This is an optimization exercise on Yosys and OpenROAD, whose aim is small area, not a production implementation.
Only simulation tests tie the RTL to the original design; equivalence was not proved.
The series may have gaps, and a smaller design here may also do less where the tests do not look.
In runs 10 and 13 the design's own scripts or RTL, not TritonCTS, make the clock network.
The clock port is modelled as an ideal driver, which makes a skipped or thinned clock tree look cheaper than it is; a real chip needs a root buffer or a tree.
No activity file was given, so power comes from the tool's default toggle rates.

$ cat flow/design.v
`timescale 1ns / 1ps
module hamming74en(
input [3:0]data,
output [6:0]o_hammingcode,
output parity
    );
reg p1,p2,p4;
always @(*)
begin
 p1 = data[0]^data[1]^data[3];
 p2 = data[0]^data[2]^data[3];
 p4 = data[1]^data[2]^data[3];
end
assign o_hammingcode = {data[3:1],p4,data[0],p2,p1};
assign parity = ^o_hammingcode;
endmodule
module noise(
input [7:0]data_in,
input [4:0]i_noise,
output [7:0]data_out
    );
reg [6:0]noise;
always @(*) begin 
case(i_noise[2:0])
  default: noise = {i_noise[3],6'b000000};
  3'd0: noise = {i_noise[3],6'b000000};
  3'd1: noise = {i_noise[3],6'b000001};
  3'd2: noise = {i_noise[3],6'b000010};
  3'd3: noise = {i_noise[3],6'b000100};
  3'd4: noise = {i_noise[3],6'b001000};
  3'd5: noise = {i_noise[3],6'b010000};
  3'd6: noise = {i_noise[3],6'b100000};
  3'd7: noise = {6'b100000,i_noise[3]};
endcase
end
assign data_out = data_in ^{i_noise[4],noise[6:0]};
endmodule
module hamming74dec(
input [6:0]data_in,
input i_parity,
output [3:0]data_dec,
output error_1bit,
output error_2bit,
output parity_error
    );
reg p1,p2,p4;
reg [6:0]syndrome;
wire [6:0]out_data;
always @(*) begin 
p1 = data_in[0]^data_in[2]^data_in[4]^data_in[6];
p2 = data_in[1]^data_in[2]^data_in[5]^data_in[6];
p4 = data_in[3]^data_in[4]^data_in[5]^data_in[6];
end
always @(*)begin
case({p4,p2,p1})
default: syndrome = 7'b0;
3'b000: syndrome = 7'b0;
3'b001: syndrome = 7'b0000001;
3'b010: syndrome = 7'b0000010;
3'b011: syndrome = 7'b0000100;
3'b100: syndrome = 7'b0001000;
3'b101: syndrome = 7'b0010000;
3'b110: syndrome = 7'b0100000;
3'b111: syndrome = 7'b1000000;
endcase
end
wire overall_parity;
assign out_data = syndrome^data_in;
assign overall_parity = ^{i_parity,data_in[6:0]};
assign error_1bit = (syndrome!= 7'b0);
assign error_2bit = ((syndrome!=7'b0) && (~overall_parity));
assign parity_error = ((syndrome==7'b0) && (overall_parity));
assign data_dec = {out_data[6:4],out_data[2]};
endmodule
module sinewave(
    input wire clk,
    input wire reset,
    input wire [15:0] freq,
    output reg [7:0] sine_out
);
    reg [15:0] phase_acc;
    wire [3:0] addr;
    reg [7:0] sine_lut [0:15];
    assign addr = phase_acc[15:12];
    initial begin
        sine_lut[ 0] = 8'd128;
        sine_lut[ 1] = 8'd176;
        sine_lut[ 2] = 8'd218;
        sine_lut[ 3] = 8'd245;
        sine_lut[ 4] = 8'd255;
        sine_lut[ 5] = 8'd245;
        sine_lut[ 6] = 8'd218;
        sine_lut[ 7] = 8'd176;
        sine_lut[ 8] = 8'd128;
        sine_lut[ 9] = 8'd80;
        sine_lut[10] = 8'd38;
        sine_lut[11] = 8'd11;
        sine_lut[12] = 8'd0;
        sine_lut[13] = 8'd11;
        sine_lut[14] = 8'd38;
        sine_lut[15] = 8'd80;
    end
    always @(posedge clk or posedge reset) begin
        if (reset)
            phase_acc <= 0;
        else
            phase_acc <= phase_acc + freq;
    end
    always @(posedge clk) begin
        sine_out <= sine_lut[addr];
    end
endmodule
module ask_modulator(
    input  clk,
    input  rst,
    input  data_bit,
    input  start,
    input [15:0]freq,
    output reg [7:0] ask_out,
    output reg done
);
    wire [7:0] sine_value;
    reg active;
    reg [7:0] sample_count;
    parameter SAMPLES_PER_BIT = 128;  
    sinewave rom(clk, rst, freq, sine_value);  
    always @(posedge clk or posedge rst) begin
        if (rst) begin
            ask_out <= 0;
            active <= 0;
            done <= 0;
            sample_count <= 0;
        end else begin
            if (start && !active) begin
                active <= 1;
                done <= 0;
                sample_count <= 0;
            end else if (active) begin
                ask_out <= data_bit ? sine_value : 8'd0;
                sample_count <= sample_count + 1;
                if (sample_count >= SAMPLES_PER_BIT - 1) begin
                    done <= 1;
                    active <= 0;
                    sample_count <= 0;
                end
            end else begin
                done <= 0;
            end
        end
    end
endmodule
module ask_demodulator(
    input clk,
    input  rst,
    input  [7:0] received_signal,
    input  start,
    output reg data_out,
    output reg done
);
 parameter samples=128;
    reg [7:0] counter;
    reg [31:0] i;
    reg active;
    always @(posedge clk or posedge rst) begin
        if (rst) begin
            counter <= 0;
            i <= 0;
            data_out <= 0;
            done <= 0;
            active <= 0;
        end else begin
            if (start && !active) begin
                active <= 1;
                counter <= 0;
                i <= 0;
                done <= 0;
            end else if (active) begin
                if (i < samples) begin
                    if (received_signal> 8'd128)
                        counter <= counter + 1;
                    i <= i + 1;
                end else begin
                    data_out <= (counter > (samples>>2));  
                    done <= 1;
                    active <= 0;
                    i <= 0;
                    counter <= 0;
                end
            end else begin
                done <= 0;
            end
        end
    end
endmodule
module project1(
    input clk,
    input rst,
    input [3:0] sedbec_in,
    input [4:0] noise1,
    input start,
    input [15:0]freq,
    output [3:0] data_o,
    output error1bit,
    output error2bit,
    output errorparity,
    output done
);
    wire [6:0] encoded_o;
    wire enc_parity;
    wire [7:0] noise_o;
    wire [7:0] demodu_o;
    wire [7:0] mod_start, mod_done;
    wire [7:0] demod_start, demod_done;
    wire [7:0] ask_out0, ask_out1, ask_out2, ask_out3;
    wire [7:0] ask_out4, ask_out5, ask_out6, ask_out7;
    reg [2:0] state;
    reg [7:0] mod_start_reg, demod_start_reg;
    reg done_reg;
    localparam IDLE = 3'd0, ENCODE = 3'd1, MODULATE = 3'd2, 
               DEMODULATE = 3'd3, DECODE = 3'd4, DONE = 3'd5;
    hamming74en en(sedbec_in, encoded_o, enc_parity);
    noise noi({enc_parity, encoded_o}, noise1, noise_o);
    ask_modulator a_0(clk, rst, noise_o[0], mod_start[0], freq,ask_out0, mod_done[0]);
    ask_demodulator b_0(clk, rst, ask_out0, demod_start[0], demodu_o[0], demod_done[0]);
    ask_modulator a_1(clk, rst, noise_o[1], mod_start[1], freq,ask_out1, mod_done[1]);
    ask_demodulator b_1(clk, rst, ask_out1, demod_start[1], demodu_o[1], demod_done[1]);
    ask_modulator a_2(clk, rst, noise_o[2], mod_start[2], freq,ask_out2, mod_done[2]);
    ask_demodulator b_2(clk, rst, ask_out2, demod_start[2], demodu_o[2], demod_done[2]);
    ask_modulator a_3(clk, rst, noise_o[3], mod_start[3], freq,ask_out3, mod_done[3]);
    ask_demodulator b_3(clk, rst, ask_out3, demod_start[3], demodu_o[3], demod_done[3]);
    ask_modulator a_4(clk, rst, noise_o[4], mod_start[4], freq,ask_out4, mod_done[4]);
    ask_demodulator b_4(clk, rst, ask_out4, demod_start[4], demodu_o[4], demod_done[4]);
    ask_modulator a_5(clk, rst, noise_o[5], mod_start[5], freq,ask_out5, mod_done[5]);
    ask_demodulator b_5(clk, rst, ask_out5, demod_start[5], demodu_o[5], demod_done[5]);
    ask_modulator a_6(clk, rst, noise_o[6], mod_start[6], freq,ask_out6, mod_done[6]);
    ask_demodulator b_6(clk, rst, ask_out6, demod_start[6], demodu_o[6], demod_done[6]);
    ask_modulator a_7(clk, rst, noise_o[7], mod_start[7], freq,ask_out7, mod_done[7]);
    ask_demodulator b_7(clk, rst, ask_out7, demod_start[7], demodu_o[7], demod_done[7]);
    assign mod_start = mod_start_reg;
    assign demod_start = demod_start_reg;
    assign done = done_reg;
    always @(posedge clk or posedge rst) begin
        if (rst) begin
            state <= IDLE;
            mod_start_reg <= 8'h00;
            demod_start_reg <= 8'h00;
            done_reg <= 0;
        end else begin
            case (state)
                IDLE: begin
                    done_reg <= 0;  
                    if (start) begin
                        state <= ENCODE;
                    end
                end
                ENCODE: begin
                    state <= MODULATE;
                    mod_start_reg <= 8'hFF;  
                end
                MODULATE: begin
                    mod_start_reg <= 8'h00;
                    state <= DEMODULATE;
                    demod_start_reg <= 8'hFF;
                end
                DEMODULATE: begin
                    if (demod_start_reg != 8'h00) begin
                        demod_start_reg <= 8'h00;  
                    end else if (&demod_done) begin  
                        state <= DECODE;
                    end
                end
                DECODE: begin
                    state <= DONE;
                    done_reg <= 1;
                end
                DONE: begin
                    if (!start) begin
                        state <= IDLE;
                        done_reg <= 0;
                    end
                end
            endcase
        end
    end
    hamming74dec dec(demodu_o[6:0], demodu_o[7], data_o, error1bit, error2bit, errorparity);
endmodule
$ cat flow/config.mk
export PLATFORM = sky130hd
export DESIGN_NAME = project1
export DESIGN_NICKNAME = project1
export VERILOG_FILES = /design/flow/design.v
export SDC_FILE = /design/flow/constraint.sdc
export NUM_CORES = 4
export LEC_CHECK = 0
export CAP_MARGIN = 20
export CORE_MARGIN = 2
export CORE_UTILIZATION = 40
export SLEW_MARGIN = 20
$ cat flow/run.sh
#!/bin/bash
# synth_recipe.tcl (not shown) runs the flow's synth.tcl, then flattens the netlist and writes it again
# the make line also repeats each setting of config.mk as NAME=value (left out here)
make -C /OpenROAD-flow-scripts/flow DESIGN_CONFIG=/design/flow/config.mk WORK_HOME=/design/flow/orfs CLKGATE_MAP_FILE= SYNTH_SCRIPT=/design/flow/synth_recipe.tcl finish
$ cat flow/constraint.sdc
create_clock -name core_clock -period 5.0 [get_ports {clk}]
set_input_delay 1.0000 -clock core_clock [delete_from_list [all_inputs] [get_ports {clk}]]
set_output_delay 1.0000 -clock core_clock [all_outputs]
set_load 0.01 [all_outputs]
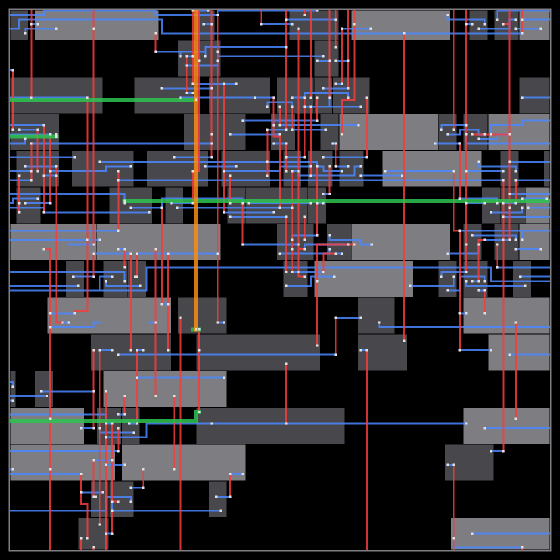
(run_1/closeup.png)
Region (52, 52) to (92, 92) um. Cells in gray, sequential cells in the stronger gray; small squares are vias.
| color | layer |
|---|---|
| orange | M4 |
| green | M3 |
| red | M2 |
| blue | M1 |
netlist names of flops here include: `a_2.ask_out` (6), `a_3.rom.sine_out` (5), `a_2.sample_count` (2)
most frequent: o21ai_0 (12), dfrtp_1 (11), inv_1 (10)
cells with their middle in the window: 76
sequential cells in the window: 16

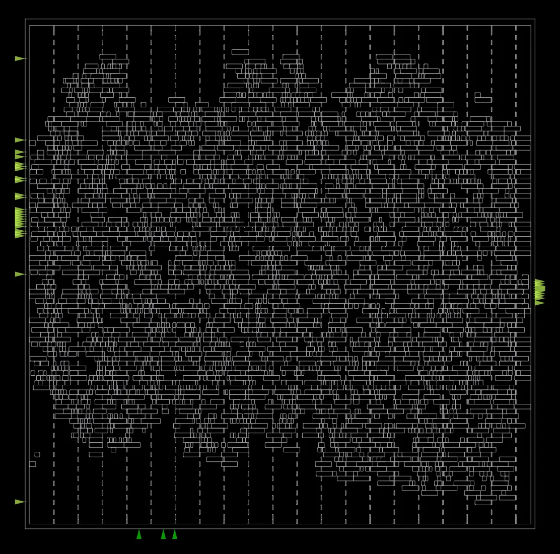
(run_1/placed.png)
Seq Cell Count: 678
core area: 80500 um2
fillers: 7501
# Taps: 1060
Seq area share: 45.3%

==> results by group, run 1 <==
Outcome
  – Status: finished clean

Pwr
  – Power Internal: 12.1 mW
  – Pwr Density: 484 nW/um2
  – Clock Power Share: between 30% and 40%
  – Comb pwr share: 28.9%
  – Worst VDD drop: between 0.4 and 0.5 mV
  – P_sw: 5.69 mW
  – Power, Total: 17.8 mW
  – Sw frac: 32.0%
  – Sequential share of power: 39.0%
  – P_leak: 17.2 nW

Die
  – IO Pins: 36
  – Die ar.: 83700 um2
  – Initial Util: 40.4%

Synthesis
  – XOR/XNOR Fraction of Synth Area: 3.90%
  – Top_reg_cell synth: dfrtp_1
  – Synth warnings: 7
  – Post-synthesis register bit count: 678
  – Compound-Gate Fraction of Synth Area: 15.8%
  – Syn Std Cell Area: approximately 33000 um2
  – Post-Synth Simple-Gate Area: 16.8%
  – Main combinational cell family by area after synthesis: simple AND/OR/NAND/NOR gates
  – Mapped Avg Cell Area: 10.1 um2
  – Post-synthesis cell type count: 68
  – Synthesized Nets: 3481
  – Async SR Flop Fraction: between 90% and 100%
  – Post-synthesis mux area share: 1.18%

Route
  – 1st-pass router iterations: 5
  – Via count: between 20000 and 25000
  – DR DRC count: 0
  – Post-route ant nets: 0
  – Post-Route M1 WL: 32600 um
  – WL final: about 64000 um
  – Drt via density: 5.15
  – Met3 routed WL: approximately 2100 um
  – DRT iter0 DRCs: 1367
  – Top Metal Used: met4
  – Metal2 WL: 28000 um
  – Mean routed wirelength per cell: ~15 um

Finish
  – Nets: 3531
  – Fin cells: 4409
  – Layout cells sized above 1: 5.61%
  – Ant diodes: 0
  – Synth-to-layout area growth: 12.9%
  – Most frequent cells in the layout: 614 x dfrtp_1, 340 x o21ai_0, 292 x nand2_1

STA
  – Hold Vio Cnt, Final: 0
  – TNS Setup: 0 ns
  – # setup viols final: 0
  – Worst hold slack: 0.427 ns
  – Worst Skew: about 0.025 ns
  – Max Slew Vio Count: 0
  – Fmax: 264 MHz
  – RSZ-0062 raised after global routing: no
  – Period utilisation layout: 75.7%
  – Worst slew pin tran: 1.08 ns
  – Crit path time final: between 3 and 4 ns
  – Slew margin rel.: 27.9%

Critical path
  – Startpoint Class: register
  – Crit end category: output pin
  – Critical path depth: 6
  – Reg-to-reg startpoint: a_1.rom.phase_acc[0]$_DFF_PP0_
  – Critical path class: reg2out
  – CP cell instances: xnor2_1 > xor2_1 > xnor2_1 > nor3_1 > xor2_1 > clkdlybuf4s50_1
  – Critical path origin: b_2.data_out$_DFFE_PP0P_
  – Crit path max-delay family: XOR/XNOR gates
  – R2r setup slk: approximately 2.5 ns
  – Worst Path Required: 4.00 ns
  – CP max stage delay: roughly 0.56 ns
  – CP arrival: 2.79 ns
  – Crit path buffers/inverters: 1
  – Max FO, Critical Path: 4
  – Slowest CP cell: clkdlybuf4s50_1
  – Reg2Reg Capture Point: a_1.rom.phase_acc[14]$_DFF_PP0_
  – Setup crit end: data_o[0]
  – Worst Reg2Reg Path Length in Cells: 8

Clock network
  – Post-CTS setup buffers: 0
  – CTS root buf: clkbuf_16
  – Resize count post-CTS: 0
  – Maximum buffer depth of the clock tree: 3
  – Clock sinks: 678
  – Clk Latency, worst-skew pair: 0.63 ns
  – Clock tree from TritonCTS: done
  – H-tree depth: 3
  – CTS clock-pin slew for the worst setup and hold paths: 0.06 ns
  – Cts-stage hold buffer count: 0

Global route
  – Total gr overflow: 0
  – GRT Overall Usage: 15.9%
  – Initial antenna violation count: 0
  – Largest net degree at the start of global routing: 122
  – First-pass GRT wire length: roughly 110000 um

Worst hold path
  – Hold Path Stages: 2
  – Hold-critical path endpoint: a_3.ask_out[4]$_DFFE_PP0P_
  – Hold Path Origin: a_3.rom.sine_out[4]$_DFF_P_
  – Hold WC Path Type: reg2reg

Place
  – Dpl hpwl: 42700 um
  – Placer congestion estimate: 0.785
  – DP Worst Slack: 0.997 ns
  – Placed cells: 4273

Run
  – Max-cap viol count: 0
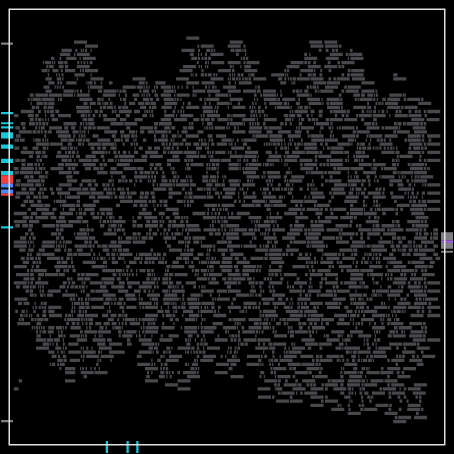
(run_1/pinout.png)
Scale: 1.5 px per um. Pins as bars across the die edge, other pins in gray.
| color | port | pins | direction | edge |
|---|---|---|---|---|
| purple | `done` | 1 | output | east |
| blue | `sedbec_in` | 4 | input | west |
| red | `noise1` | 5 | input | west |
| cyan | `freq` | 16 | input | 13 west, 3 south |
die height: 289 um
# port buffers: 35
die width: 289 um

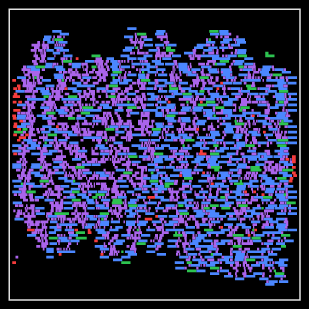
(run_1/class_map.png)
Scale: 1 px per um.
| color | class | cells | share of their area |
|---|---|---|---|
| blue | registers | 678 | 47% |
| red | remaining buffers and delay cells | 64 | 1.7% |
| green | clock drivers and dummy loads | 136 | 7.3% |
| purple | remaining logic cells | 2471 | 44% |
row cnt: 104
Design Area, Final: 36800 um2
Final Util: 45.6%

run 1: final cells by class:
class | instances | area, um2
fillers | 7501 | 43800
inverters | 150 | 567
flip-flops and latches | 678 | 16600
well taps | 1060 | 1330
multi-input cells | 2321 | 15000
clock buffers | 106 | 2180
repair buffers | 64 | 618
clock inverters | 30 | 393
run 1: power groups by stage:
stage	combinational, mW	clock, mW	sequential [mW]
4_1_cts	5.16	5.87	6.94
3_5_place_dp	5.12	0	7.03
5_1_grt	5.92	6.11	7.06
3_3_place_gp	5.09	0	7.02
2_1_floorplan	4.40	0	6.78
6_report	5.14	5.71	6.94
run 1: Yosys cell counts, types with 64 or more instances:
cell type / count / area, um2
and2_1: 195 / 1220
o21ai_0: 340 / 1700
xnor2_1: 103 / 902
nand3_1: 85 / 425
clkbuf_1: 84 / 315
a21oi_1: 154 / 771
nand2_1: 292 / 1100
inv_1: 149 / 559
dfrtp_1: 614 / 15400
nor2_1: 226 / 848
dfxtp_1: 64 / 1280
ha_1: 206 / 2580
run 1: layer usage:
layer | vias to the layer above | track usage (%)
li1 | 11600 | -
met1 | 10800 | 22.8
met2 | 247 | 24.7
met3 | 104 | 2.83
met4 | 0 | 4.56
met5 | - | 0
==> run 2, diff against run 1 <==
==> flow/design.v (replaced) <==
`timescale 1ns / 1ps
module project1(
    input clk,
    input rst,
    input [3:0] sedbec_in,
    input [4:0] noise1,
    input start,
    input [15:0] freq,
    output reg [3:0] data_o,
    output reg error1bit,
    output reg error2bit,
    output reg errorparity,
    output reg done
);
    reg [15:0] phase_acc;
    reg above;
    always @(posedge clk or posedge rst)
        if (rst) phase_acc <= 16'd0;
        else     phase_acc <= phase_acc + freq;
    always @(posedge clk)
        above <= ~phase_acc[15] & (|phase_acc[14:12]);
    wire p1 = sedbec_in[0]^sedbec_in[1]^sedbec_in[3];
    wire p2 = sedbec_in[0]^sedbec_in[2]^sedbec_in[3];
    wire p4 = sedbec_in[1]^sedbec_in[2]^sedbec_in[3];
    wire [6:0] code = {sedbec_in[3:1], p4, sedbec_in[0], p2, p1};
    wire par = ^code;
    reg [6:0] nz;
    always @(*) begin
        case (noise1[2:0])
            3'd1: nz = {noise1[3], 6'b000001};
            3'd2: nz = {noise1[3], 6'b000010};
            3'd3: nz = {noise1[3], 6'b000100};
            3'd4: nz = {noise1[3], 6'b001000};
            3'd5: nz = {noise1[3], 6'b010000};
            3'd6: nz = {noise1[3], 6'b100000};
            3'd7: nz = {6'b100000, noise1[3]};
            default: nz = {noise1[3], 6'b000000};
        endcase
    end
    wire [7:0] tx = {par, code} ^ {noise1[4], nz};
    reg run;
    reg [7:0] t;
    always @(posedge clk or posedge rst)
        if (rst) begin
            run <= 1'b0;
            done <= 1'b0;
        end else if (run) begin
            if (t == 8'd3) begin
                run <= 1'b0;
                done <= 1'b1;
            end
        end else if (done) begin
            if (!start) done <= 1'b0;
        end else if (start) begin
            run <= 1'b1;
        end
    always @(posedge clk)
        t <= run ? t + 8'd1 : 8'd126;
    wire clr = ~t[7] & t[6];
    wire cnt = t[7] & above;
    reg [5:0] c [0:7];
    wire [7:0] rx;
    genvar k;
    generate
        for (k = 0; k < 8; k = k + 1) begin : ch
            wire sat = c[k][5] & c[k][0];
            always @(posedge clk)
                if (clr)
                    c[k] <= 6'd0;
                else if (cnt & tx[k] & ~sat)
                    c[k] <= c[k] + 6'd1;
            assign rx[k] = sat;
        end
    endgenerate
    wire s1 = rx[0]^rx[2]^rx[4]^rx[6];
    wire s2 = rx[1]^rx[2]^rx[5]^rx[6];
    wire s4 = rx[3]^rx[4]^rx[5]^rx[6];
    wire [2:0] syn = {s4, s2, s1};
    wire [6:0] fix = (syn == 3'd0) ? 7'd0 : (7'd1 << (syn - 3'd1));
    wire [6:0] cor = rx[6:0] ^ fix;
    wire opar = ^rx;
    wire e1 = (syn != 3'd0);
    always @(posedge clk or posedge rst)
        if (rst) begin
            data_o <= 4'd0;
            error1bit <= 1'b0;
            error2bit <= 1'b0;
            errorparity <= 1'b0;
        end else if (run && t == 8'd1) begin
            data_o <= {cor[6:4], cor[2]};
            error1bit <= e1;
            error2bit <= e1 & ~opar;
            errorparity <= ~e1 & opar;
        end
endmodule
--- a/flow/config.mk
+++ b/flow/config.mk
@@ -5,6 +5,7 @@
 export SDC_FILE = /design/flow/constraint.sdc
 export NUM_CORES = 4
 export LEC_CHECK = 0
+export ABC_AREA = 1
 export CAP_MARGIN = 20
 export CORE_MARGIN = 2
 export CORE_UTILIZATION = 40
==> run 2 against run 1 <==
Design area decreased by 85%. Synthesized area decreased by 85%. Largest power group is now combinational cells. Synthesized cell count is 80% lower. Sequential share of layout area shrank 14 points. Power fell by 86%. First-iteration DRC count shrank 85%. Worst hold slack better by 0.023 ns. Clock skew shrank 0.020 ns. Combinational power is 82% lower. Sequential power fell by 87%. Via count decreased by 81%. Global-route usage grew 1.2 points.
==> results by group, run 2 <==
Outcome
  – Status: finished clean

Die
  – Die ar.: 13000 um2 (-85%)
  – Row cnt: 40 (-62%)
  – IO Pins: 36 (unchanged)
  – Core area: 11900 um2 (-85%)

Worst hold path
  – Hold-critical path endpoint: c[5][5]$_SDFFE_PP0P_
  – Hold WC Path Type: reg2reg
  – Hold Path Stages: 2 (unchanged)

Critical path
  – Crit end category: register
  – Startpoint Class: input port
  – Worst Path Required: 5.24 ns (+1.24 ns)
  – CP max stage delay: 0.43 ns (-0.13 ns)
  – Critical path origin: freq[0]
  – Crit path max-delay family: adder cells
  – Slowest CP cell: fa_1
  – Setup crit end: phase_acc[14]$_DFF_PP0_

Route
  – WL final: 10200 um (-84%)
  – DRT iter0 DRCs: 199 (-85%)
  – Mean routed wirelength per cell: 12.0 um (-18%)

Clock network
  – Cts-stage hold buffer count: 0 (unchanged)
  – Clock sinks: 82 (-88%)
  – CTS root buf: clkbuf_16
  – Resize count post-CTS: 0 (unchanged)

Pwr
  – Clock network power: 0.750 mW (-87%)
  – Power Internal: 1.61 mW (-87%)
  – Clock Power Share: 29.5% (-2.6 points)
  – P_sw: 0.931 mW (-84%)
  – P_leak: 2.60 nW (-85%)
  – Comb pwr share: 36.0% (+7.1 points)
  – Seq group: 0.878 mW (-87%)
  – Highest-power group: combinational cells

Synthesis
  – Post-synthesis register bit count: 82 (-88%)
  – Synth top area cells: dfxtp_1 24%, nand2_1 13%, dfrtp_1 13%, a21oi_1 6.7%, ha_1 6.7%
  – Top-count cell post-synth: nand2_1
  – Post-synthesis cell type count: 36 (-47%)
  – Mapped Avg Cell Area: 7.34 um2 (-27%)

Finish
  – Synth-to-layout area growth: 17.6%

STA
  – Max Slew Vio Count: 0 (unchanged)
  – Fmax: 369 MHz (+40%)
  – Period utilisation layout: 54.1% (-22 points)
  – Worst slew pin tran: 0.680 ns (-0.398 ns)

Place
  – DP Worst Slack: 1.96 ns (+0.966 ns)

Global route
  – GRT Overall Usage: 17.1% (+1.2 points)
-- run 2: cell families after synthesis --
family / count (synthesis) / share of synthesized area [%]
buffers and inverters: 73 / 5.96
XOR/XNOR: 46 / 8.50
flip-flops: 82 / 36.6
AO/OA/AOI/OAI: 93 / 10.3
AND/OR/NAND/NOR: 337 / 31.5
adder cells (fa/ha/maj): 27 / 7.15
-- run 2: layer usage --
layer  vias up  wire length (um)  GRT usage, %  part of all wire [%]
met5         -                 0             0                     0
li1       2278                 -             -                     -
met3        14               487          4.52                   4.8
met1      1941              4910          21.5                    48
met2        76              4610          28.3                    45
met4         0               179          6.59                   1.8
-- run 2: cell type report --
class                           count  share of cell area [%]
Tap cell                          147                    3.24
Clock buffer                       11                    4.10
Timing Repair Buffer               37                    6.56
Inverter                           65                    4.30
Clock inverter                      5                    1.78
Sequential cell                    82                    31.1
Multi-Input combinational cell    503                    48.9
-- run 2: worst register-to-register path, delay by kind of cell, from the launching register on --
kind	cells	cell delay, ns
and+or+nand+nor	11	1.30
DFF	1	0.43
adders and majority gates	1	0.28
buffers and inverters	1	0.15
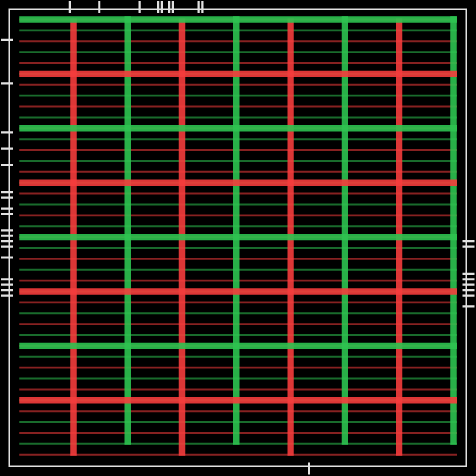
(run_2/floorplan.png)
Scale: 4 px per um. Pins as bars on the die edge.
| color | net |
|---|---|
| red | VSS |
| green | VDD |
rows: 40
met1 rails: 41
signal pins: 36

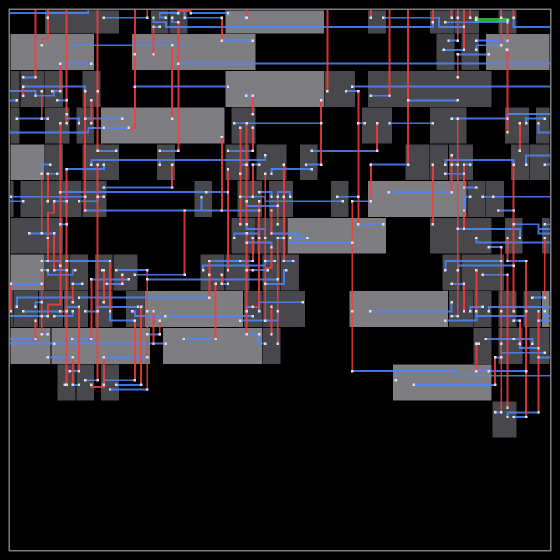
(run_2/closeup.png)
Region (8, 8) to (48, 48) um. Cells in gray, sequential cells in the stronger gray; small squares are vias.
| color | layer |
|---|---|
| red | M2 |
| blue | M1 |
| green | M3 |
cells with their middle in the window: 86
netlist names of flops here include: `t` (5), `c` (4)
most frequent: nand2_1 (17), inv_1 (14), dfxtp_1 (10)
sequential cells in the window: 13

==> run 3, diff against run 2 <==
--- a/flow/config.mk
+++ b/flow/config.mk
@@ -5,7 +5,6 @@
 export SDC_FILE = /design/flow/constraint.sdc
 export NUM_CORES = 4
 export LEC_CHECK = 0
-export ABC_AREA = 1
 export CAP_MARGIN = 20
 export CORE_MARGIN = 2
 export CORE_UTILIZATION = 40
==> run 3 against run 2 <==
Clock power down 35%. Synthesized area down 13%. Via count down 28%. Global-route usage down 2.8 points. Sequential power up 5.0%. Routed wire length down 26%. Sequential cell count unchanged. Final cell count down 26%.
==> results by group, run 3 <==
Finish
  – Top flop regs: c x48, phase_acc x16, t x8
  – Final Util: 47.9%
  – Synth-to-layout area growth: 17.1%

Clock network
  – Cts-stage hold buffer count: 0 (unchanged)
  – Maximum buffer depth of the clock tree: 2
  – CTS root buf: clkbuf_8
  – Num CTS Buffers: 9
  – Clk Latency, worst-skew pair: 0.35 ns
  – Clock sinks: 82 (unchanged)
  – Resize count post-CTS: 0 (unchanged)
  – Post-CTS setup buffers: 0

STA
  – TNS Setup: 0 ns
  – Max Slew Vio Count: 0 (unchanged)
  – Period utilisation layout: 63.7% (+9.5 points)
  – # setup viols final: 0
  – RSZ-0062 raised after global routing: no
  – Fmax: 314 MHz (-15%)
  – Crit path time final: 3.18 ns
  – Worst slew pin tran: 0.857 ns (+0.177 ns)
  – Final worst setup slack: 1.82 ns

Critical path
  – Setup crit end: phase_acc[15]$_DFF_PP0_
  – Max FO, Critical Path: 3
  – Startpoint Class: input port
  – CP cell instances: clkdlybuf4s50_1 > ha_1 > a211o_1 > a21oi_1 > a21boi_1 > a221oi_2 > mux2_1 > a211oi_1
  – CP max stage delay: 0.46 ns (+0.03 ns)
  – Critical path origin: freq[1]
  – Reg-to-reg startpoint: phase_acc[0]$_DFF_PP0_
  – Worst Path Required: 5.25 ns (about the same)
  – Worst Reg2Reg Path Length in Cells: 8
  – Crit end category: register
  – R2r setup slk: 2.54 ns
  – Critical path class: in2reg
  – Crit path max-delay family: compound AO/OA/AOI/OAI gates
  – Slowest CP cell: clkdlybuf4s50_1

Synthesis
  – Synth top area cells: dfxtp_1 27%, dfrtp_1 15%, ha_1 7.8%, xor2_1 6.9%, xnor2_1 6.5%
  – Synth area leader: dfxtp_1
  – Post-synthesis cell type count: 51 (+42%)
  – Top-count cell post-synth: dfxtp_1
  – Post-synthesis register bit count: 82 (unchanged)
  – Mapped Avg Cell Area: 9.41 um2 (+28%)
  – Most frequent cells after synthesis: 57 x dfxtp_1, 51 x nand2_1, 47 x nor2_1

Pwr
  – Power Internal: 1.42 mW (-12%)
  – Clock network power: 0.490 mW (-35%)
  – P_sw: 0.780 mW (-16%)
  – Clock Power Share: 22.3% (-7.2 points)
  – P_leak: 1.98 nW (-24%)
  – Seq group: 0.922 mW (+5.0%)
  – Comb pwr share: 35.9% (about the same)
  – Highest-power group: registers

Die
  – Row cnt: 37 (-7.5%)
  – Die ar.: 11300 um2 (-13%)
  – Core area: 10200 um2 (-14%)
  – IO Pins: 36 (unchanged)

Outcome
  – Status: finished clean

Place
  – DP Worst Slack: 1.46 ns (-0.502 ns)

Route
  – WL final: 7550 um (-26%)
  – Post-route ant nets: 0
  – Mean routed wirelength per cell: 12.1 um (+0.71%)
  – DRT iter0 DRCs: 63 (-68%)
  – DR DRC count: 0

Worst hold path
  – Hold-critical path endpoint: above$_DFF_P_
  – Hold WC Path Type: reg2reg
  – Hold Path Stages: 1 (-1)

Global route
  – GRT Overall Usage: 14.4% (-2.8 points)
run 3: changes by cell type after synthesis, sizes merged, moves of 6 or more:
cell   change
nand4     -35
and3       +8
a31oi      +6
nor2b      +6
xnor2     +11
inv       -60
xor2       +8
nand2    -129
nand3     -30
a21oi     -49
run 3: layout make-up:
cell class | instances | area [um2] | area share [%]
Tap cell | 136 | 170 | 3.47
Inverter | 5 | 18.8 | 0.383
Timing Repair Buffer | 36 | 365 | 7.45
Clock buffer | 12 | 155 | 3.16
Clock inverter | 4 | 48.8 | 0.995
Multi-Input combinational cell | 350 | 2380 | 48.5
Sequential cell | 82 | 1770 | 36.0
run 3: cell families (layout without fill, tap and decap cells):
logic type      after synthesis  after routing  synth area share [%]
mux                           6              6                  1.46
fa+ha+maj                    27             27                  8.25
compound gates               76             76                  11.5
xor+xnor                     67             67                  14.8
flops                        82             82                  42.2
buf+inv                      13             57                  1.17
simple gates                174            174                  20.6
run 3: routing by layer:
metal  GRT usage [%]  share of wire, %
met5               0                 0
met4            6.48               1.8
met3            2.58               2.2
met2            23.6                47
met1            18.5                49
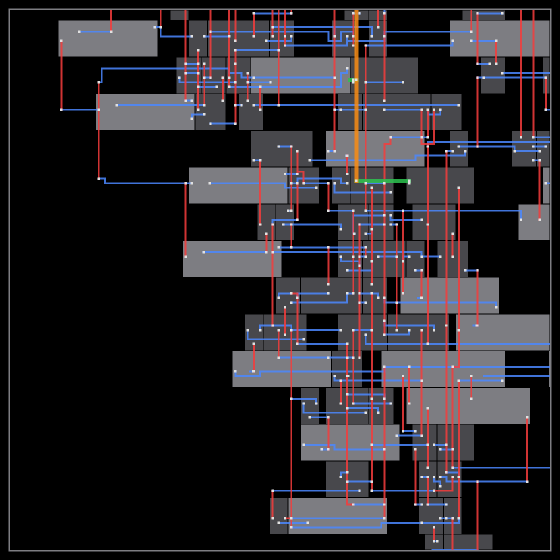
(run_3/closeup.png)
Region (7, 7) to (47, 47) um. Cells in gray, sequential cells in the stronger gray; small squares are vias.
| color | layer |
|---|---|
| orange | M4 |
| green | M3 |
| blue | M1 |
| red | M2 |
sequential cells in the window: 14
netlist names of flops here include: `t` (8), `c` (3)
cells with their middle in the window: 65
most frequent: dfxtp_1 (11), nand2_1 (10), nand3_1 (8)

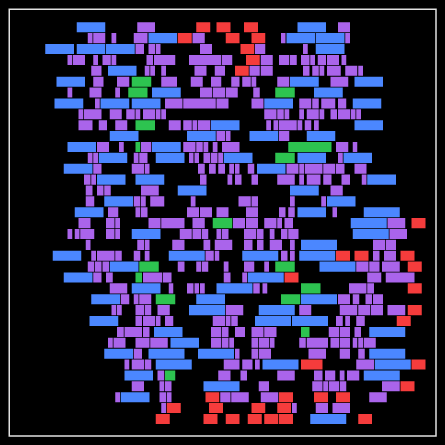
(run_3/class_map.png)
Scale: 4 px per um.
| color | class | cells | share of their area |
|---|---|---|---|
| purple | remaining logic cells | 355 | 51% |
| blue | registers | 82 | 37% |
| red | remaining buffers and delay cells | 36 | 7.7% |
| green | clock drivers and dummy loads | 16 | 4.3% |

==> run 4, diff against run 3 <==
--- a/flow/design.v
+++ b/flow/design.v
@@ -12,13 +12,35 @@
     output reg errorparity,
     output reg done
 );
-    reg [15:0] phase_acc;
+    reg [7:0] lo, hi;
+    reg cy;
+    wire [8:0] cl, chh;
+    wire [7:0] sl, sh;
+    assign cl[0] = 1'b0;
+    assign chh[0] = cy;
+    genvar i;
+    generate
+        for (i = 0; i < 8; i = i + 1) begin : add
+            assign sl[i] = lo[i] ^ freq[i] ^ cl[i];
+            assign cl[i+1] = (lo[i] & freq[i]) | (cl[i] & (lo[i] ^ freq[i]));
+            assign sh[i] = hi[i] ^ freq[8+i] ^ chh[i];
+            assign chh[i+1] = (hi[i] & freq[8+i]) | (chh[i] & (hi[i] ^ freq[8+i]));
+        end
+    endgenerate
+    always @(posedge clk or posedge rst)
+        if (rst) begin
+            lo <= 8'd0;
+            hi <= 8'd0;
+            cy <= 1'b0;
+        end else begin
+            lo <= sl;
+            hi <= sh;
+            cy <= cl[8];
+        end
+    wire [3:0] top = hi[7:4] + {3'd0, cy & (&hi[3:0])};
     reg above;
-    always @(posedge clk or posedge rst)
-        if (rst) phase_acc <= 16'd0;
-        else     phase_acc <= phase_acc + freq;
     always @(posedge clk)
-        above <= ~phase_acc[15] & (|phase_acc[14:12]);
+        above <= ~top[3] & (|top[2:0]);
     wire p1 = sedbec_in[0]^sedbec_in[1]^sedbec_in[3];
     wire p2 = sedbec_in[0]^sedbec_in[2]^sedbec_in[3];
     wire p4 = sedbec_in[1]^sedbec_in[2]^sedbec_in[3];
==> run 4 against run 3 <==
Final cell count fell by 9.0%. Clock skew increased by 0.0036 ns. First-iteration DRC count grew 14%. Register-to-register slack worse by 0.96 ns. Non-clock buffer count grew 1. Clock power is 8.0% higher. Maximum frequency is 22% lower. Routed wire length shrank 8.3%. Synthesized area shrank 5.7%. Highest routed layer unchanged.
==> results by group, run 4 <==
Critical path
  – Crit path buffers/inverters: 3
  – CP cell instances: clkdlybuf4s50_1 > inv_1 > fa_1 > inv_1 > fa_1 > fa_1 > fa_1 > fa_1 > fa_1 > fa_1 > xnor2_1 > xnor2_1
  – Most frequent CP cell: fa_1
  – Worst Path Required: 5.27 ns (+0.02 ns)
  – R2r setup slk: 1.58 ns (-0.96 ns)
  – CP max stage delay: 0.40 ns (-0.06 ns)
  – Critical path origin: freq[8]
  – Crit end category: register
  – Worst Reg2Reg Path Length in Cells: 11 (+3)
  – Crit path max-delay family: adder cells
  – Max FO, Critical Path: 1 (-2)
  – Startpoint Class: input port
  – Critical path class: in2reg
  – Reg-to-reg startpoint: hi[0]$_DFF_PP0_
  – Slowest CP cell: clkdlybuf4s50_1

Global route
  – Met3 usage: 2.69% (+0.11 points)
  – GRT Overall Usage: 14.4% (-0.031 points)
  – GR Layer Usage met1: 18.0% (-0.47 points)
  – Grt met2 use: 24.1% (+0.49 points)
  – GRT Max-Usage Layer: met2

Synthesis
  – Post-synthesis register bit count: 83 (+1.2%)
  – Post-Synth Simple-Gate Area: 19.3% (-1.3 points)
  – Synth top area cells: dfxtp_1 29%, dfrtp_1 16%, fa_1 7.1%, xnor2_1 6.4%, nand2_1 4.7%
  – Synth area leader: dfxtp_1
  – Post-synthesis mux area share: 2.03% (+0.56 points)
  – Synth Area in Adders: 11.5% (+3.3 points)
  – Mapped Avg Cell Area: 10.1 um2 (+6.8%)
  – Compound-Gate Fraction of Synth Area: 6.34% (-5.1 points)
  – Synth Instances: between 300 and 400
  – Post-synthesis cell type count: 46 (-9.8%)
  – Top-count cell post-synth: dfxtp_1
  – Main combinational cell family by area after synthesis: simple AND/OR/NAND/NOR gates
  – XOR/XNOR Fraction of Synth Area: 12.7% (-2.2 points)
  – Most frequent cells after synthesis: 57 x dfxtp_1, 49 x nand2_1, 39 x nor2_1

Route
  – Drt via density: 4.84
  – Post-Route M1 WL: 3260 um (-12%)
  – Top Metal Used: met4
  – Via count: 2752
  – DRT iter0 DRCs: 72 (+14%)
  – Metal2 WL: 3440 um (-2.5%)
  – WL final: 6920 um (-8.3%)
  – Mean routed wirelength per cell: 12.2 um (+0.74%)
  – Met3 routed WL: 130 um (-23%)
  – Post-route ant nets: 0 (unchanged)
  – DR DRC count: 0 (unchanged)

Die
  – Core area: 9680 um2 (-5.3%)
  – Row cnt: 36 (-2.7%)
  – IO Pins: 36 (unchanged)
  – Die ar.: 10700 um2 (-5.5%)

Finish
  – Synth-to-layout area growth: 18.5%
  – Storage element area: 1790 um2 (+1.4%)
  – Fillers: 905
  – Multi-input gate area: 2050 um2 (-14%)
  – Max reg flops: 48
  – Final Util: 48.3% (+0.41 points)
  – Nets: ~490

STA
  – Crit path time final: 4.09 ns (+0.907 ns)
  – Final worst setup slack: 0.908 ns (-0.907 ns)
  – Worst slew pin tran: 0.797 ns (-0.0602 ns)
  – TNS Setup: 0 ns (unchanged)
  – Fmax: 244 MHz (-22%)
  – # setup viols final: 0 (unchanged)
  – RSZ-0062 raised after global routing: no
  – Period utilisation layout: 81.8% (+18 points)
  – Max Slew Vio Count: 0 (unchanged)

Clock network
  – Clk Latency, worst-skew pair: 0.35 ns (about the same)
  – Resize count post-CTS: 0 (unchanged)
  – Num CTS Buffers: 9 (unchanged)
  – Post-CTS setup buffers: 0 (unchanged)
  – Maximum buffer depth of the clock tree: 2 (unchanged)
  – Clock sinks: 83 (+1.2%)
  – Cts-stage hold buffer count: 0 (unchanged)
  – CTS root buf: clkbuf_8

Pwr
  – P_leak: 1.87 nW (-5.9%)
  – Comb pwr share: 26.5% (-9.4 points)
  – Power Internal: 1.33 mW (-6.6%)
  – Worst VDD drop: 0.208 mV
  – Seq group: 0.928 mW (+0.7%)
  – Clock Power Share: 26.7% (+4.4 points)
  – Clock network power: 0.529 mW (+8.0%)
  – Power, Total: 1.98 mW
  – Highest-power group: registers
  – P_sw: 0.655 mW (-16%)

Outcome
  – Status: finished clean

Place
  – Placer congestion estimate: 0.811
  – DP Worst Slack: 0.518 ns (-0.943 ns)

Worst hold path
  – Hold Path Stages: 1 (unchanged)
  – Hold-critical path endpoint: c[2][4]$_SDFFE_PP0P_
  – Hold WC Path Type: reg2reg
run 4: cell count changes in the layout (fill, tap and decap cells not counted), sizes merged, moves of 4 or more:
| cell | before | now |
|---|---|---|
| nor2 | 49 | 39 |
| nand4 | 5 | 10 |
| fa | 1 | 14 |
| a21oi | 17 | 5 |
| o21ai | 21 | 16 |
| nand3 | 25 | 18 |
| a31oi | 9 | 5 |
| inv | 6 | 18 |
| ha | 26 | 14 |
| xor2 | 33 | 21 |
| a21o | 8 | 0 |
| nor3 | 9 | 5 |
run 4: how the worst max path moves through the flow:
stage / to / slack [ns] / cells after the start
CTS: hi[7]$_DFF_PP0_ / 0.89 / 12
floorplan: hi[7]$_DFF_PP0_ / 1.09 / 11
detailed placement: hi[7]$_DFF_PP0_ / 0.52 / 12
global placement: hi[7]$_DFF_PP0_ / 0.63 / 12
finish: hi[7]$_DFF_PP0_ / 0.91 / 12
global route: hi[7]$_DFF_PP0_ / 0.78 / 12
run 4: final cells by class:
class,count,area share (%)
multi-input combinational,283,43.8
sequential,83,38.3
timing repair buffer,37,8.23
tap,133,3.55
clock buffer,9,2.65
clock inverter,7,2.11
inverter,17,1.36
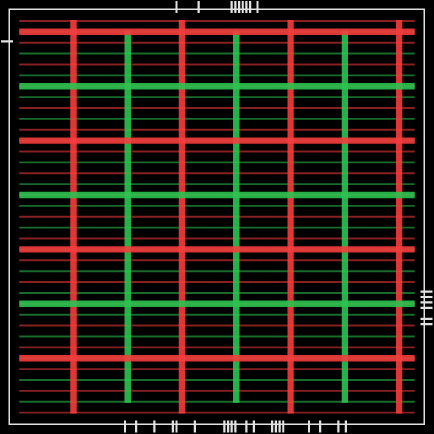
(run_4/floorplan.png)
Scale: 4 px per um. Pins as bars on the die edge.
| color | net |
|---|---|
| green | VDD |
| red | VSS |
met4 straps: 7
signal pins: 36
rows: 36

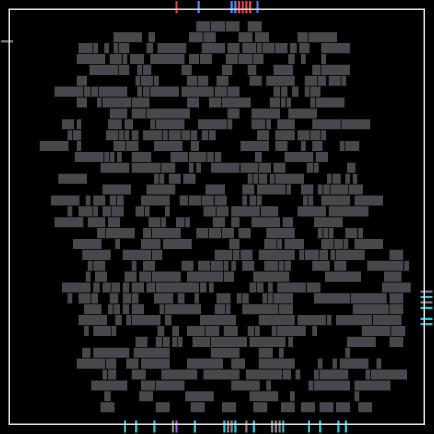
(run_4/pinout.png)
Scale: 4 px per um. Pins as bars across the die edge, other pins in gray.
| color | port | pins | direction | edge |
|---|---|---|---|---|
| purple | `done` | 1 | output | south |
| blue | `sedbec_in` | 4 | input | north |
| cyan | `freq` | 16 | input | 12 south, 4 east |
| red | `noise1` | 5 | input | north |
all pins by edge: 20 south, 9 north, 6 east, 1 west
die height: 103 um
die width: 103 um

==> run 5, diff against run 4 <==
==> flow/flow/run.sh (new file) <==
#!/bin/bash
# Layout flow: the standard synthesis, then its combinational logic
# re-mapped by ABC for area (registers, full adders and all names of
# registers kept as the standard synthesis made them), then the standard
# layout with smaller port buffers and a smaller clock tree.
set -euo pipefail
W=$(pwd)
R=$W/orfs/results/$FLOW_PLATFORM/project1/base
LIB=$(ls $FLOW_HOME/platforms/$FLOW_PLATFORM/lib/sky130_fd_sc_hd__tt_025C_1v80.lib)
YOSYS=$(command -v yosys || echo $FLOW_HOME/../tools/install/yosys/bin/yosys)

# 1. standard synthesis
bash standard.sh synth > 1_standard_synth.log 2>&1
cp $R/1_2_yosys.v $W/1_standard.v

# 2. re-map the combinational logic for area
cat > $W/reopt.ys <<EOT
read_liberty -ignore_miss_func -overwrite $LIB
read_verilog $W/1_standard.v
hierarchy -top $FLOW_TOP
setattr -mod -set keep_hierarchy 1 sky130_fd_sc_hd__df* sky130_fd_sc_hd__fa_1 sky130_fd_sc_hd__conb_1
flatten
opt_clean
abc -liberty $LIB -dont_use sky130_fd_sc_hd__lpflow_* -dont_use sky130_fd_sc_hd__probe* -script $W/flow/area.abc
opt_clean -purge
stat -liberty $LIB
write_verilog -noattr -noexpr -selected $W/1_reopt.v
EOT
$YOSYS -s $W/reopt.ys > 2_reopt.log 2>&1
cp $W/1_reopt.v $R/1_2_yosys.v
rm -f $R/1_synth.odb $R/1_synth.sdc
bash standard.sh synth > 3_synth_odb.log 2>&1

# 3. layout
export CTS_ARGS="-sink_clustering_enable -repair_clock_nets -dont_use_dummy_load -buf_list sky130_fd_sc_hd__clkbuf_4 sky130_fd_sc_hd__clkbuf_8"
bash standard.sh "BUFFER_PORTS_ARGS=-buffer_cell sky130_fd_sc_hd__buf_1" finish > 4_layout.log 2>&1
==> flow/flow/area.abc (new file) <==
strash
dch -f
map -a
mfs2
strash
dch -f
map -a
mfs2
strash
dch -f
map -a
topo
==> flow/standard.sh (new file) <==
#!/bin/bash
# synth_recipe.tcl (not shown) runs the flow's synth.tcl, then flattens the netlist and writes it again
# the make line also repeats each setting of config.mk as NAME=value (left out here)
make -C /OpenROAD-flow-scripts/flow DESIGN_CONFIG=/design/flow/config.mk WORK_HOME=/design/flow/orfs CLKGATE_MAP_FILE= SYNTH_SCRIPT=/design/flow/synth_recipe.tcl "${@:-finish}"
removed: flow/run.sh
==> run 5 against run 4 <==
The flow now stops in clock tree synthesis (4_1_cts). Synthesized area decreased by 8.5%. Synthesized cell count is 8.4% higher.
==> results by group, run 5 <==
Die
  – Initial Util: 41.2%
  – IO Pins: 36 (unchanged)
  – Row cnt: 34 (-5.6%)
  – Die height: 99.1 um (-4.2%)
  – Die width: 99.1 um (-4.2%)

Synthesis
  – Synth warnings: 2
  – Synth Instances: 426 (+8.4%)
  – Mapped Avg Cell Area: 8.49 um2 (-16%)
  – Syn Std Cell Area: 3610 um2
  – Synthesized Nets: 468

Place
  – Placer congestion estimate: 0.815 (+0.54%)
  – Dpl hpwl: 4690 um
  – DP Worst Slack: 0.909 ns (+0.391 ns)
  – # port buffers: 35

Outcome
  – Status: aborted with a tool error
  – First error: [ERROR STA-0564] clock_tree_synthesis positional arguments not supported.
  – Fail Step: clock tree synthesis (4_1_cts)
run 5: how the worst max path moves through the flow:
stage / endpoint / slack [ns] / cells after the start
2_1_floorplan: hi[7]$_DFF_PP0_ / 1.09 / 11
3_3_place_gp: hi[7]$_DFF_PP0_ / 0.95 / 12
3_5_place_dp: hi[7]$_DFF_PP0_ / 0.91 / 12
run 5: stage by stage:
stage          util (%)  instance area, um2  cells
2_1_floorplan         -                3610    426
3_3_place_gp       44.5                3900    572
3_5_place_dp       44.5                3900    572
run 5: power by group through the flow:
stage	Clock (mW)	Sequential (mW)	Combinational, mW
floorplan	0	0.936	0.357
global placement	0	0.949	0.483
detailed placement	0	0.957	0.508
==> run 6, diff against run 5 <==
--- a/flow/flow/run.sh
+++ b/flow/flow/run.sh
@@ -24,7 +24,8 @@
 abc -liberty $LIB -dont_use sky130_fd_sc_hd__lpflow_* -dont_use sky130_fd_sc_hd__probe* -script $W/flow/area.abc
 opt_clean -purge
 stat -liberty $LIB
-write_verilog -noattr -noexpr -selected $W/1_reopt.v
+delete sky130_fd_sc_hd__*
+write_verilog -noattr -noexpr $W/1_reopt.v
 EOT
 $YOSYS -s $W/reopt.ys > 2_reopt.log 2>&1
 cp $W/1_reopt.v $R/1_2_yosys.v
@@ -32,5 +33,5 @@
 bash standard.sh synth > 3_synth_odb.log 2>&1
 
 # 3. layout
-export CTS_ARGS="-sink_clustering_enable -repair_clock_nets -dont_use_dummy_load -buf_list sky130_fd_sc_hd__clkbuf_4 sky130_fd_sc_hd__clkbuf_8"
+export CTS_ARGS="-sink_clustering_enable -repair_clock_nets -dont_use_dummy_load -buf_list {sky130_fd_sc_hd__clkbuf_4 sky130_fd_sc_hd__clkbuf_8}"
 bash standard.sh "BUFFER_PORTS_ARGS=-buffer_cell sky130_fd_sc_hd__buf_1" finish > 4_layout.log 2>&1
==> run 6 against run 5 <==
Now clean on timing, DRC and antenna. Synthesized area stayed put. Synthesized cell count unchanged.
==> results by group, run 6 <==
Route
  – Met3 routed WL: 411 um
  – Mean routed wirelength per cell: between 10 and 15 um
  – Post-route ant nets: 0
  – Post-Route M1 WL: 3070 um
  – DRT iter0 DRCs: 64
  – Metal2 WL: 2600 um
  – DR DRC count: 0

Global route
  – GRT Max-Usage Layer: met2
  – GR Layer Usage met1: between 10% and 20%
  – Initial antenna violation count: 0
  – Met3 usage: 5.11%
  – Grt met2 use: 21.9%

Critical path
  – Critical path class: in2reg
  – CP cell instances: buf_1 > clkinv_1 > fa_1 > clkinv_1 > fa_1 > fa_1 > fa_1 > fa_1 > fa_1 > fa_1 > xnor2_1 > xnor2_1
  – Worst Reg2Reg Path Length in Cells: 11
  – Max FO, Critical Path: 1
  – Slowest CP cell: fa_1
  – Most frequent CP cell: fa_1
  – CP arrival: 4.00 ns

Clock network
  – Clk Latency, worst-skew pair: 0.34 ns
  – Clock sinks: 83
  – H-tree depth: 3
  – Post-CTS setup buffers: 0
  – Maximum buffer depth of the clock tree: 2
  – CTS clock-pin slew for the worst setup and hold paths: 0.08 ns

Pwr
  – Pwr Density: approximately 450 nW/um2
  – Sequential share of power: 52.3%
  – Sw frac: 33.7%
  – Comb pwr share: 27.8%
  – Power Internal: 1.19 mW

Place
  – Placer congestion estimate: 0.815 (unchanged)
  – Dpl hpwl: 4690 um (unchanged)
  – DP Worst Slack: 0.909 ns (unchanged)
  – # port buffers: 35 (unchanged)
  – Placed cell area: 3900 um2 (unchanged)

Finish
  – Synth-to-layout area growth: 11.4%
  – Most common cell after layout, fill and taps aside: clkinv_1
  – Nets: 517
  – Most frequent cells in the layout: 80 x clkinv_1, 65 x nor2_1, 57 x dfxtp_1
  – Largest Register: c
  – Layout cells sized above 1: 2.96%

Die
  – IO Pins: 36 (unchanged)
  – Initial Util: 41.2% (unchanged)
  – Row cnt: 34 (unchanged)
  – Die ar.: 9810 um2

Worst hold path
  – Hold-critical path endpoint: c[1][5]$_SDFFE_PP0P_

STA
  – TNS Setup: 0 ns
  – Hold Vio Cnt, Final: 0
  – Crit path time final: around 3.7 ns
  – Final worst setup slack: 1.27 ns
  – Worst Skew: between 0.02 and 0.025 ns
  – RSZ-0062 raised after global routing: no

Synthesis
  – Synthesized Nets: 468 (unchanged)
  – Mapped Avg Cell Area: 8.49 um2 (unchanged)
  – Syn Std Cell Area: 3610 um2 (unchanged)
  – Synth Instances: 426 (unchanged)
  – Synth warnings: 2 (unchanged)

Outcome
  – Status: finished clean

Run
  – Max-cap viol count: 0
[run 6: critical path, delay by kind of cell]
family / cells / cell delay [ns]
xor gates and xnor gates: 2 / 0.31
adders and majority gates: 7 / 2.49
buffers and inverters: 3 / 0.19
[run 6: how the worst max path moves through the flow]
stage / from / to / slack, ns / cells past startpoint
final: freq[8] / hi[7]$_DFF_PP0_ / 1.27 / 12
after global routing: freq[8] / hi[7]$_DFF_PP0_ / 1.10 / 12
after CTS: freq[8] / hi[7]$_DFF_PP0_ / 1.29 / 12
after detailed placement: freq[8] / hi[7]$_DFF_PP0_ / 0.91 / 12
after global placement: freq[8] / hi[7]$_DFF_PP0_ / 0.95 / 12
after floorplan: freq[8] / hi[7]$_DFF_PP0_ / 1.09 / 11
[run 6: stage by stage]
stage	hold WS, ns	power (mW)	cells
after floorplan	0.417	1.29	426
after global placement	0.425	1.43	572
after detailed placement	0.444	1.47	572
after CTS	0.456	1.83	581
after global routing	0.470	1.97	581
final	0.448	1.80	581
[run 6: area by class of cell]
cell class,instances,area [um2]
sequential,83,1790
tap,108,135
inverter,80,300
clock buffer,9,124
timing repair buffer,38,154
fill,869,4740
multi-input combinational,263,1520
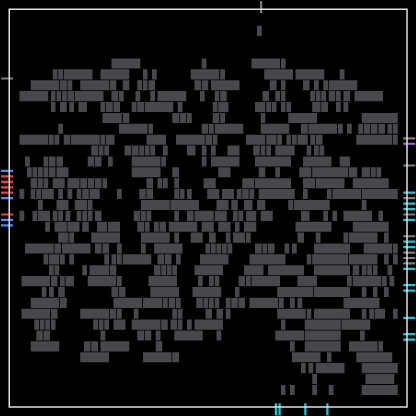
(run_6/pinout.png)
Scale: 4 px per um. Pins as bars across the die edge, other pins in gray.
die height: 99.1 um
die width: 99.1 um

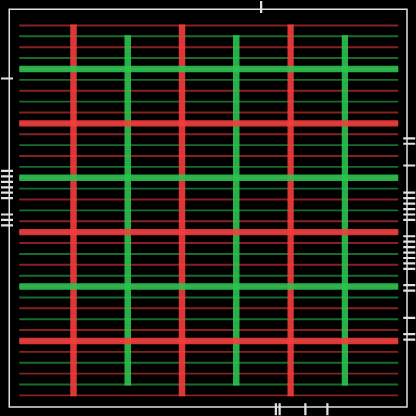
(run_6/floorplan.png)
Scale: 4 px per um. Pins as bars on the die edge.
| color | net |
|---|---|
| red | VSS |
| green | VDD |
met4 straps: 6
met5 straps: 6
signal pins: 36

==> run 7, diff against run 6 <==
--- a/flow/flow/run.sh
+++ b/flow/flow/run.sh
@@ -33,5 +33,5 @@
 bash standard.sh synth > 3_synth_odb.log 2>&1
 
 # 3. layout
-export CTS_ARGS="-sink_clustering_enable -repair_clock_nets -dont_use_dummy_load -buf_list {sky130_fd_sc_hd__clkbuf_4 sky130_fd_sc_hd__clkbuf_8}"
+export CTS_ARGS="-sink_clustering_enable -repair_clock_nets -dont_use_dummy_load -sink_clustering_size 100 -sink_clustering_max_diameter 300 -buf_list {sky130_fd_sc_hd__clkbuf_16}"
 bash standard.sh "BUFFER_PORTS_ARGS=-buffer_cell sky130_fd_sc_hd__buf_1" finish > 4_layout.log 2>&1
==> flow/flow/area.abc (replaced) <==
strash
dch -f
map -a
mfs2
strash
dch -f
amap
topo
==> run 7 against run 6 <==
Synthesized cell count shrank 4.2%. Sequential share of layout area shrank 0.27 points. Design area grew 0.62%. Sequential cell count is the same. Final cell count shrank 3.4%. Power grew 8.5%. Routed wire length grew 2.3%. Register-to-register slack lost 0.09 ns.
==> results by group, run 7 <==
Finish
  – Nets: 497 (-3.9%)
  – Layout cells sized above 1: 2.43% (-0.53 points)
  – Fillers: 862 (-0.81%)
  – Most frequent cells in the layout: 76 x nor2_1, 65 x clkinv_1, 57 x dfxtp_1
  – Largest Register: c
  – Synth-to-layout area growth: 14.1%
  – Most common cell after layout, fill and taps aside: nor2_1
  – Fin cells: 561 (-3.4%)

Place
  – # port buffers: 35 (unchanged)
  – Placed cells: 552 (-3.5%)
  – Dpl hpwl: 4750 um (+1.4%)
  – DP Worst Slack: 0.809 ns (-0.100 ns)
  – Placed cell area: 3830 um2 (-2.0%)
  – Placer congestion estimate: 0.854 (+4.7%)

Critical path
  – Slowest CP cell: fa_1
  – Most frequent CP cell: fa_1
  – CP cell instances: buf_1 > clkinv_1 > fa_1 > clkinv_1 > fa_1 > fa_1 > fa_1 > fa_1 > fa_1 > fa_1 > a21oi_1 > nor2_1 > a21oi_1
  – Worst Path Required: 5.26 ns
  – Critical path class: in2reg
  – CP max stage delay: 0.40 ns
  – Crit path max-delay family: adder cells
  – Max FO, Critical Path: 2 (+1)
  – CP arrival: 4.07 ns (+0.07 ns)
  – Crit path buffers/inverters: 3 (unchanged)

Route
  – Metal2 WL: 3060 um (+18%)
  – Post-Route M1 WL: 2960 um (-3.6%)
  – DRT iter0 DRCs: 93 (+45%)
  – Mean routed wirelength per cell: 11.2 um (+5.9%)
  – DR DRC count: 0 (unchanged)
  – Post-route ant nets: 0 (unchanged)
  – Met3 routed WL: 132 um (-68%)

Pwr
  – Power Internal: 1.34 mW (+12%)
  – P_sw: 0.616 mW
  – Sw frac: 31.5% (-2.2 points)
  – Sequential share of power: 48.3% (-4.0 points)
  – Power, Total: 1.96 mW (+8.5%)
  – Pwr Density: 482 nW/um2 (+7.8%)
  – Comb pwr share: 24.5% (-3.3 points)

Global route
  – Grt met2 use: 23.7% (+1.8 points)
  – GR Layer Usage met1: 18.0% (-0.76 points)
  – Met3 usage: 2.58% (-2.5 points)
  – GRT Max-Usage Layer: met2
  – Initial antenna violation count: 0 (unchanged)

STA
  – TNS Setup: 0 ns (unchanged)
  – RSZ-0062 raised after global routing: no
  – Worst hold slack: 0.450 ns (+0.00168 ns)
  – Hold Vio Cnt, Final: 0 (unchanged)
  – Fmax: around 260 MHz
  – Final worst setup slack: 1.19 ns (-0.0874 ns)
  – Max Slew Vio Count: 0
  – Crit path time final: 3.81 ns (+0.0874 ns)
  – Worst Skew: 0.0228 ns (-0.000503 ns)

Clock network
  – Clock sinks: 83 (unchanged)
  – H-tree depth: 3 (unchanged)
  – Maximum buffer depth of the clock tree: 2 (unchanged)
  – Cts-stage hold buffer count: 0
  – Post-CTS setup buffers: 0 (unchanged)
  – Clk Latency, worst-skew pair: 0.33 ns (about the same)
  – CTS clock-pin slew for the worst setup and hold paths: 0.07 ns (about the same)

Run
  – Max-cap viol count: 0 (unchanged)

Outcome
  – Status: finished clean

Synthesis
  – Synthesized Nets: 450 (-3.8%)
  – Mapped Avg Cell Area: 8.70 um2 (+2.6%)
  – Syn Std Cell Area: 3550 um2 (-1.8%)
  – Synth Instances: 408 (-4.2%)
  – Synth warnings: 2 (unchanged)

Die
  – IO Pins: 36 (unchanged)
  – Die ar.: 9650 um2 (-1.7%)
  – Row cnt: 34 (unchanged)
run 7: final timing paths:
kind                                 startpoint                     to  cells after the start
max                                     freq[8]        hi[7]$_DFF_PP0_                     13
min                        c[1][4]$_SDFFE_PP0P_   c[1][4]$_SDFFE_PP0P_                      2
max reg2reg                     hi[0]$_DFF_PP0_        hi[7]$_DFF_PP0_                     12
min reg2reg                c[1][4]$_SDFFE_PP0P_   c[1][4]$_SDFFE_PP0P_                      2
max in group asynchronous                   rst  data_o[2]$_DFFE_PP0P_                      2
min in group asynchronous                   rst        lo[5]$_DFF_PP0_                      2
run 7: final cells by class:
class | instances | area (um2) | share of cell area (%)
Sequential cell | 83 | 1790 | 44.2
Multi-Input combinational cell | 260 | 1520 | 37.4
Inverter | 65 | 244 | 6.02
Clock buffer | 9 | 225 | 5.56
Timing Repair Buffer | 36 | 139 | 3.43
Tap cell | 108 | 135 | 3.33
run 7: worst register-to-register path, stage by stage, from the launching register on:
cell and delay (ns):
dfrtp_1 0.39, clkinv_1 0.06, fa_1 0.16, clkinv_1 0.08, fa_1 0.39, fa_1 0.39, fa_1 0.39, fa_1 0.40
fa_1 0.39, fa_1 0.39, a21oi_1 0.19, nor2_1 0.06, a21oi_1 0.11
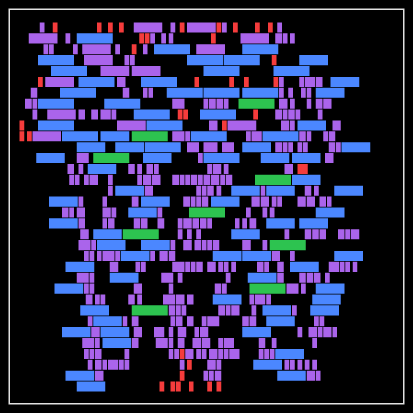
(run_7/class_map.png)
Scale: 4 px per um.
| color | class | cells | share of their area |
|---|---|---|---|
| purple | remaining logic cells | 325 | 45% |
| green | clock-net drivers | 9 | 5.7% |
| red | remaining buffers and delay cells | 36 | 3.5% |
| blue | registers | 83 | 46% |

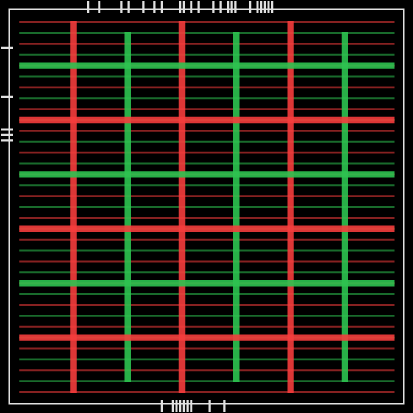
(run_7/floorplan.png)
Scale: 4 px per um. Pins as bars on the die edge.
| color | net |
|---|---|
| green | VDD |
| red | VSS |
met1 rails: 35
met5 straps: 6
signal pins: 36
met4 straps: 6
core area: 8680 um2
die width: 98.2 um
Worst VDD drop: 0.219 mV
die height: 98.2 um

==> run 8, diff against run 7 <==
--- a/flow/flow/run.sh
+++ b/flow/flow/run.sh
@@ -33,5 +33,5 @@
 bash standard.sh synth > 3_synth_odb.log 2>&1
 
 # 3. layout
-export CTS_ARGS="-sink_clustering_enable -repair_clock_nets -dont_use_dummy_load -sink_clustering_size 100 -sink_clustering_max_diameter 300 -buf_list {sky130_fd_sc_hd__clkbuf_16}"
+export CTS_ARGS="-sink_clustering_enable -repair_clock_nets -dont_use_dummy_load -sink_clustering_size 40 -sink_clustering_max_diameter 200 -buf_list {sky130_fd_sc_hd__clkbuf_4 sky130_fd_sc_hd__clkbuf_8}"
 bash standard.sh "BUFFER_PORTS_ARGS=-buffer_cell sky130_fd_sc_hd__buf_1" finish > 4_layout.log 2>&1
==> run 8 against run 7 <==
Sequential power about the same. Clock power down 33%. First-iteration DRC count is 34% higher. Via count shrank 0.51%. Combinational power barely moved. Synthesized cell count did not move. Largest cell class unchanged. Highest routed layer unchanged.
==> results by group, run 8 <==
Finish
  – Most common cell after layout, fill and taps aside: nor2_1
  – Nets: 497 (unchanged)
  – Largest Register: c
  – Most frequent cells in the layout: 76 x nor2_1, 65 x clkinv_1, 57 x dfxtp_1
  – Synth-to-layout area growth: 11.3%
  – Max reg flops: 48
  – Layout cells sized above 1: 2.43% (unchanged)
  – Fillers: 878 (+1.9%)

Critical path
  – Max FO, Critical Path: 2 (unchanged)
  – Worst Path Required: 5.28 ns (+0.02 ns)
  – Slowest CP cell: fa_1
  – Setup crit end: hi[7]$_DFF_PP0_
  – Critical path class: in2reg
  – Reg-to-reg startpoint: hi[0]$_DFF_PP0_
  – Most frequent CP cell: fa_1
  – Crit path max-delay family: adder cells
  – CP max stage delay: 0.40 ns (about the same)
  – Crit end category: register
  – Critical path depth: 13 (unchanged)
  – CP arrival: 4.08 ns (about the same)
  – Critical path origin: freq[8]
  – Reg2Reg Capture Point: hi[7]$_DFF_PP0_
  – CP cell instances: buf_1 > clkinv_1 > fa_1 > clkinv_1 > fa_1 > fa_1 > fa_1 > fa_1 > fa_1 > fa_1 > a21oi_1 > nor2_1 > a21oi_1
  – Crit path buffers/inverters: 3 (unchanged)
  – Worst Reg2Reg Path Length in Cells: 12 (unchanged)

Clock network
  – Post-CTS setup buffers: 0 (unchanged)
  – Clock sinks: 83 (unchanged)
  – Clk Latency, worst-skew pair: 0.35 ns (+0.02 ns)
  – CTS clock-pin slew for the worst setup and hold paths: 0.09 ns (+0.02 ns)
  – Cts-stage hold buffer count: 0 (unchanged)
  – Maximum buffer depth of the clock tree: 2 (unchanged)
  – H-tree depth: 3 (unchanged)

Die
  – Row cnt: 34 (unchanged)
  – Die width: 98.2 um (unchanged)
  – Die ar.: 9650 um2 (unchanged)
  – Core area: 8680 um2 (unchanged)
  – IO Pins: 36 (unchanged)
  – Die height: 98.2 um (unchanged)

STA
  – Hold Vio Cnt, Final: 0 (unchanged)
  – Worst Skew: 0.0301 ns (+0.00733 ns)
  – RSZ-0062 raised after global routing: no
  – Worst hold slack: 0.452 ns (+0.00226 ns)
  – Max Slew Vio Count: 0 (unchanged)
  – Crit path time final: 3.80 ns (-0.0167 ns)
  – TNS Setup: 0 ns (unchanged)
  – Fmax: 263 MHz (+0.44%)

Global route
  – Initial antenna violation count: 0 (unchanged)
  – First-pass GRT wire length: 11100 um

Worst hold path
  – Hold-critical path endpoint: c[1][4]$_SDFFE_PP0P_
  – Hold Path Origin: c[1][4]$_SDFFE_PP0P_
  – Hold Path Stages: 2 (unchanged)

Pwr
  – P_sw: 0.598 mW (-2.9%)
  – Sequential share of power: 52.9% (+4.6 points)
  – Comb pwr share: 27.0% (+2.5 points)
  – Pwr Density: 451 nW/um2 (-6.5%)
  – Highest-power group: registers
  – Power Internal: 1.18 mW (-12%)
  – Clock Power Share: 20.2%
  – Worst VDD drop: 0.209 mV (-4.9%)
  – Seq group: approximately 0.94 mW
  – Combinational Power: between 0.4 and 0.5 mW
  – Sw frac: 33.6% (+2.1 points)

Route
  – Mean routed wirelength per cell: 11.2 um (-0.52%)
  – Drt via density: 4.85
  – Post-route ant nets: 0 (unchanged)
  – DR DRC count: 0 (unchanged)
  – DRT iter0 DRCs: 125 (+34%)

Synthesis
  – Synth warnings: 2 (unchanged)
  – Synth Instances: 408 (unchanged)
  – Synthesized Nets: 450 (unchanged)
  – Syn Std Cell Area: 3550 um2 (unchanged)
  – Mapped Avg Cell Area: 8.70 um2 (unchanged)

Place
  – Placed cell area: 3830 um2 (unchanged)
  – # port buffers: 35 (unchanged)
  – Placer congestion estimate: 0.854 (unchanged)
  – Dpl hpwl: 4750 um (unchanged)

Run
  – Max-cap viol count: 0 (unchanged)

Outcome
  – Status: finished clean
run 8: metrics by stage:
| step | setup WS, ns | utilization, % | cells | total power [mW] |
|---|---|---|---|---|
| after floorplan | 1.07 | - | 408 | 1.28 |
| after global placement | 0.922 | 44.1 | 552 | 1.41 |
| after detailed placement | 0.809 | 44.1 | 552 | 1.45 |
| after CTS | 1.20 | 45.5 | 561 | 1.81 |
| after global routing | 1.03 | 45.5 | 561 | 1.93 |
| final | 1.20 | 45.5 | 561 | 1.78 |
run 8: area by class of cell:
type                       count  area (um2)  area share (%)
tap                          108         135            3.42
timing repair buffer          36         139            3.51
inverter                      65         244            6.17
clock buffer                   9         124            3.13
sequential                    83        1790            45.3
multi-input combinational    260        1520            38.4
run 8: worst register-to-register path, stage by stage (launching register included):
cell	delay [ns]
dfrtp_1	0.40
clkinv_1	0.06
fa_1	0.16
clkinv_1	0.08
fa_1	0.39
fa_1	0.39
fa_1	0.39
fa_1	0.40
fa_1	0.39
fa_1	0.40
a21oi_1	0.19
nor2_1	0.06
a21oi_1	0.11
run 8: metal layers:
metal / global-route usage (%) / routed length [um]
met5: 0 / 0
met4: 7.17 / 131
met3: 2.58 / 113
met2: 23.6 / 3040
met1: 17.7 / 2980
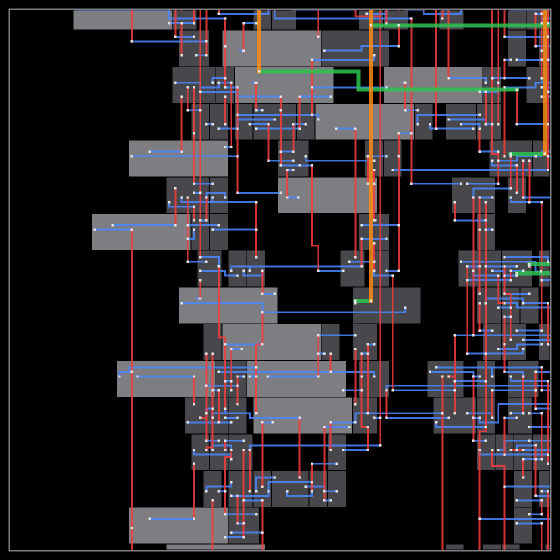
(run_8/closeup.png)
Region (5, 5) to (45, 45) um. Cells in gray, sequential cells in the stronger gray; small squares are vias.
| color | layer |
|---|---|
| green | M3 |
| blue | M1 |
| orange | M4 |
| red | M2 |
most frequent: clkinv_1 (19), nor2_1 (15), dfxtp_1 (14)
netlist names of flops here include: `c` (14)
sequential cells in the window: 14
cells with their middle in the window: 96

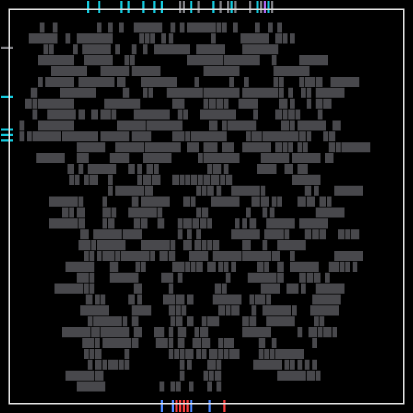
(run_8/pinout.png)
Scale: 4 px per um. Pins as bars across the die edge, other pins in gray.
| color | port | pins | direction | edge |
|---|---|---|---|---|
| red | `noise1` | 5 | input | south |
| purple | `done` | 1 | output | north |
| cyan | `freq` | 16 | input | 12 north, 4 west |
| blue | `sedbec_in` | 4 | input | south |
all pins by edge: 22 north, 9 south, 5 west

==> run 9, diff against run 8 <==
--- a/flow/flow/run.sh
+++ b/flow/flow/run.sh
@@ -33,5 +33,7 @@
 bash standard.sh synth > 3_synth_odb.log 2>&1
 
 # 3. layout
+export POST_CTS_TCL=$W/flow/cts_post.tcl
+export CLKTREE_ROOT=sky130_fd_sc_hd__inv_2 CLKTREE_LEAF=sky130_fd_sc_hd__inv_12 CLKTREE_N=3
 export CTS_ARGS="-sink_clustering_enable -repair_clock_nets -dont_use_dummy_load -sink_clustering_size 40 -sink_clustering_max_diameter 200 -buf_list {sky130_fd_sc_hd__clkbuf_4 sky130_fd_sc_hd__clkbuf_8}"
 bash standard.sh "BUFFER_PORTS_ARGS=-buffer_cell sky130_fd_sc_hd__buf_1" finish > 4_layout.log 2>&1
==> flow/flow/cts_post.tcl (new file) <==
# Replace the clock tree that CTS built with a smaller one. The flip-flops
# are split into CLKTREE_N groups by position (k-means); each group hangs on
# one CLKTREE_LEAF cell placed at its centre. If CLKTREE_ROOT is set, one
# CLKTREE_ROOT inverter drives the leaves (then the leaves are inverters
# too, so every flip-flop still sees the clock's polarity); otherwise the
# clock port drives the leaves, which are buffers.
set block [ord::get_db_block]
set db [ord::get_db]
set leaf $::env(CLKTREE_LEAF)
set root [expr {[info exists ::env(CLKTREE_ROOT)] ? $::env(CLKTREE_ROOT) : ""}]
set nbuf $::env(CLKTREE_N)
set clknet [$block findNet clk]
set bufs {}
set sinks {}
foreach inst [$block getInsts] {
  if {[string match "clkbuf_*" [$inst getName]]} { lappend bufs $inst }
}
foreach b $bufs {
  set n [[$b findITerm X] getNet]
  foreach it [$n getITerms] {
    if {[lsearch -exact $bufs [$it getInst]] < 0 && [$it getIoType] == "INPUT"} { lappend sinks $it }
  }
}
foreach it [$clknet getITerms] {
  if {[lsearch -exact $bufs [$it getInst]] < 0 && [$it getIoType] == "INPUT"} { lappend sinks $it }
}
puts "manual clock tree: removing [llength $bufs] CTS buffers, [llength $sinks] sinks"
foreach b $bufs {
  set n [[$b findITerm X] getNet]
  foreach it [$b getITerms] { $it disconnect }
  odb::dbInst_destroy $b
  if {$n ne "NULL" && $n ne ""} { odb::dbNet_destroy $n }
}
foreach it $sinks {
  if {[$it getMTerm] ne "NULL" && [[$it getMTerm] getName] ne "CLK"} { error "clock sink [[$it getInst] getName] is not a CLK pin" }
  $it disconnect
}
set pts {}
foreach it $sinks {
  set bb [[$it getInst] getBBox]
  lappend pts [list [expr {([$bb xMin]+[$bb xMax])/2.0}] [expr {([$bb yMin]+[$bb yMax])/2.0}] $it]
}
# k-means, seeded along x
set pts [lsort -real -index 0 $pts]
set np [llength $pts]
set cents {}
for {set k 0} {$k < $nbuf} {incr k} {
  set p [lindex $pts [expr {int(($k + 0.5) * $np / $nbuf)}]]
  lappend cents [list [lindex $p 0] [lindex $p 1]]
}
for {set iter 0} {$iter < 50} {incr iter} {
  set assign {}
  foreach p $pts {
    set best 0; set bd 1e30
    for {set k 0} {$k < $nbuf} {incr k} {
      set c [lindex $cents $k]
      set d [expr {abs([lindex $p 0]-[lindex $c 0]) + abs([lindex $p 1]-[lindex $c 1])}]
      if {$d < $bd} { set bd $d; set best $k }
    }
    lappend assign $best
  }
  set newc {}
  for {set k 0} {$k < $nbuf} {incr k} {
    set sx 0.0; set sy 0.0; set cnt 0
    foreach p $pts a $assign { if {$a == $k} { set sx [expr {$sx+[lindex $p 0]}]; set sy [expr {$sy+[lindex $p 1]}]; incr cnt } }
    if {$cnt > 0} { lappend newc [list [expr {$sx/$cnt}] [expr {$sy/$cnt}]] } else { lappend newc [lindex $cents $k] }
  }
  set cents $newc
}
set lm [$db findMaster $leaf]
set lin [expr {[string match "*inv*" $leaf] ? "A" : "A"}]
set lout [expr {[string match "*inv*" $leaf] ? "Y" : "X"}]
if {$root ne ""} {
  set rm [$db findMaster $root]
  set rnet [odb::dbNet_create $block "clknet_root"]
  $rnet setSigType CLOCK
  set rinst [odb::dbInst_create $block $rm "clkbuf_root"]
  [$rinst findITerm A] connect $clknet
  [$rinst findITerm [expr {[string match "*inv*" $root] ? "Y" : "X"}]] connect $rnet
  set drvnet $rnet
} else {
  set drvnet $clknet
}
set rx 0.0; set ry 0.0
for {set k 0} {$k < $nbuf} {incr k} {
  set net [odb::dbNet_create $block "clknet_leaf$k"]
  $net setSigType CLOCK
  set inst [odb::dbInst_create $block $lm "clkbuf_leaf$k"]
  [$inst findITerm $lin] connect $drvnet
  [$inst findITerm $lout] connect $net
  set n 0
  foreach p $pts a $assign { if {$a == $k} { [lindex $p 2] connect $net; incr n } }
  set c [lindex $cents $k]
  $inst setLocation [expr {int([lindex $c 0])}] [expr {int([lindex $c 1])}]
  $inst setPlacementStatus PLACED
  $inst setSourceType TIMING
  set rx [expr {$rx + [lindex $c 0]}]; set ry [expr {$ry + [lindex $c 1]}]
  puts "leaf $k: $n sinks"
}
if {$root ne ""} {
  $rinst setLocation [expr {int($rx/$nbuf)}] [expr {int($ry/$nbuf)}]
  $rinst setPlacementStatus PLACED
  $rinst setSourceType TIMING
}
detailed_placement
check_placement -verbose
estimate_parasitics -placement
foreach p [get_pins -of_objects [get_nets clknet_leaf*] -filter "direction == input"] {}
report_check_types -max_slew -max_capacitance -violators
==> run 9 against run 8 <==
Sequential share of layout area increased by 0.83 points. Design area is 1.8% lower. Critical path depth is the same. Worst hold slack improved by 0.0083 ns. Worst setup slack worse by 0.0012 ns. First-iteration DRC count grew 6.4%. Synthesized cell count stayed put. Via count fell by 0.85%. Largest power group unchanged. Highest routed layer unchanged.
==> results by group, run 9 <==
Outcome
  – Status: finished clean

Run
  – Max-cap viol count: 0 (unchanged)

Pwr
  – P_leak: 1.44 nW
  – Pwr Density: 432 nW/um2 (-4.2%)
  – Worst VDD drop: 0.219 mV (+5.2%)
  – Power, Total: 1.68 mW (-6.0%)

Die
  – Die width: 98.2 um (unchanged)
  – Die height: 98.2 um (unchanged)
  – Initial Util: 40.9%
  – Row cnt: 34 (unchanged)
  – Die ar.: 9650 um2 (unchanged)
  – Core area: 8680 um2 (unchanged)
  – IO Pins: 36 (unchanged)

Critical path
  – CP max stage delay: 0.40 ns (about the same)
  – Startpoint Class: input port
  – Crit path buffers/inverters: 3 (unchanged)
  – Most frequent CP cell: fa_1
  – Max FO, Critical Path: 2 (unchanged)
  – Worst Reg2Reg Path Length in Cells: 12 (unchanged)
  – CP cell instances: buf_1 > clkinv_1 > fa_1 > clkinv_1 > fa_1 > fa_1 > fa_1 > fa_1 > fa_1 > fa_1 > a21oi_1 > nor2_1 > a21oi_1
  – Crit end category: register
  – CP arrival: 4.07 ns (about the same)
  – Critical path depth: 13 (unchanged)
  – Critical path class: in2reg
  – Slowest CP cell: fa_1
  – Worst Path Required: 5.27 ns (about the same)
  – Crit path max-delay family: adder cells

Route
  – Mean routed wirelength per cell: 11.1 um (-0.49%)
  – DR DRC count: 0 (unchanged)
  – Post-route ant nets: 0 (unchanged)
  – WL final: just over 6000 um
  – 1st-pass router iterations: 6
  – DRT iter0 DRCs: 133 (+6.4%)
  – Drt via density: 4.85 (about the same)
  – Via count: 2697

Finish
  – Most frequent cells in the layout: 76 x nor2_1, 65 x clkinv_1, 57 x dfxtp_1
  – Final Util: 44.7% (-0.82 points)
  – Synth-to-layout area growth: 9.27%
  – Ant diodes: 0
  – Largest Register: c
  – Nets: 492 (-1.0%)
  – Most common cell after layout, fill and taps aside: nor2_1
  – Layout cells sized above 1: 1.34% (-1.1 points)
  – Design Area, Final: 3880 um2
  – Max reg flops: 48 (unchanged)

Clock network
  – CTS clock-pin slew for the worst setup and hold paths: 0.13 ns (+0.04 ns)
  – Clk Latency, worst-skew pair: 0.34 ns (about the same)
  – Clock sinks: 83 (unchanged)

Worst hold path
  – Hold Path Stages: 2 (unchanged)
  – Hold WC Path Type: reg2reg

Global route
  – Total gr overflow: 0
  – Largest net degree at the start of global routing: 34
  – GRT Overall Usage: 13.4%
  – First-pass GRT wire length: 11000 um (-0.81%)
  – Number of global-route vias before repair: 2515
  – Initial antenna violation count: 0 (unchanged)

Synthesis
  – Syn Std Cell Area: 3550 um2 (unchanged)
  – Mapped Avg Cell Area: 8.70 um2 (unchanged)
  – Synth Instances: 408 (unchanged)
  – Synthesized Nets: 450 (unchanged)
  – Synth warnings: 2 (unchanged)

Place
  – Placed cells: 552 (unchanged)
  – DP Worst Slack: 0.809 ns (unchanged)
  – Placer congestion estimate: 0.854 (unchanged)
  – Placed cell area: 3830 um2 (unchanged)
  – # port buffers: 35 (unchanged)
  – Dpl hpwl: 4750 um (unchanged)

STA
  – Worst hold slack: 0.460 ns (+0.00831 ns)
  – Fmax: 263 MHz (about the same)
  – Max Slew Vio Count: 0 (unchanged)
  – RSZ-0062 raised after global routing: no
  – Worst Skew: 0.0465 ns (+0.0164 ns)
  – Final worst setup slack: 1.20 ns (-0.00125 ns)
  – Hold Vio Cnt, Final: 0 (unchanged)
  – Worst slew pin tran: 0.903 ns
  – Crit path time final: 3.80 ns (+0.00125 ns)
  – # setup viols final: 0
  – Period utilisation layout: 75.9%
  – TNS Setup: 0 ns (unchanged)
  – Slew margin rel.: 39.4%
[run 9: worst paths after layout]
path	from	end	slack, ns
hold / removal	c[1][4]$_SDFFE_PP0P_	c[1][4]$_SDFFE_PP0P_	0.46
hold reg to reg	c[1][4]$_SDFFE_PP0P_	c[1][4]$_SDFFE_PP0P_	0.46
max in group asynchronous	rst	hi[3]$_DFF_PP0_	3.89
setup / recovery	freq[8]	hi[7]$_DFF_PP0_	1.20
min in group asynchronous	rst	lo[0]$_DFF_PP0_	0.69
setup reg to reg	hi[0]$_DFF_PP0_	hi[7]$_DFF_PP0_	1.53
[run 9: layer usage]
metal  global-route usage, %  part of all wire [%]  vias up
met5                       0                     0        -
met2                    23.8                    49       31
li1                        -                     -     1451
met4                    3.06                   2.0        0
met1                    17.6                    46     1204
met3                    1.86                   2.8       11
[run 9: cell type report]
type                            count  area [um2]
Multi-Input combinational cell    260        1520
Sequential cell                    83        1790
Inverter                           65         244
Fill cell                         880        4800
Tap cell                          108         135
Timing Repair Buffer               36         139
Clock inverter                      4        52.6
[run 9: power by group]
group | internal, mW | switching [mW] | leakage, nW
Sequential | 0.830 | 0.111 | 0.765
Clock | 0.0329 | 0.224 | 0.0261
Combinational | 0.191 | 0.287 | 0.652
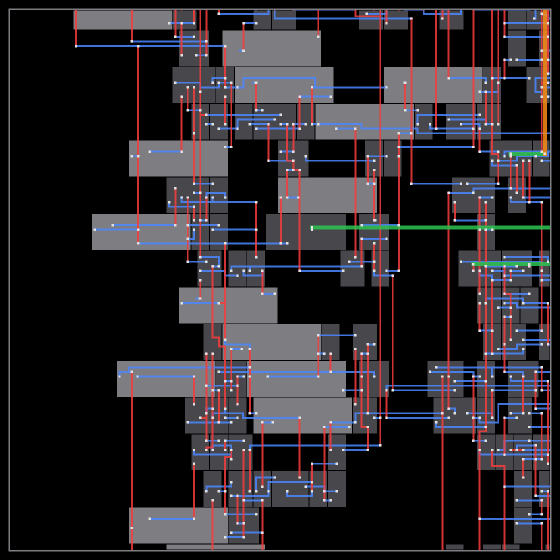
(run_9/closeup.png)
Region (5, 5) to (45, 45) um. Cells in gray, sequential cells in the stronger gray; small squares are vias.
| color | layer |
|---|---|
| green | M3 |
| blue | M1 |
| red | M2 |
| orange | M4 |
sequential cells in the window: 14
cells with their middle in the window: 95
most frequent: clkinv_1 (19), nor2_1 (15), dfxtp_1 (14)
netlist names of flops here include: `c` (14)

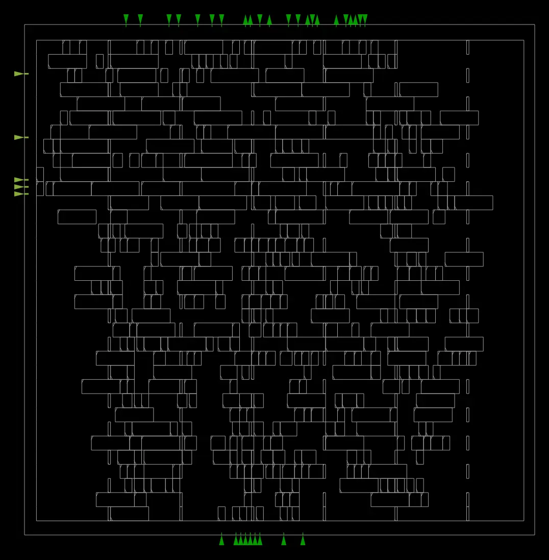
(run_9/placed.png)
Seq Cell Count: 83
fin cells: 556
fillers: 880

==> run 10, diff against run 9 <==
--- a/flow/flow/run.sh
+++ b/flow/flow/run.sh
@@ -34,6 +34,6 @@
 
 # 3. layout
 export POST_CTS_TCL=$W/flow/cts_post.tcl
-export CLKTREE_ROOT=sky130_fd_sc_hd__inv_2 CLKTREE_LEAF=sky130_fd_sc_hd__inv_12 CLKTREE_N=3
+export CLKTREE_LEAF=sky130_fd_sc_hd__clkbuf_16 CLKTREE_N=3
 export CTS_ARGS="-sink_clustering_enable -repair_clock_nets -dont_use_dummy_load -sink_clustering_size 40 -sink_clustering_max_diameter 200 -buf_list {sky130_fd_sc_hd__clkbuf_4 sky130_fd_sc_hd__clkbuf_8}"
 bash standard.sh "BUFFER_PORTS_ARGS=-buffer_cell sky130_fd_sc_hd__buf_1" finish > 4_layout.log 2>&1
==> run 10 against run 9 <==
Synthesized cell count unchanged. Largest cell class unchanged. Still clean on timing, DRC and antenna. Sequential cell count unchanged. Clock skew decreased by 0.0045 ns. Routed wire length increased by 0.21%. Maximum frequency decreased by 4.2%. Global-route usage increased by 0.23 points. Sequential share of layout area decreased by 0.27 points. Via count decreased by 0.26%. Critical endpoint unchanged.
==> results by group, run 10 <==
Clock network
  – Clk Latency, worst-skew pair: 0.18 ns (-0.16 ns)
  – Clock sinks: 83 (unchanged)

Pwr
  – Power, Total: 1.69 mW (+1.1%)
  – Combinational Power: 0.480 mW (about the same)
  – Worst VDD drop: 0.233 mV (+6.4%)
  – Comb pwr share: 28.3% (-0.2 points)
  – Sequential share of power: 55.5% (-0.7 points)
  – Clock network power: 0.274 mW (+7%)
  – Highest-power group: registers
  – Pwr Density: 434 nW/um2 (+0.54%)
  – P_sw: 0.562 mW (-9.7%)
  – Power Internal: 1.13 mW (+7.5%)
  – Clock Power Share: 16.1% (+0.8 points)

Die
  – Die width: 98.2 um (unchanged)
  – Core area: 8680 um2 (unchanged)
  – Row cnt: 34 (unchanged)
  – Die height: 98.2 um (unchanged)

STA
  – TNS Setup: 0 ns (unchanged)
  – Worst Skew: 0.0420 ns (-0.00452 ns)
  – Max Slew Vio Count: 0 (unchanged)
  – Worst slew pin tran: 0.906 ns (+0.00252 ns)
  – Hold Vio Cnt, Final: 0 (unchanged)
  – RSZ-0062 raised after global routing: no

Global route
  – Grt met2 use: 23.8% (+0.053 points)
  – GRT Max-Usage Layer: met2
  – Largest net degree at the start of global routing: 34 (unchanged)
  – Met3 usage: 2.36% (+0.50 points)
  – Total gr overflow: 0 (unchanged)
  – Number of global-route vias before repair: 2502 (-0.52%)
  – GR Layer Usage met1: 17.7% (+0.092 points)

Finish
  – Storage element area: 1790 um2 (unchanged)
  – Largest Register: c
  – Max reg flops: 48 (unchanged)
  – Ant diodes: 0 (unchanged)
  – Nets: 491 (-0.20%)

Critical path
  – Worst Path Required: 5.11 ns (-0.16 ns)
  – CP max stage delay: 0.40 ns (about the same)
  – Most frequent CP cell: fa_1
  – Startpoint Class: input port
  – Crit end category: register
  – Max FO, Critical Path: 2 (unchanged)
  – Slowest CP cell: fa_1
  – Critical path class: in2reg
  – CP cell instances: buf_1 > clkinv_1 > fa_1 > clkinv_1 > fa_1 > fa_1 > fa_1 > fa_1 > fa_1 > fa_1 > a21oi_1 > nor2_1 > a21oi_1

Worst hold path
  – Hold WC Path Type: reg2reg

Route
  – Met3 routed WL: 134 um (-23%)
  – DR DRC count: 0 (unchanged)
  – DRT iter0 DRCs: 138 (+3.8%)
  – Post-route ant nets: 0 (unchanged)
  – Top Metal Used: met4
  – Drt via density: 4.85 (about the same)

Run
  – Max-cap viol count: 0 (unchanged)

Outcome
  – Status: finished clean
## run 10: cell count changes in the layout (fill, tap and decap cells not counted), sizes merged
cell    delta
clkbuf     +3
inv        -4
## run 10: metrics by stage
stage,cell area [um2],std cells,setup slack [ns],hold slack [ns],util [%]
2_1_floorplan,3550,408,1.07,0.426,-
3_3_place_gp,3830,552,0.922,0.437,44.1
3_5_place_dp,3830,552,0.809,0.445,44.1
5_1_grt,3900,555,0.854,0.477,45.0
6_report,3900,555,1.04,0.458,45.0
## run 10: path summary, 6_finish.rpt
path	from	end	cells after the start	slack, ns
max in group asynchronous	rst	error1bit$_DFFE_PP0P_	2	3.72
min reg2reg	c[5][2]$_SDFFE_PP0P_	c[5][2]$_SDFFE_PP0P_	1	0.46
min in group asynchronous	rst	lo[0]$_DFF_PP0_	2	0.86
max	freq[8]	hi[7]$_DFF_PP0_	13	1.04
min	c[5][2]$_SDFFE_PP0P_	c[5][2]$_SDFFE_PP0P_	1	0.46
max reg2reg	hi[0]$_DFF_PP0_	hi[7]$_DFF_PP0_	12	1.53
## run 10: final cells by class, without the clock buffers
cell class                 count  area share [%]
inverter                      65            6.25
multi-input combinational    260            38.9
sequential                    83            45.9
tap                          108            3.46
timing repair buffer          36            3.56
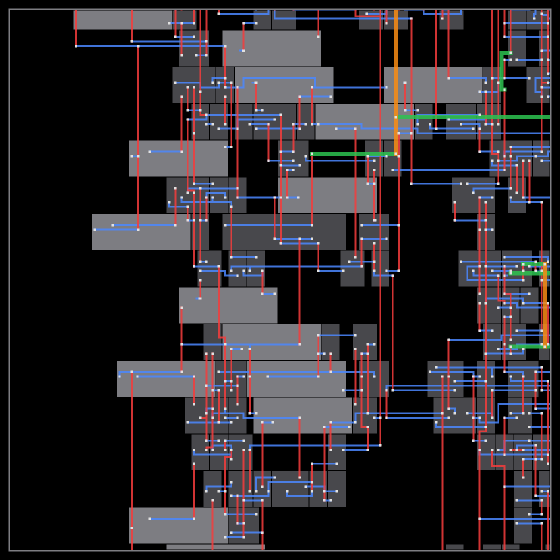
(run_10/closeup.png)
Region (5, 5) to (45, 45) um. Cells in gray, sequential cells in the stronger gray; small squares are vias.
| color | layer |
|---|---|
| red | M2 |
| blue | M1 |
| orange | M4 |
| green | M3 |
cells with their middle in the window: 95
sequential cells in the window: 14
most frequent: clkinv_1 (19), nor2_1 (15), dfxtp_1 (14)
netlist names of flops here include: `c` (14)

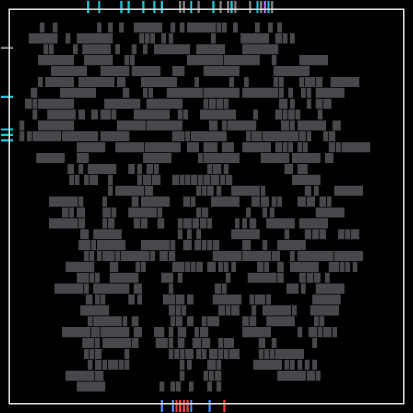
(run_10/pinout.png)
Scale: 4 px per um. Pins as bars across the die edge, other pins in gray.
| color | port | pins | direction | edge |
|---|---|---|---|---|
| cyan | `freq` | 16 | input | 12 north, 4 west |
| blue | `sedbec_in` | 4 | input | south |
| red | `noise1` | 5 | input | south |
| purple | `done` | 1 | output | north |

==> run 11, diff against run 10 <==
--- a/flow/design.v
+++ b/flow/design.v
@@ -80,17 +80,18 @@
         t <= run ? t + 8'd1 : 8'd126;
     wire clr = ~t[7] & t[6];
     wire cnt = t[7] & above;
-    reg [5:0] c [0:7];
+    reg [5:0] nc [0:7];
     wire [7:0] rx;
     genvar k;
     generate
         for (k = 0; k < 8; k = k + 1) begin : ch
-            wire sat = c[k][5] & c[k][0];
+            wire [5:0] c = ~nc[k];
+            wire sat = c[5] & c[0];
             always @(posedge clk)
                 if (clr)
-                    c[k] <= 6'd0;
+                    nc[k] <= 6'h3f;
                 else if (cnt & tx[k] & ~sat)
-                    c[k] <= c[k] + 6'd1;
+                    nc[k] <= nc[k] - 6'd1;
             assign rx[k] = sat;
         end
     endgenerate
--- a/flow/flow/run.sh
+++ b/flow/flow/run.sh
@@ -14,9 +14,10 @@
 cp $R/1_2_yosys.v $W/1_standard.v
 
 # 2. re-map the combinational logic for area
+python3 $W/flow/fa_pol.py $W/1_standard.v $W/1_fapol.v > 2_fapol.log 2>&1
 cat > $W/reopt.ys <<EOT
 read_liberty -ignore_miss_func -overwrite $LIB
-read_verilog $W/1_standard.v
+read_verilog $W/1_fapol.v
 hierarchy -top $FLOW_TOP
 setattr -mod -set keep_hierarchy 1 sky130_fd_sc_hd__df* sky130_fd_sc_hd__fa_1 sky130_fd_sc_hd__conb_1
 flatten
@@ -34,6 +35,6 @@
 
 # 3. layout
 export POST_CTS_TCL=$W/flow/cts_post.tcl
-export CLKTREE_LEAF=sky130_fd_sc_hd__clkbuf_16 CLKTREE_N=3
+export CLKTREE_ROOT=sky130_fd_sc_hd__inv_4 CLKTREE_LEAF=sky130_fd_sc_hd__inv_16 CLKTREE_N=3
 export CTS_ARGS="-sink_clustering_enable -repair_clock_nets -dont_use_dummy_load -sink_clustering_size 40 -sink_clustering_max_diameter 200 -buf_list {sky130_fd_sc_hd__clkbuf_4 sky130_fd_sc_hd__clkbuf_8}"
 bash standard.sh "BUFFER_PORTS_ARGS=-buffer_cell sky130_fd_sc_hd__buf_1" finish > 4_layout.log 2>&1
==> flow/flow/area.abc (replaced) <==
strash
dch -f
amap
mfs2
strash
dch -f
amap
mfs2
strash
dch -f
amap
mfs2
strash
dch -f
amap
mfs2
strash
dch -f
amap
mfs2
strash
dch -f
amap
mfs2
strash
dch -f
amap
mfs2
strash
dch -f
amap
mfs2
strash
dch -f
amap
mfs2
strash
dch -f
amap
mfs2
strash
strash
dch -f
amap
topo
==> flow/flow/fa_pol.py (new file) <==
#!/usr/bin/env python3
"""Flip full adders whose three inputs are all inverted copies of other
nets: a full adder of the inverted inputs gives the inverted sum and carry,
so the adder is rewired to the un-inverted nets and inverters are put on
its two outputs (the re-mapping that follows removes the double
inversions). Reads and writes a flat structural Verilog netlist."""
import re, sys

src, dst = sys.argv[1], sys.argv[2]
text = open(src).read()
inst_re = re.compile(r'(\s*)(sky130_fd_sc_hd__\w+)\s+(\S+)\s*\((.*?)\);', re.S)
pin_re = re.compile(r'\.(\w+)\(([^()]*)\)')
cells = []
for m in inst_re.finditer(text):
    pins = {p: n.strip() for p, n in pin_re.findall(m.group(4))}
    cells.append([m, m.group(2), m.group(3), pins])
def w(net):
    return net + ' ' if net.startswith('\\') else net

inv_of = {}   # net -> net it is the inverse of
for m, t, n, pins in cells:
    if re.match(r'sky130_fd_sc_hd__(clk)?inv_\d+$', t):
        inv_of[pins['Y']] = pins['A']
new_cells = []
flipped = 0
repl = {}
k = 0
for idx, (m, t, n, pins) in enumerate(cells):
    if t == 'sky130_fd_sc_hd__fa_1' and all(pins[p] in inv_of for p in ('A', 'B', 'CIN')):
        old_s, old_c = pins['SUM'], pins['COUT']
        ns, nc = f'fapol_s{k}', f'fapol_c{k}'
        k += 1
        body = (f"  sky130_fd_sc_hd__fa_1 {n} (\n    .A({w(inv_of[pins['A']])}),\n    .B({w(inv_of[pins['B']])}),\n"
                f"    .CIN({w(inv_of[pins['CIN']])}),\n    .COUT({nc}),\n    .SUM({ns})\n  );\n"
                f"  sky130_fd_sc_hd__inv_1 fapol_is{k} (\n    .A({ns}),\n    .Y({w(old_s)})\n  );\n"
                f"  sky130_fd_sc_hd__inv_1 fapol_ic{k} (\n    .A({nc}),\n    .Y({w(old_c)})\n  );")
        repl[m.start()] = (m.end(), body, [ns, nc])
        flipped += 1
out = []
pos = 0
wires = []
for start in sorted(repl):
    end, body, w = repl[start]
    out.append(text[pos:start]); out.append('\n' + body); pos = end
    wires += w
out.append(text[pos:])
res = ''.join(out)
if wires:
    # declare the new wires after the module header
    hdr_end = res.index(';', res.index('module ')) + 1
    res = res[:hdr_end] + '\n' + ''.join(f'  wire {w};\n' for w in wires) + res[hdr_end:]
open(dst, 'w').write(res)
print(f'fa_pol: flipped {flipped} full adders')
==> run 11 against run 10 <==
Worst hold slack improved by 0.0031 ns. Sequential cell count did not move. Synthesized area fell by 2.8%. Clock skew fell by 0.013 ns. Die area fell by 2.7%. Clock power rose by 2%. Final cell count fell by 6.8%. Critical endpoint unchanged. Core utilization rose by 0.41 points. Worst setup slack got worse by 0.12 ns. Sequential share of layout area rose by 1.7 points. Power fell by 2.2%. Critical path depth fell by 2.
==> results by group, run 11 <==
Critical path
  – Worst Path Required: 5.17 ns (+0.06 ns)
  – Critical path class: in2reg
  – Setup crit end: hi[7]$_DFF_PP0_
  – Slowest CP cell: fa_1
  – Startpoint Class: input port
  – R2r setup slk: 1.37 ns (-0.16 ns)
  – Max FO, Critical Path: 2 (unchanged)
  – Most frequent CP cell: fa_1
  – Critical path origin: freq[8]
  – Crit end category: register
  – CP cell instances: buf_1 > fa_1 > fa_1 > fa_1 > fa_1 > fa_1 > fa_1 > fa_1 > a21oi_1 > nor2_1 > a21oi_1
  – Reg2Reg Capture Point: hi[7]$_DFF_PP0_
  – Worst Reg2Reg Path Length in Cells: 10 (-2)
  – Reg-to-reg startpoint: hi[0]$_DFF_PP0_
  – CP max stage delay: 0.44 ns (+0.04 ns)

Clock network
  – CTS clock-pin slew for the worst setup and hold paths: approximately 0.09 ns
  – Clk Latency, worst-skew pair: 0.25 ns (+0.07 ns)
  – Clock sinks: 83 (unchanged)

Global route
  – Total gr overflow: 0 (unchanged)
  – Largest net degree at the start of global routing: 34 (unchanged)
  – Number of global-route vias before repair: 2392 (-4.4%)
  – Met3 usage: 1.73% (-0.63 points)
  – Grt met2 use: 23.7% (-0.097 points)
  – Initial antenna violation count: 0
  – GRT Max-Usage Layer: met2
  – GR Layer Usage met1: 16.9% (-0.78 points)

STA
  – RSZ-0062 raised after global routing: no
  – TNS Setup: 0 ns (unchanged)
  – Crit path time final: 4.08 ns
  – Slew margin rel.: between 30% and 40%
  – Worst slew pin tran: 0.918 ns (+0.0121 ns)
  – # setup viols final: 0
  – Hold Vio Cnt, Final: 0 (unchanged)
  – Worst Skew: 0.0289 ns (-0.0130 ns)
  – Max Slew Vio Count: 0 (unchanged)

Place
  – Dpl hpwl: 4490 um
  – Placed cell area: 3700 um2 (-3.3%)
  – Placer congestion estimate: about 0.76
  – # port buffers: 35

Finish
  – Ant diodes: 0 (unchanged)
  – Max reg flops: 48 (unchanged)
  – Synth-to-layout area growth: 9.10%
  – Most frequent cells in the layout: 77 x nor2_1, 57 x dfxtp_1, 40 x clkinv_1
  – Storage element area: 1790 um2 (unchanged)
  – Nets: 456 (-7.1%)
  – Layout cells sized above 1: 1.21%
  – Fillers: 793
  – Design Area, Final: 3770 um2 (-3.5%)
  – Multi-input gate area: 1490 um2
  – Largest Register: nc

Synthesis
  – Synth warnings: 2
  – Synthesized Nets: 420
  – Syn Std Cell Area: ~3500 um2
  – Synth Instances: about 380
  – Mapped Avg Cell Area: 9.13 um2

Route
  – WL final: around 6000 um
  – Post-route ant nets: 0 (unchanged)
  – Drt via density: 4.95 (+2.2%)
  – DR DRC count: 0 (unchanged)
  – Via count: 2561
  – Mean routed wirelength per cell: ~12 um
  – DRT iter0 DRCs: 86 (-38%)
  – 1st-pass router iterations: 4

Pwr
  – Pwr Density: 440 nW/um2 (+1.4%)
  – Worst VDD drop: 0.231 mV (-1.1%)
  – P_leak: 1.38 nW
  – Power, Total: 1.66 mW (-2.2%)

Die
  – Die width: 96.9 um (-1.3%)
  – Die ar.: between 9000 and 10000 um2
  – Initial Util: 41.6%
  – IO Pins: 36
  – Die height: 96.9 um (-1.3%)

Outcome
  – Status: finished clean

Run
  – Max-cap viol count: 0 (unchanged)

Worst hold path
  – Hold-critical path endpoint: nc[5][5]$_SDFFE_PP1P_
  – Hold Path Origin: nc[5][5]$_SDFFE_PP1P_
  – Hold Path Stages: 2 (+1)
  – Hold WC Path Type: reg2reg
run 11: changes by cell type in the layout (fill, tap and decap cells not counted), sizes merged, moves of 13 or more:
cell and delta:
o21ai +13, a211o +14, clkinv -25, a21oi -13, o22ai -13, nor3 -14
run 11: final cells by class:
class	instances	area share (%)
Clock inverter	4	1.76
Inverter	40	3.99
Multi-Input combinational cell	249	39.5
Sequential cell	83	47.6
Tap cell	105	3.49
Timing Repair Buffer	36	3.69
run 11: stage by stage:
step                      utilization (%)  hold WS, ns  instances  setup slack (ns)
after floorplan                         -        0.430        378             0.839
after global placement               44.6        0.443        513             0.752
after detailed placement             44.6        0.448        513             0.654
after global routing                 45.4        0.484        517             0.766
final                                45.4        0.461        517             0.916
run 11: layer usage:
layer,vias up,part of all wire (%)
met3,4,2.6
met5,-,0
li1,1360,-
met4,0,1.2
met2,27,49
met1,1170,48
run 11: where the power goes:
part | switching (mW) | internal (mW) | leakage, nW
logic | 0.257 | 0.172 | 0.560
clock network | 0.237 | 0.0424 | 0.0338
registers | 0.117 | 0.833 | 0.781
run 11: worst max-delay path: cells and delay by family:
kind,cells,cell delay (ns)
simple gates,1,0.06
compound gates,2,0.30
fa+ha+maj,7,2.81
buf+inv,1,0.09
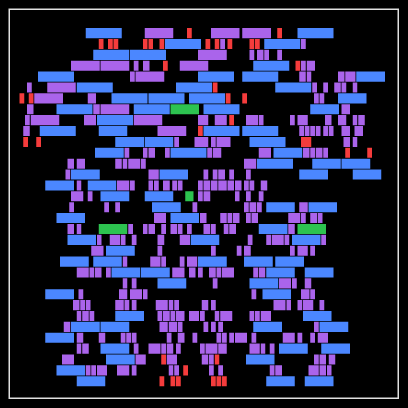
(run_11/class_map.png)
Scale: 4 px per um.
| color | class | cells | share of their area |
|---|---|---|---|
| blue | registers | 83 | 49% |
| purple | remaining logic cells | 289 | 45% |
| green | clock-net drivers | 4 | 1.8% |
| red | remaining buffers and delay cells | 36 | 3.8% |
row cnt: 33
core area: 8300 um2
Final Util: 45.4%

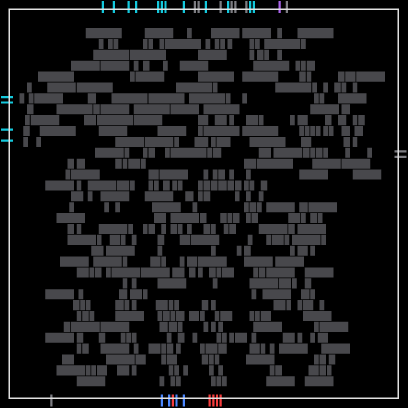
(run_11/pinout.png)
Scale: 4 px per um. Pins as bars across the die edge, other pins in gray.
| color | port | pins | direction | edge |
|---|---|---|---|---|
| cyan | `freq` | 16 | input | 12 north, 4 west |
| blue | `sedbec_in` | 4 | input | south |
| purple | `done` | 1 | output | north |
| red | `noise1` | 5 | input | south |
all pins by edge: 20 north, 10 south, 4 west, 2 east

==> run 12, diff against run 11 <==
--- a/flow/flow/run.sh
+++ b/flow/flow/run.sh
@@ -1,8 +1,11 @@
 #!/bin/bash
 # Layout flow: the standard synthesis, then its combinational logic
-# re-mapped by ABC for area (registers, full adders and all names of
-# registers kept as the standard synthesis made them), then the standard
-# layout with smaller port buffers and a smaller clock tree.
+# re-mapped by ABC for area (registers, full adders and the registers' names
+# kept as the standard synthesis made them; full adders whose three inputs
+# are all inverted are flipped first, see fa_pol.py), then the standard
+# layout with buf_1 port buffers and, after CTS, a smaller clock tree
+# (cts_post.tcl: one inverter driving three inverters, each driving a third
+# of the flip-flops). Each step's output goes to its own log file here.
 set -euo pipefail
 W=$(pwd)
 R=$W/orfs/results/$FLOW_PLATFORM/project1/base
==> run 12 against run 11 <==
Synthesized area did not move. Largest power group unchanged. Synthesized cell count did not move. Worst setup slack did not move. Global-route usage is the same.
==> results by group, run 12 <==
Pwr
  – Clock Power Share: 16.8% (about the same)
  – Power Internal: 1.05 mW (unchanged)
  – Comb pwr share: 25.9% (about the same)
  – P_leak: 1.38 nW (unchanged)
  – P_sw: 0.611 mW (unchanged)
  – Sw frac: 36.8% (unchanged)
  – Power, Total: 1.66 mW (unchanged)
  – Pwr Density: 440 nW/um2 (unchanged)
  – Sequential share of power: 57.3% (about the same)

Critical path
  – Critical path origin: freq[8]
  – Reg-to-reg startpoint: hi[0]$_DFF_PP0_
  – Worst Reg2Reg Path Length in Cells: 10 (unchanged)
  – CP arrival: 4.26 ns
  – Startpoint Class: input port
  – Reg2Reg Capture Point: hi[7]$_DFF_PP0_
  – Worst Path Required: 5.17 ns (about the same)
  – Crit end category: register
  – Max FO, Critical Path: 2 (unchanged)
  – Critical path class: in2reg
  – R2r setup slk: 1.37 ns (about the same)
  – Setup crit end: hi[7]$_DFF_PP0_

STA
  – # setup viols final: 0 (unchanged)
  – Crit path time final: 4.08 ns (unchanged)
  – Fmax: 245 MHz
  – Worst hold slack: 0.461 ns (unchanged)
  – Worst Skew: 0.0289 ns (unchanged)
  – Worst slew pin tran: 0.918 ns (unchanged)
  – Hold Vio Cnt, Final: 0 (unchanged)
  – Period utilisation layout: 81.7%
  – TNS Setup: 0 ns (unchanged)
  – RSZ-0062 raised after global routing: no
  – Slew margin rel.: 37.2% (unchanged)
  – Final worst setup slack: 0.916 ns (unchanged)
  – Max Slew Vio Count: 0 (unchanged)

Die
  – Core area: 8300 um2 (unchanged)
  – IO Pins: 36 (unchanged)
  – Die ar.: 9390 um2 (unchanged)
  – Row cnt: 33 (unchanged)
  – Initial Util: 41.6% (unchanged)

Clock network
  – CTS clock-pin slew for the worst setup and hold paths: 0.09 ns (about the same)
  – Clk Latency, worst-skew pair: 0.25 ns (about the same)
  – Clock sinks: 83 (unchanged)

Global route
  – First-pass GRT wire length: between 10000 and 15000 um
  – Initial antenna violation count: 0 (unchanged)
  – Largest net degree at the start of global routing: 34 (unchanged)
  – Number of global-route vias before repair: 2392 (unchanged)
  – Total gr overflow: 0 (unchanged)
  – GRT Overall Usage: 13.1%

Finish
  – Final Util: 45.4% (unchanged)
  – Largest Register: nc
  – Most common cell after layout, fill and taps aside: nor2_1
  – Max reg flops: 48 (unchanged)
  – Nets: 456 (unchanged)
  – Layout cells sized above 1: 1.21% (unchanged)
  – Ant diodes: 0 (unchanged)
  – Most frequent cells in the layout: 77 x nor2_1, 57 x dfxtp_1, 40 x clkinv_1
  – Design Area, Final: 3770 um2 (unchanged)
  – Synth-to-layout area growth: 9.10% (unchanged)

Route
  – DRT iter0 DRCs: 86 (unchanged)
  – Mean routed wirelength per cell: 11.5 um (unchanged)
  – DR DRC count: 0 (unchanged)
  – WL final: 5950 um (unchanged)
  – Post-route ant nets: 0 (unchanged)
  – Via count: 2561 (unchanged)
  – Drt via density: 4.95 (unchanged)
  – 1st-pass router iterations: 4 (unchanged)

Synthesis
  – Synth Instances: 378 (unchanged)
  – Synth warnings: 2 (unchanged)
  – Mapped Avg Cell Area: 9.13 um2 (unchanged)
  – Synthesized Nets: 420 (unchanged)
  – Syn Std Cell Area: 3450 um2 (unchanged)

Place
  – Placed cells: 513 (unchanged)
  – Placer congestion estimate: 0.757 (unchanged)
  – Placed cell area: 3700 um2 (unchanged)
  – # port buffers: 35 (unchanged)
  – Dpl hpwl: 4490 um (unchanged)
  – DP Worst Slack: 0.654 ns (unchanged)

Worst hold path
  – Hold Path Origin: nc[5][5]$_SDFFE_PP1P_
  – Hold WC Path Type: reg2reg
  – Hold Path Stages: 2 (unchanged)
  – Hold-critical path endpoint: nc[5][5]$_SDFFE_PP1P_

Outcome
  – Status: finished clean

Run
  – Max-cap viol count: 0 (unchanged)
run 12: cell counts in the layout (fill, tap and decap cells not counted):
No cell type changed its count.
run 12: power by group through the flow:
stage | Clock [mW] | Combinational [mW] | Sequential, mW
after floorplan | 0 | 0.325 | 0.941
after global routing | 0.318 | 0.509 | 0.978
after detailed placement | 0 | 0.442 | 0.965
final | 0.279 | 0.429 | 0.950
after global placement | 0 | 0.416 | 0.960
run 12: critical path: stages:
cell and delay, ns:
buf_1 0.09, fa_1 0.44, fa_1 0.39, fa_1 0.38, fa_1 0.41, fa_1 0.41
fa_1 0.39, fa_1 0.39, a21oi_1 0.19, nor2_1 0.06, a21oi_1 0.11
run 12: cell type report:
class                   count  area, um2  area share (%)
well taps                 105        131            3.49
clock inverters             4       66.3            1.76
repair buffers             36        139            3.69
flip-flops and latches     83       1790            47.6
multi-input cells         249       1490            39.5
inverters                  40        150            3.99
run 12: routing by layer:
metal  vias up  part of all wire (%)  track usage [%]
met5         -                     0                0
met4         0                   1.2             2.71
met3         4                   2.6             1.73
met2        27                    49             23.7
met1      1170                    48             16.9
li1       1360                     -                -
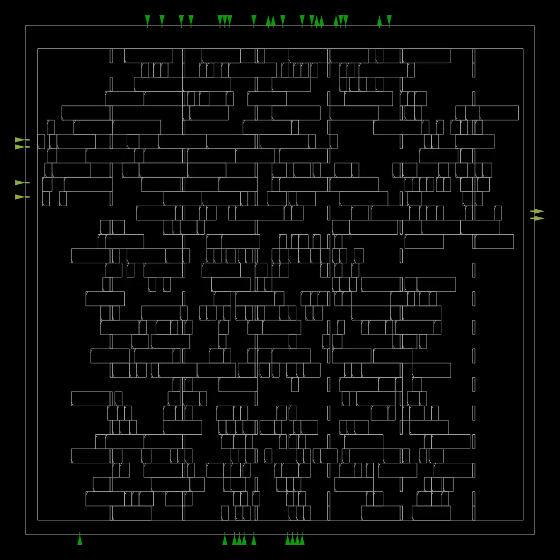
(run_12/placed.png)
Seq area share: 47.6%
fillers: 793
# Taps: 105
fin cells: 517

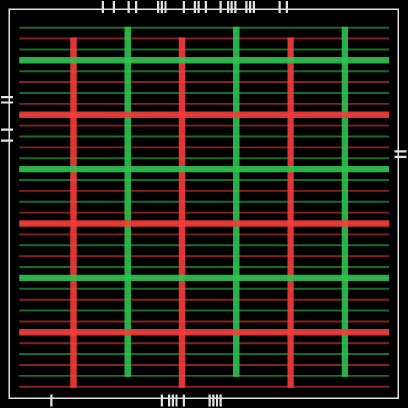
(run_12/floorplan.png)
Scale: 4 px per um. Pins as bars on the die edge.
| color | net |
|---|---|
| green | VDD |
| red | VSS |
rows: 33
met5 straps: 6
met4 straps: 6
signal pins: 36
die height: 96.9 um
Worst VDD drop: 0.231 mV
die width: 96.9 um

==> run 13, diff against run 12 <==
--- a/flow/flow/run.sh
+++ b/flow/flow/run.sh
@@ -38,6 +38,6 @@
 
 # 3. layout
 export POST_CTS_TCL=$W/flow/cts_post.tcl
-export CLKTREE_ROOT=sky130_fd_sc_hd__inv_4 CLKTREE_LEAF=sky130_fd_sc_hd__inv_16 CLKTREE_N=3
+export CLKTREE_ROOT=sky130_fd_sc_hd__inv_4 CLKTREE_LEAF=sky130_fd_sc_hd__inv_16 CLKTREE_N=2
 export CTS_ARGS="-sink_clustering_enable -repair_clock_nets -dont_use_dummy_load -sink_clustering_size 40 -sink_clustering_max_diameter 200 -buf_list {sky130_fd_sc_hd__clkbuf_4 sky130_fd_sc_hd__clkbuf_8}"
 bash standard.sh "BUFFER_PORTS_ARGS=-buffer_cell sky130_fd_sc_hd__buf_1" finish > 4_layout.log 2>&1
--- a/flow/config.mk
+++ b/flow/config.mk
@@ -7,5 +7,5 @@
 export LEC_CHECK = 0
 export CAP_MARGIN = 20
 export CORE_MARGIN = 2
-export CORE_UTILIZATION = 40
+export CORE_UTILIZATION = 65
 export SLEW_MARGIN = 20
==> run 13 against run 12 <==
Global-route usage rose by 8.2 points. Critical path depth did not move. Synthesized area did not move. Design area fell by 1.7%. Synthesized cell count did not move. First-iteration DRC count rose by 13%. Sequential cell count did not move. Via count barely moved. Maximum frequency rose by 0.49%. Clock skew fell by 0.023 ns. Die area fell by 37%. Final cell count fell by 7.0%.
==> results by group, run 13 <==
Global route
  – GRT Max-Usage Layer: met2
  – Initial antenna violation count: 0 (unchanged)
  – First-pass GRT wire length: 10300 um (-2.1%)
  – GR Layer Usage met1: 30.1% (+13 points)
  – Number of global-route vias before repair: 2288 (-4.3%)
  – GRT Overall Usage: 21.3% (+8.2 points)
  – Met3 usage: 2.47% (+0.74 points)
  – Total gr overflow: 0 (unchanged)

Route
  – Post-Route M1 WL: 2700 um (-4.7%)
  – WL final: 5820 um (-2.2%)
  – Post-route ant nets: 0 (unchanged)
  – Drt via density: 5.33 (+7.5%)
  – DR DRC count: 0 (unchanged)
  – DRT iter0 DRCs: 97 (+13%)
  – Mean routed wirelength per cell: 12.1 um (+5.1%)
  – Metal2 WL: 2940 um (+1.6%)

Critical path
  – R2r setup slk: 1.41 ns (+0.04 ns)
  – Worst Reg2Reg Path Length in Cells: 10 (unchanged)
  – Critical path origin: freq[8]
  – CP cell instances: buf_1 > fa_1 > fa_1 > fa_1 > fa_1 > fa_1 > fa_1 > fa_1 > a21oi_1 > nor2_1 > a21oi_1
  – Setup crit end: hi[7]$_DFF_PP0_
  – CP arrival: 4.21 ns (-0.05 ns)
  – Slowest CP cell: fa_1
  – Critical path class: in2reg
  – Reg-to-reg startpoint: hi[0]$_DFF_PP0_
  – CP max stage delay: 0.43 ns (about the same)
  – Worst Path Required: 5.15 ns (-0.02 ns)
  – Crit path buffers/inverters: 1 (unchanged)

Finish
  – Max reg flops: 48 (unchanged)
  – Most common cell after layout, fill and taps aside: nor2_1
  – Largest Register: nc
  – Nets: 455 (-0.22%)

Outcome
  – Status: finished clean

STA
  – Worst hold slack: 0.471 ns (+0.0102 ns)
  – Fmax: 246 MHz (+0.49%)
  – TNS Setup: 0 ns (unchanged)
  – Period utilisation layout: 81.3% (-0.40 points)
  – Crit path time final: 4.06 ns (-0.0200 ns)
  – RSZ-0062 raised after global routing: no
  – Worst slew pin tran: 0.900 ns (-0.0180 ns)

Place
  – Placed cells: 478 (-6.8%)
  – Placer congestion estimate: 0.759 (+0.24%)
  – DP Worst Slack: 0.694 ns (+0.0406 ns)
  – # port buffers: 35 (unchanged)

Die
  – Row cnt: 26 (-21%)
  – Die ar.: 5910 um2 (-37%)
  – IO Pins: 36 (unchanged)

Pwr
  – Clock Power Share: 14.5% (-2.3 points)
  – Clock network power: 0.237 mW (-15%)
  – Sequential share of power: 58.0% (+0.7 points)
  – Pwr Density: 441 nW/um2 (+0.14%)
  – Sw frac: 36.1% (-0.75 points)
  – Seq group: 0.948 mW (about the same)

Worst hold path
  – Hold Path Stages: 1 (-1)
  – Hold WC Path Type: reg2reg
  – Hold Path Origin: nc[2][4]$_SDFFE_PP1P_

Synthesis
  – Syn Std Cell Area: 3450 um2 (unchanged)
  – Synthesized Nets: 420 (unchanged)
  – Synth warnings: 2 (unchanged)

Clock network
  – Clk Latency, worst-skew pair: 0.21 ns (-0.04 ns)
  – Clock sinks: 83 (unchanged)
  – CTS clock-pin slew for the worst setup and hold paths: 0.12 ns (+0.03 ns)
==> run 13: worst reg2reg max path: cells and delay by family (launching register included) <==
kind	cells	cell delay, ns
AND/OR/NAND/NOR	1	0.06
adder cells (fa/ha/maj)	7	2.77
AO/OA/AOI/OAI	2	0.29
flip-flops	1	0.43
==> run 13: layout make-up <==
class,instances,area (um2)
fill,398,1400
tap,70,87.6
sequential,83,1790
multi-input combinational,249,1490
timing repair buffer,36,139
clock inverter,3,46.3
inverter,40,150
==> run 13: how the worst min path moves through the flow <==
stage	slack, ns	to
2_1_floorplan	0.43	nc[2][4]$_SDFFE_PP1P_
3_3_place_gp	0.44	nc[0][4]$_SDFFE_PP1P_
3_5_place_dp	0.45	nc[5][3]$_SDFFE_PP1P_
5_1_grt	0.49	nc[5][3]$_SDFFE_PP1P_
6_report	0.47	nc[2][4]$_SDFFE_PP1P_
==> run 13: metrics by stage <==
| stage | util, % | instance area [um2] |
|---|---|---|
| 2_1_floorplan | - | 3450 |
| 3_3_place_gp | 71.6 | 3660 |
| 3_5_place_dp | 71.6 | 3660 |
| 5_1_grt | 72.5 | 3700 |
| 6_report | 72.5 | 3700 |
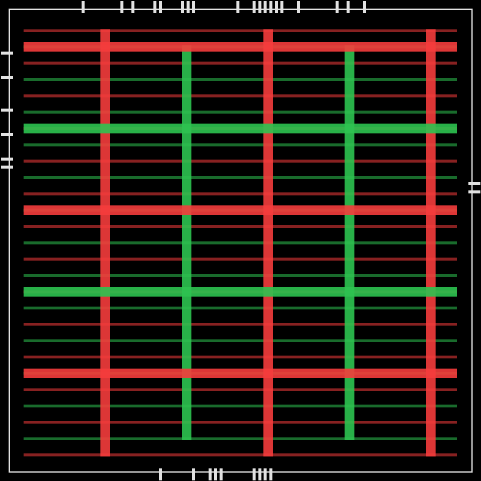
(run_13/floorplan.png)
Scale: 6 px per um. Pins as bars on the die edge.
die height: 76.9 um
core area: 5110 um2
Worst VDD drop: 0.350 mV
die width: 76.9 um

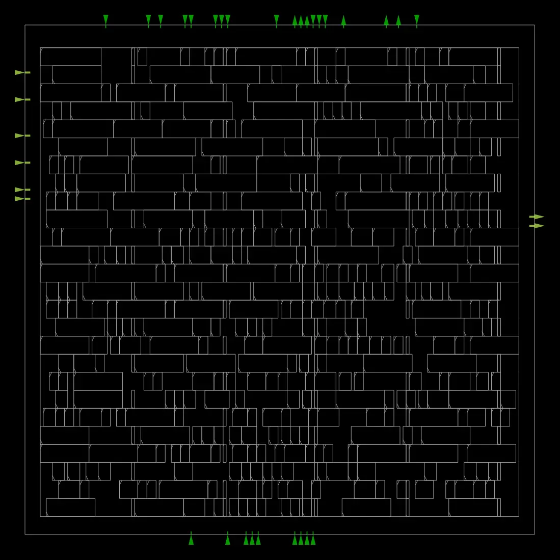
(run_13/placed.png)
fin cells: 481
Seq area share: 48.4%
# Taps: 70


==> screenshots <==
Cell classes on the final placement.
picture 1
Scale: 4 px per um.
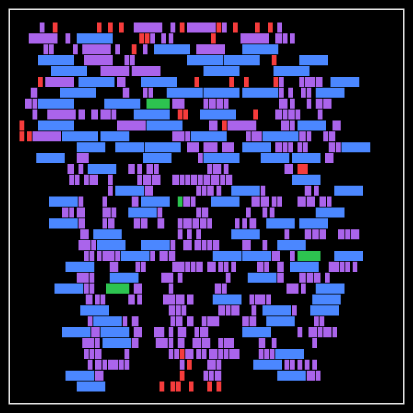
picture 2
Scale: 4 px per um.
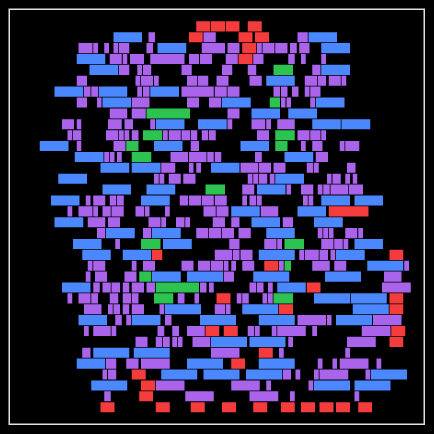
picture 3
Scale: 4 px per um.
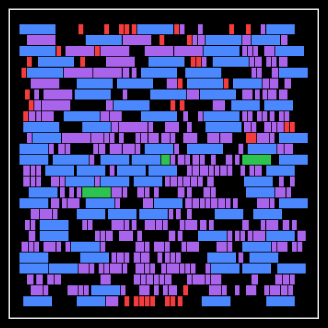
picture 4
Scale: 3 px per um.
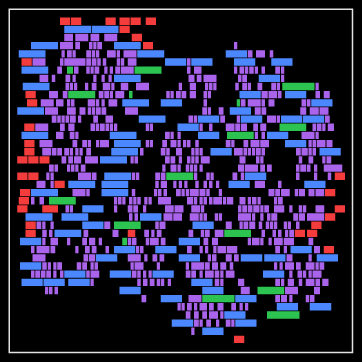
picture 5
Scale: 4 px per um.
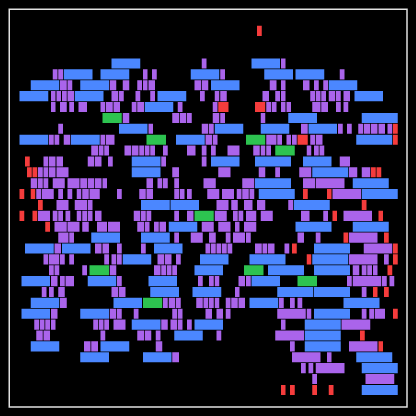
- picture 3 = run 13
- picture 2 = run 4
- picture 1 = run 9
- picture 4 = run 2
- picture 5 = run 6

Key to picture 3:
| color | class | cells | share of their area |
|---|---|---|---|
| blue | registers | 83 | 50% |
| green | clock-net drivers | 3 | 1.3% |
| red | remaining buffers and delay cells | 36 | 3.8% |
| purple | remaining logic cells | 289 | 45% |

## afterwards: timing with drivers on the ports
The flow's constraints put no driver on any port. The routed layouts listed below were extracted and timed again, unchanged, in two steps. Step 1, drivers: a clkbuf_16 drives clk and a buf_2 each remaining input, both assumed. Step 2, shift: input delay + t, output delay - t, t = (earliest + latest rising clock arrival at the registers) / 2. This alone moves slack from input paths to output paths. a / b / c = ideal / step 1 / step 2; a / b = the first two.
run | shift t [ns] | slack for setup (ns) | worst setup path at the end
run 1 | 0.682 | 1.213 / 1.147 / 1.007 | input to register
run 2 | 0.380 | 2.293 / 2.311 / 1.931 | input to register
run 3 | 0.377 | 1.815 / 1.827 / 1.450 | input to register
run 4 | 0.374 | 0.908 / 0.921 / 0.547 | input to register
run 6 | 0.362 | 1.275 / 1.284 / 0.922 | input to register
run 7 | 0.355 | 1.187 / 1.197 / 0.843 | input to register
run 8 | 0.364 | 1.204 / 1.211 / 0.847 | input to register
run 9 | 0.350 | 1.203 / 1.209 / 0.859 | input to register
run 10 | 0.224 | 1.037 / 1.077 / 0.854 | input to register
run 11 | 0.267 | 0.916 / 0.927 / 0.660 | input to register
run 12 | 0.267 | 0.916 / 0.927 / 0.660 | input to register
run 13 | 0.241 | 0.936 / 0.952 / 0.711 | input to register
After both steps setup and hold are still met in every run listed. The setup slack of run 3, which loses most, moves by +0.012 ns with the drivers and by -0.365 ns with both steps.
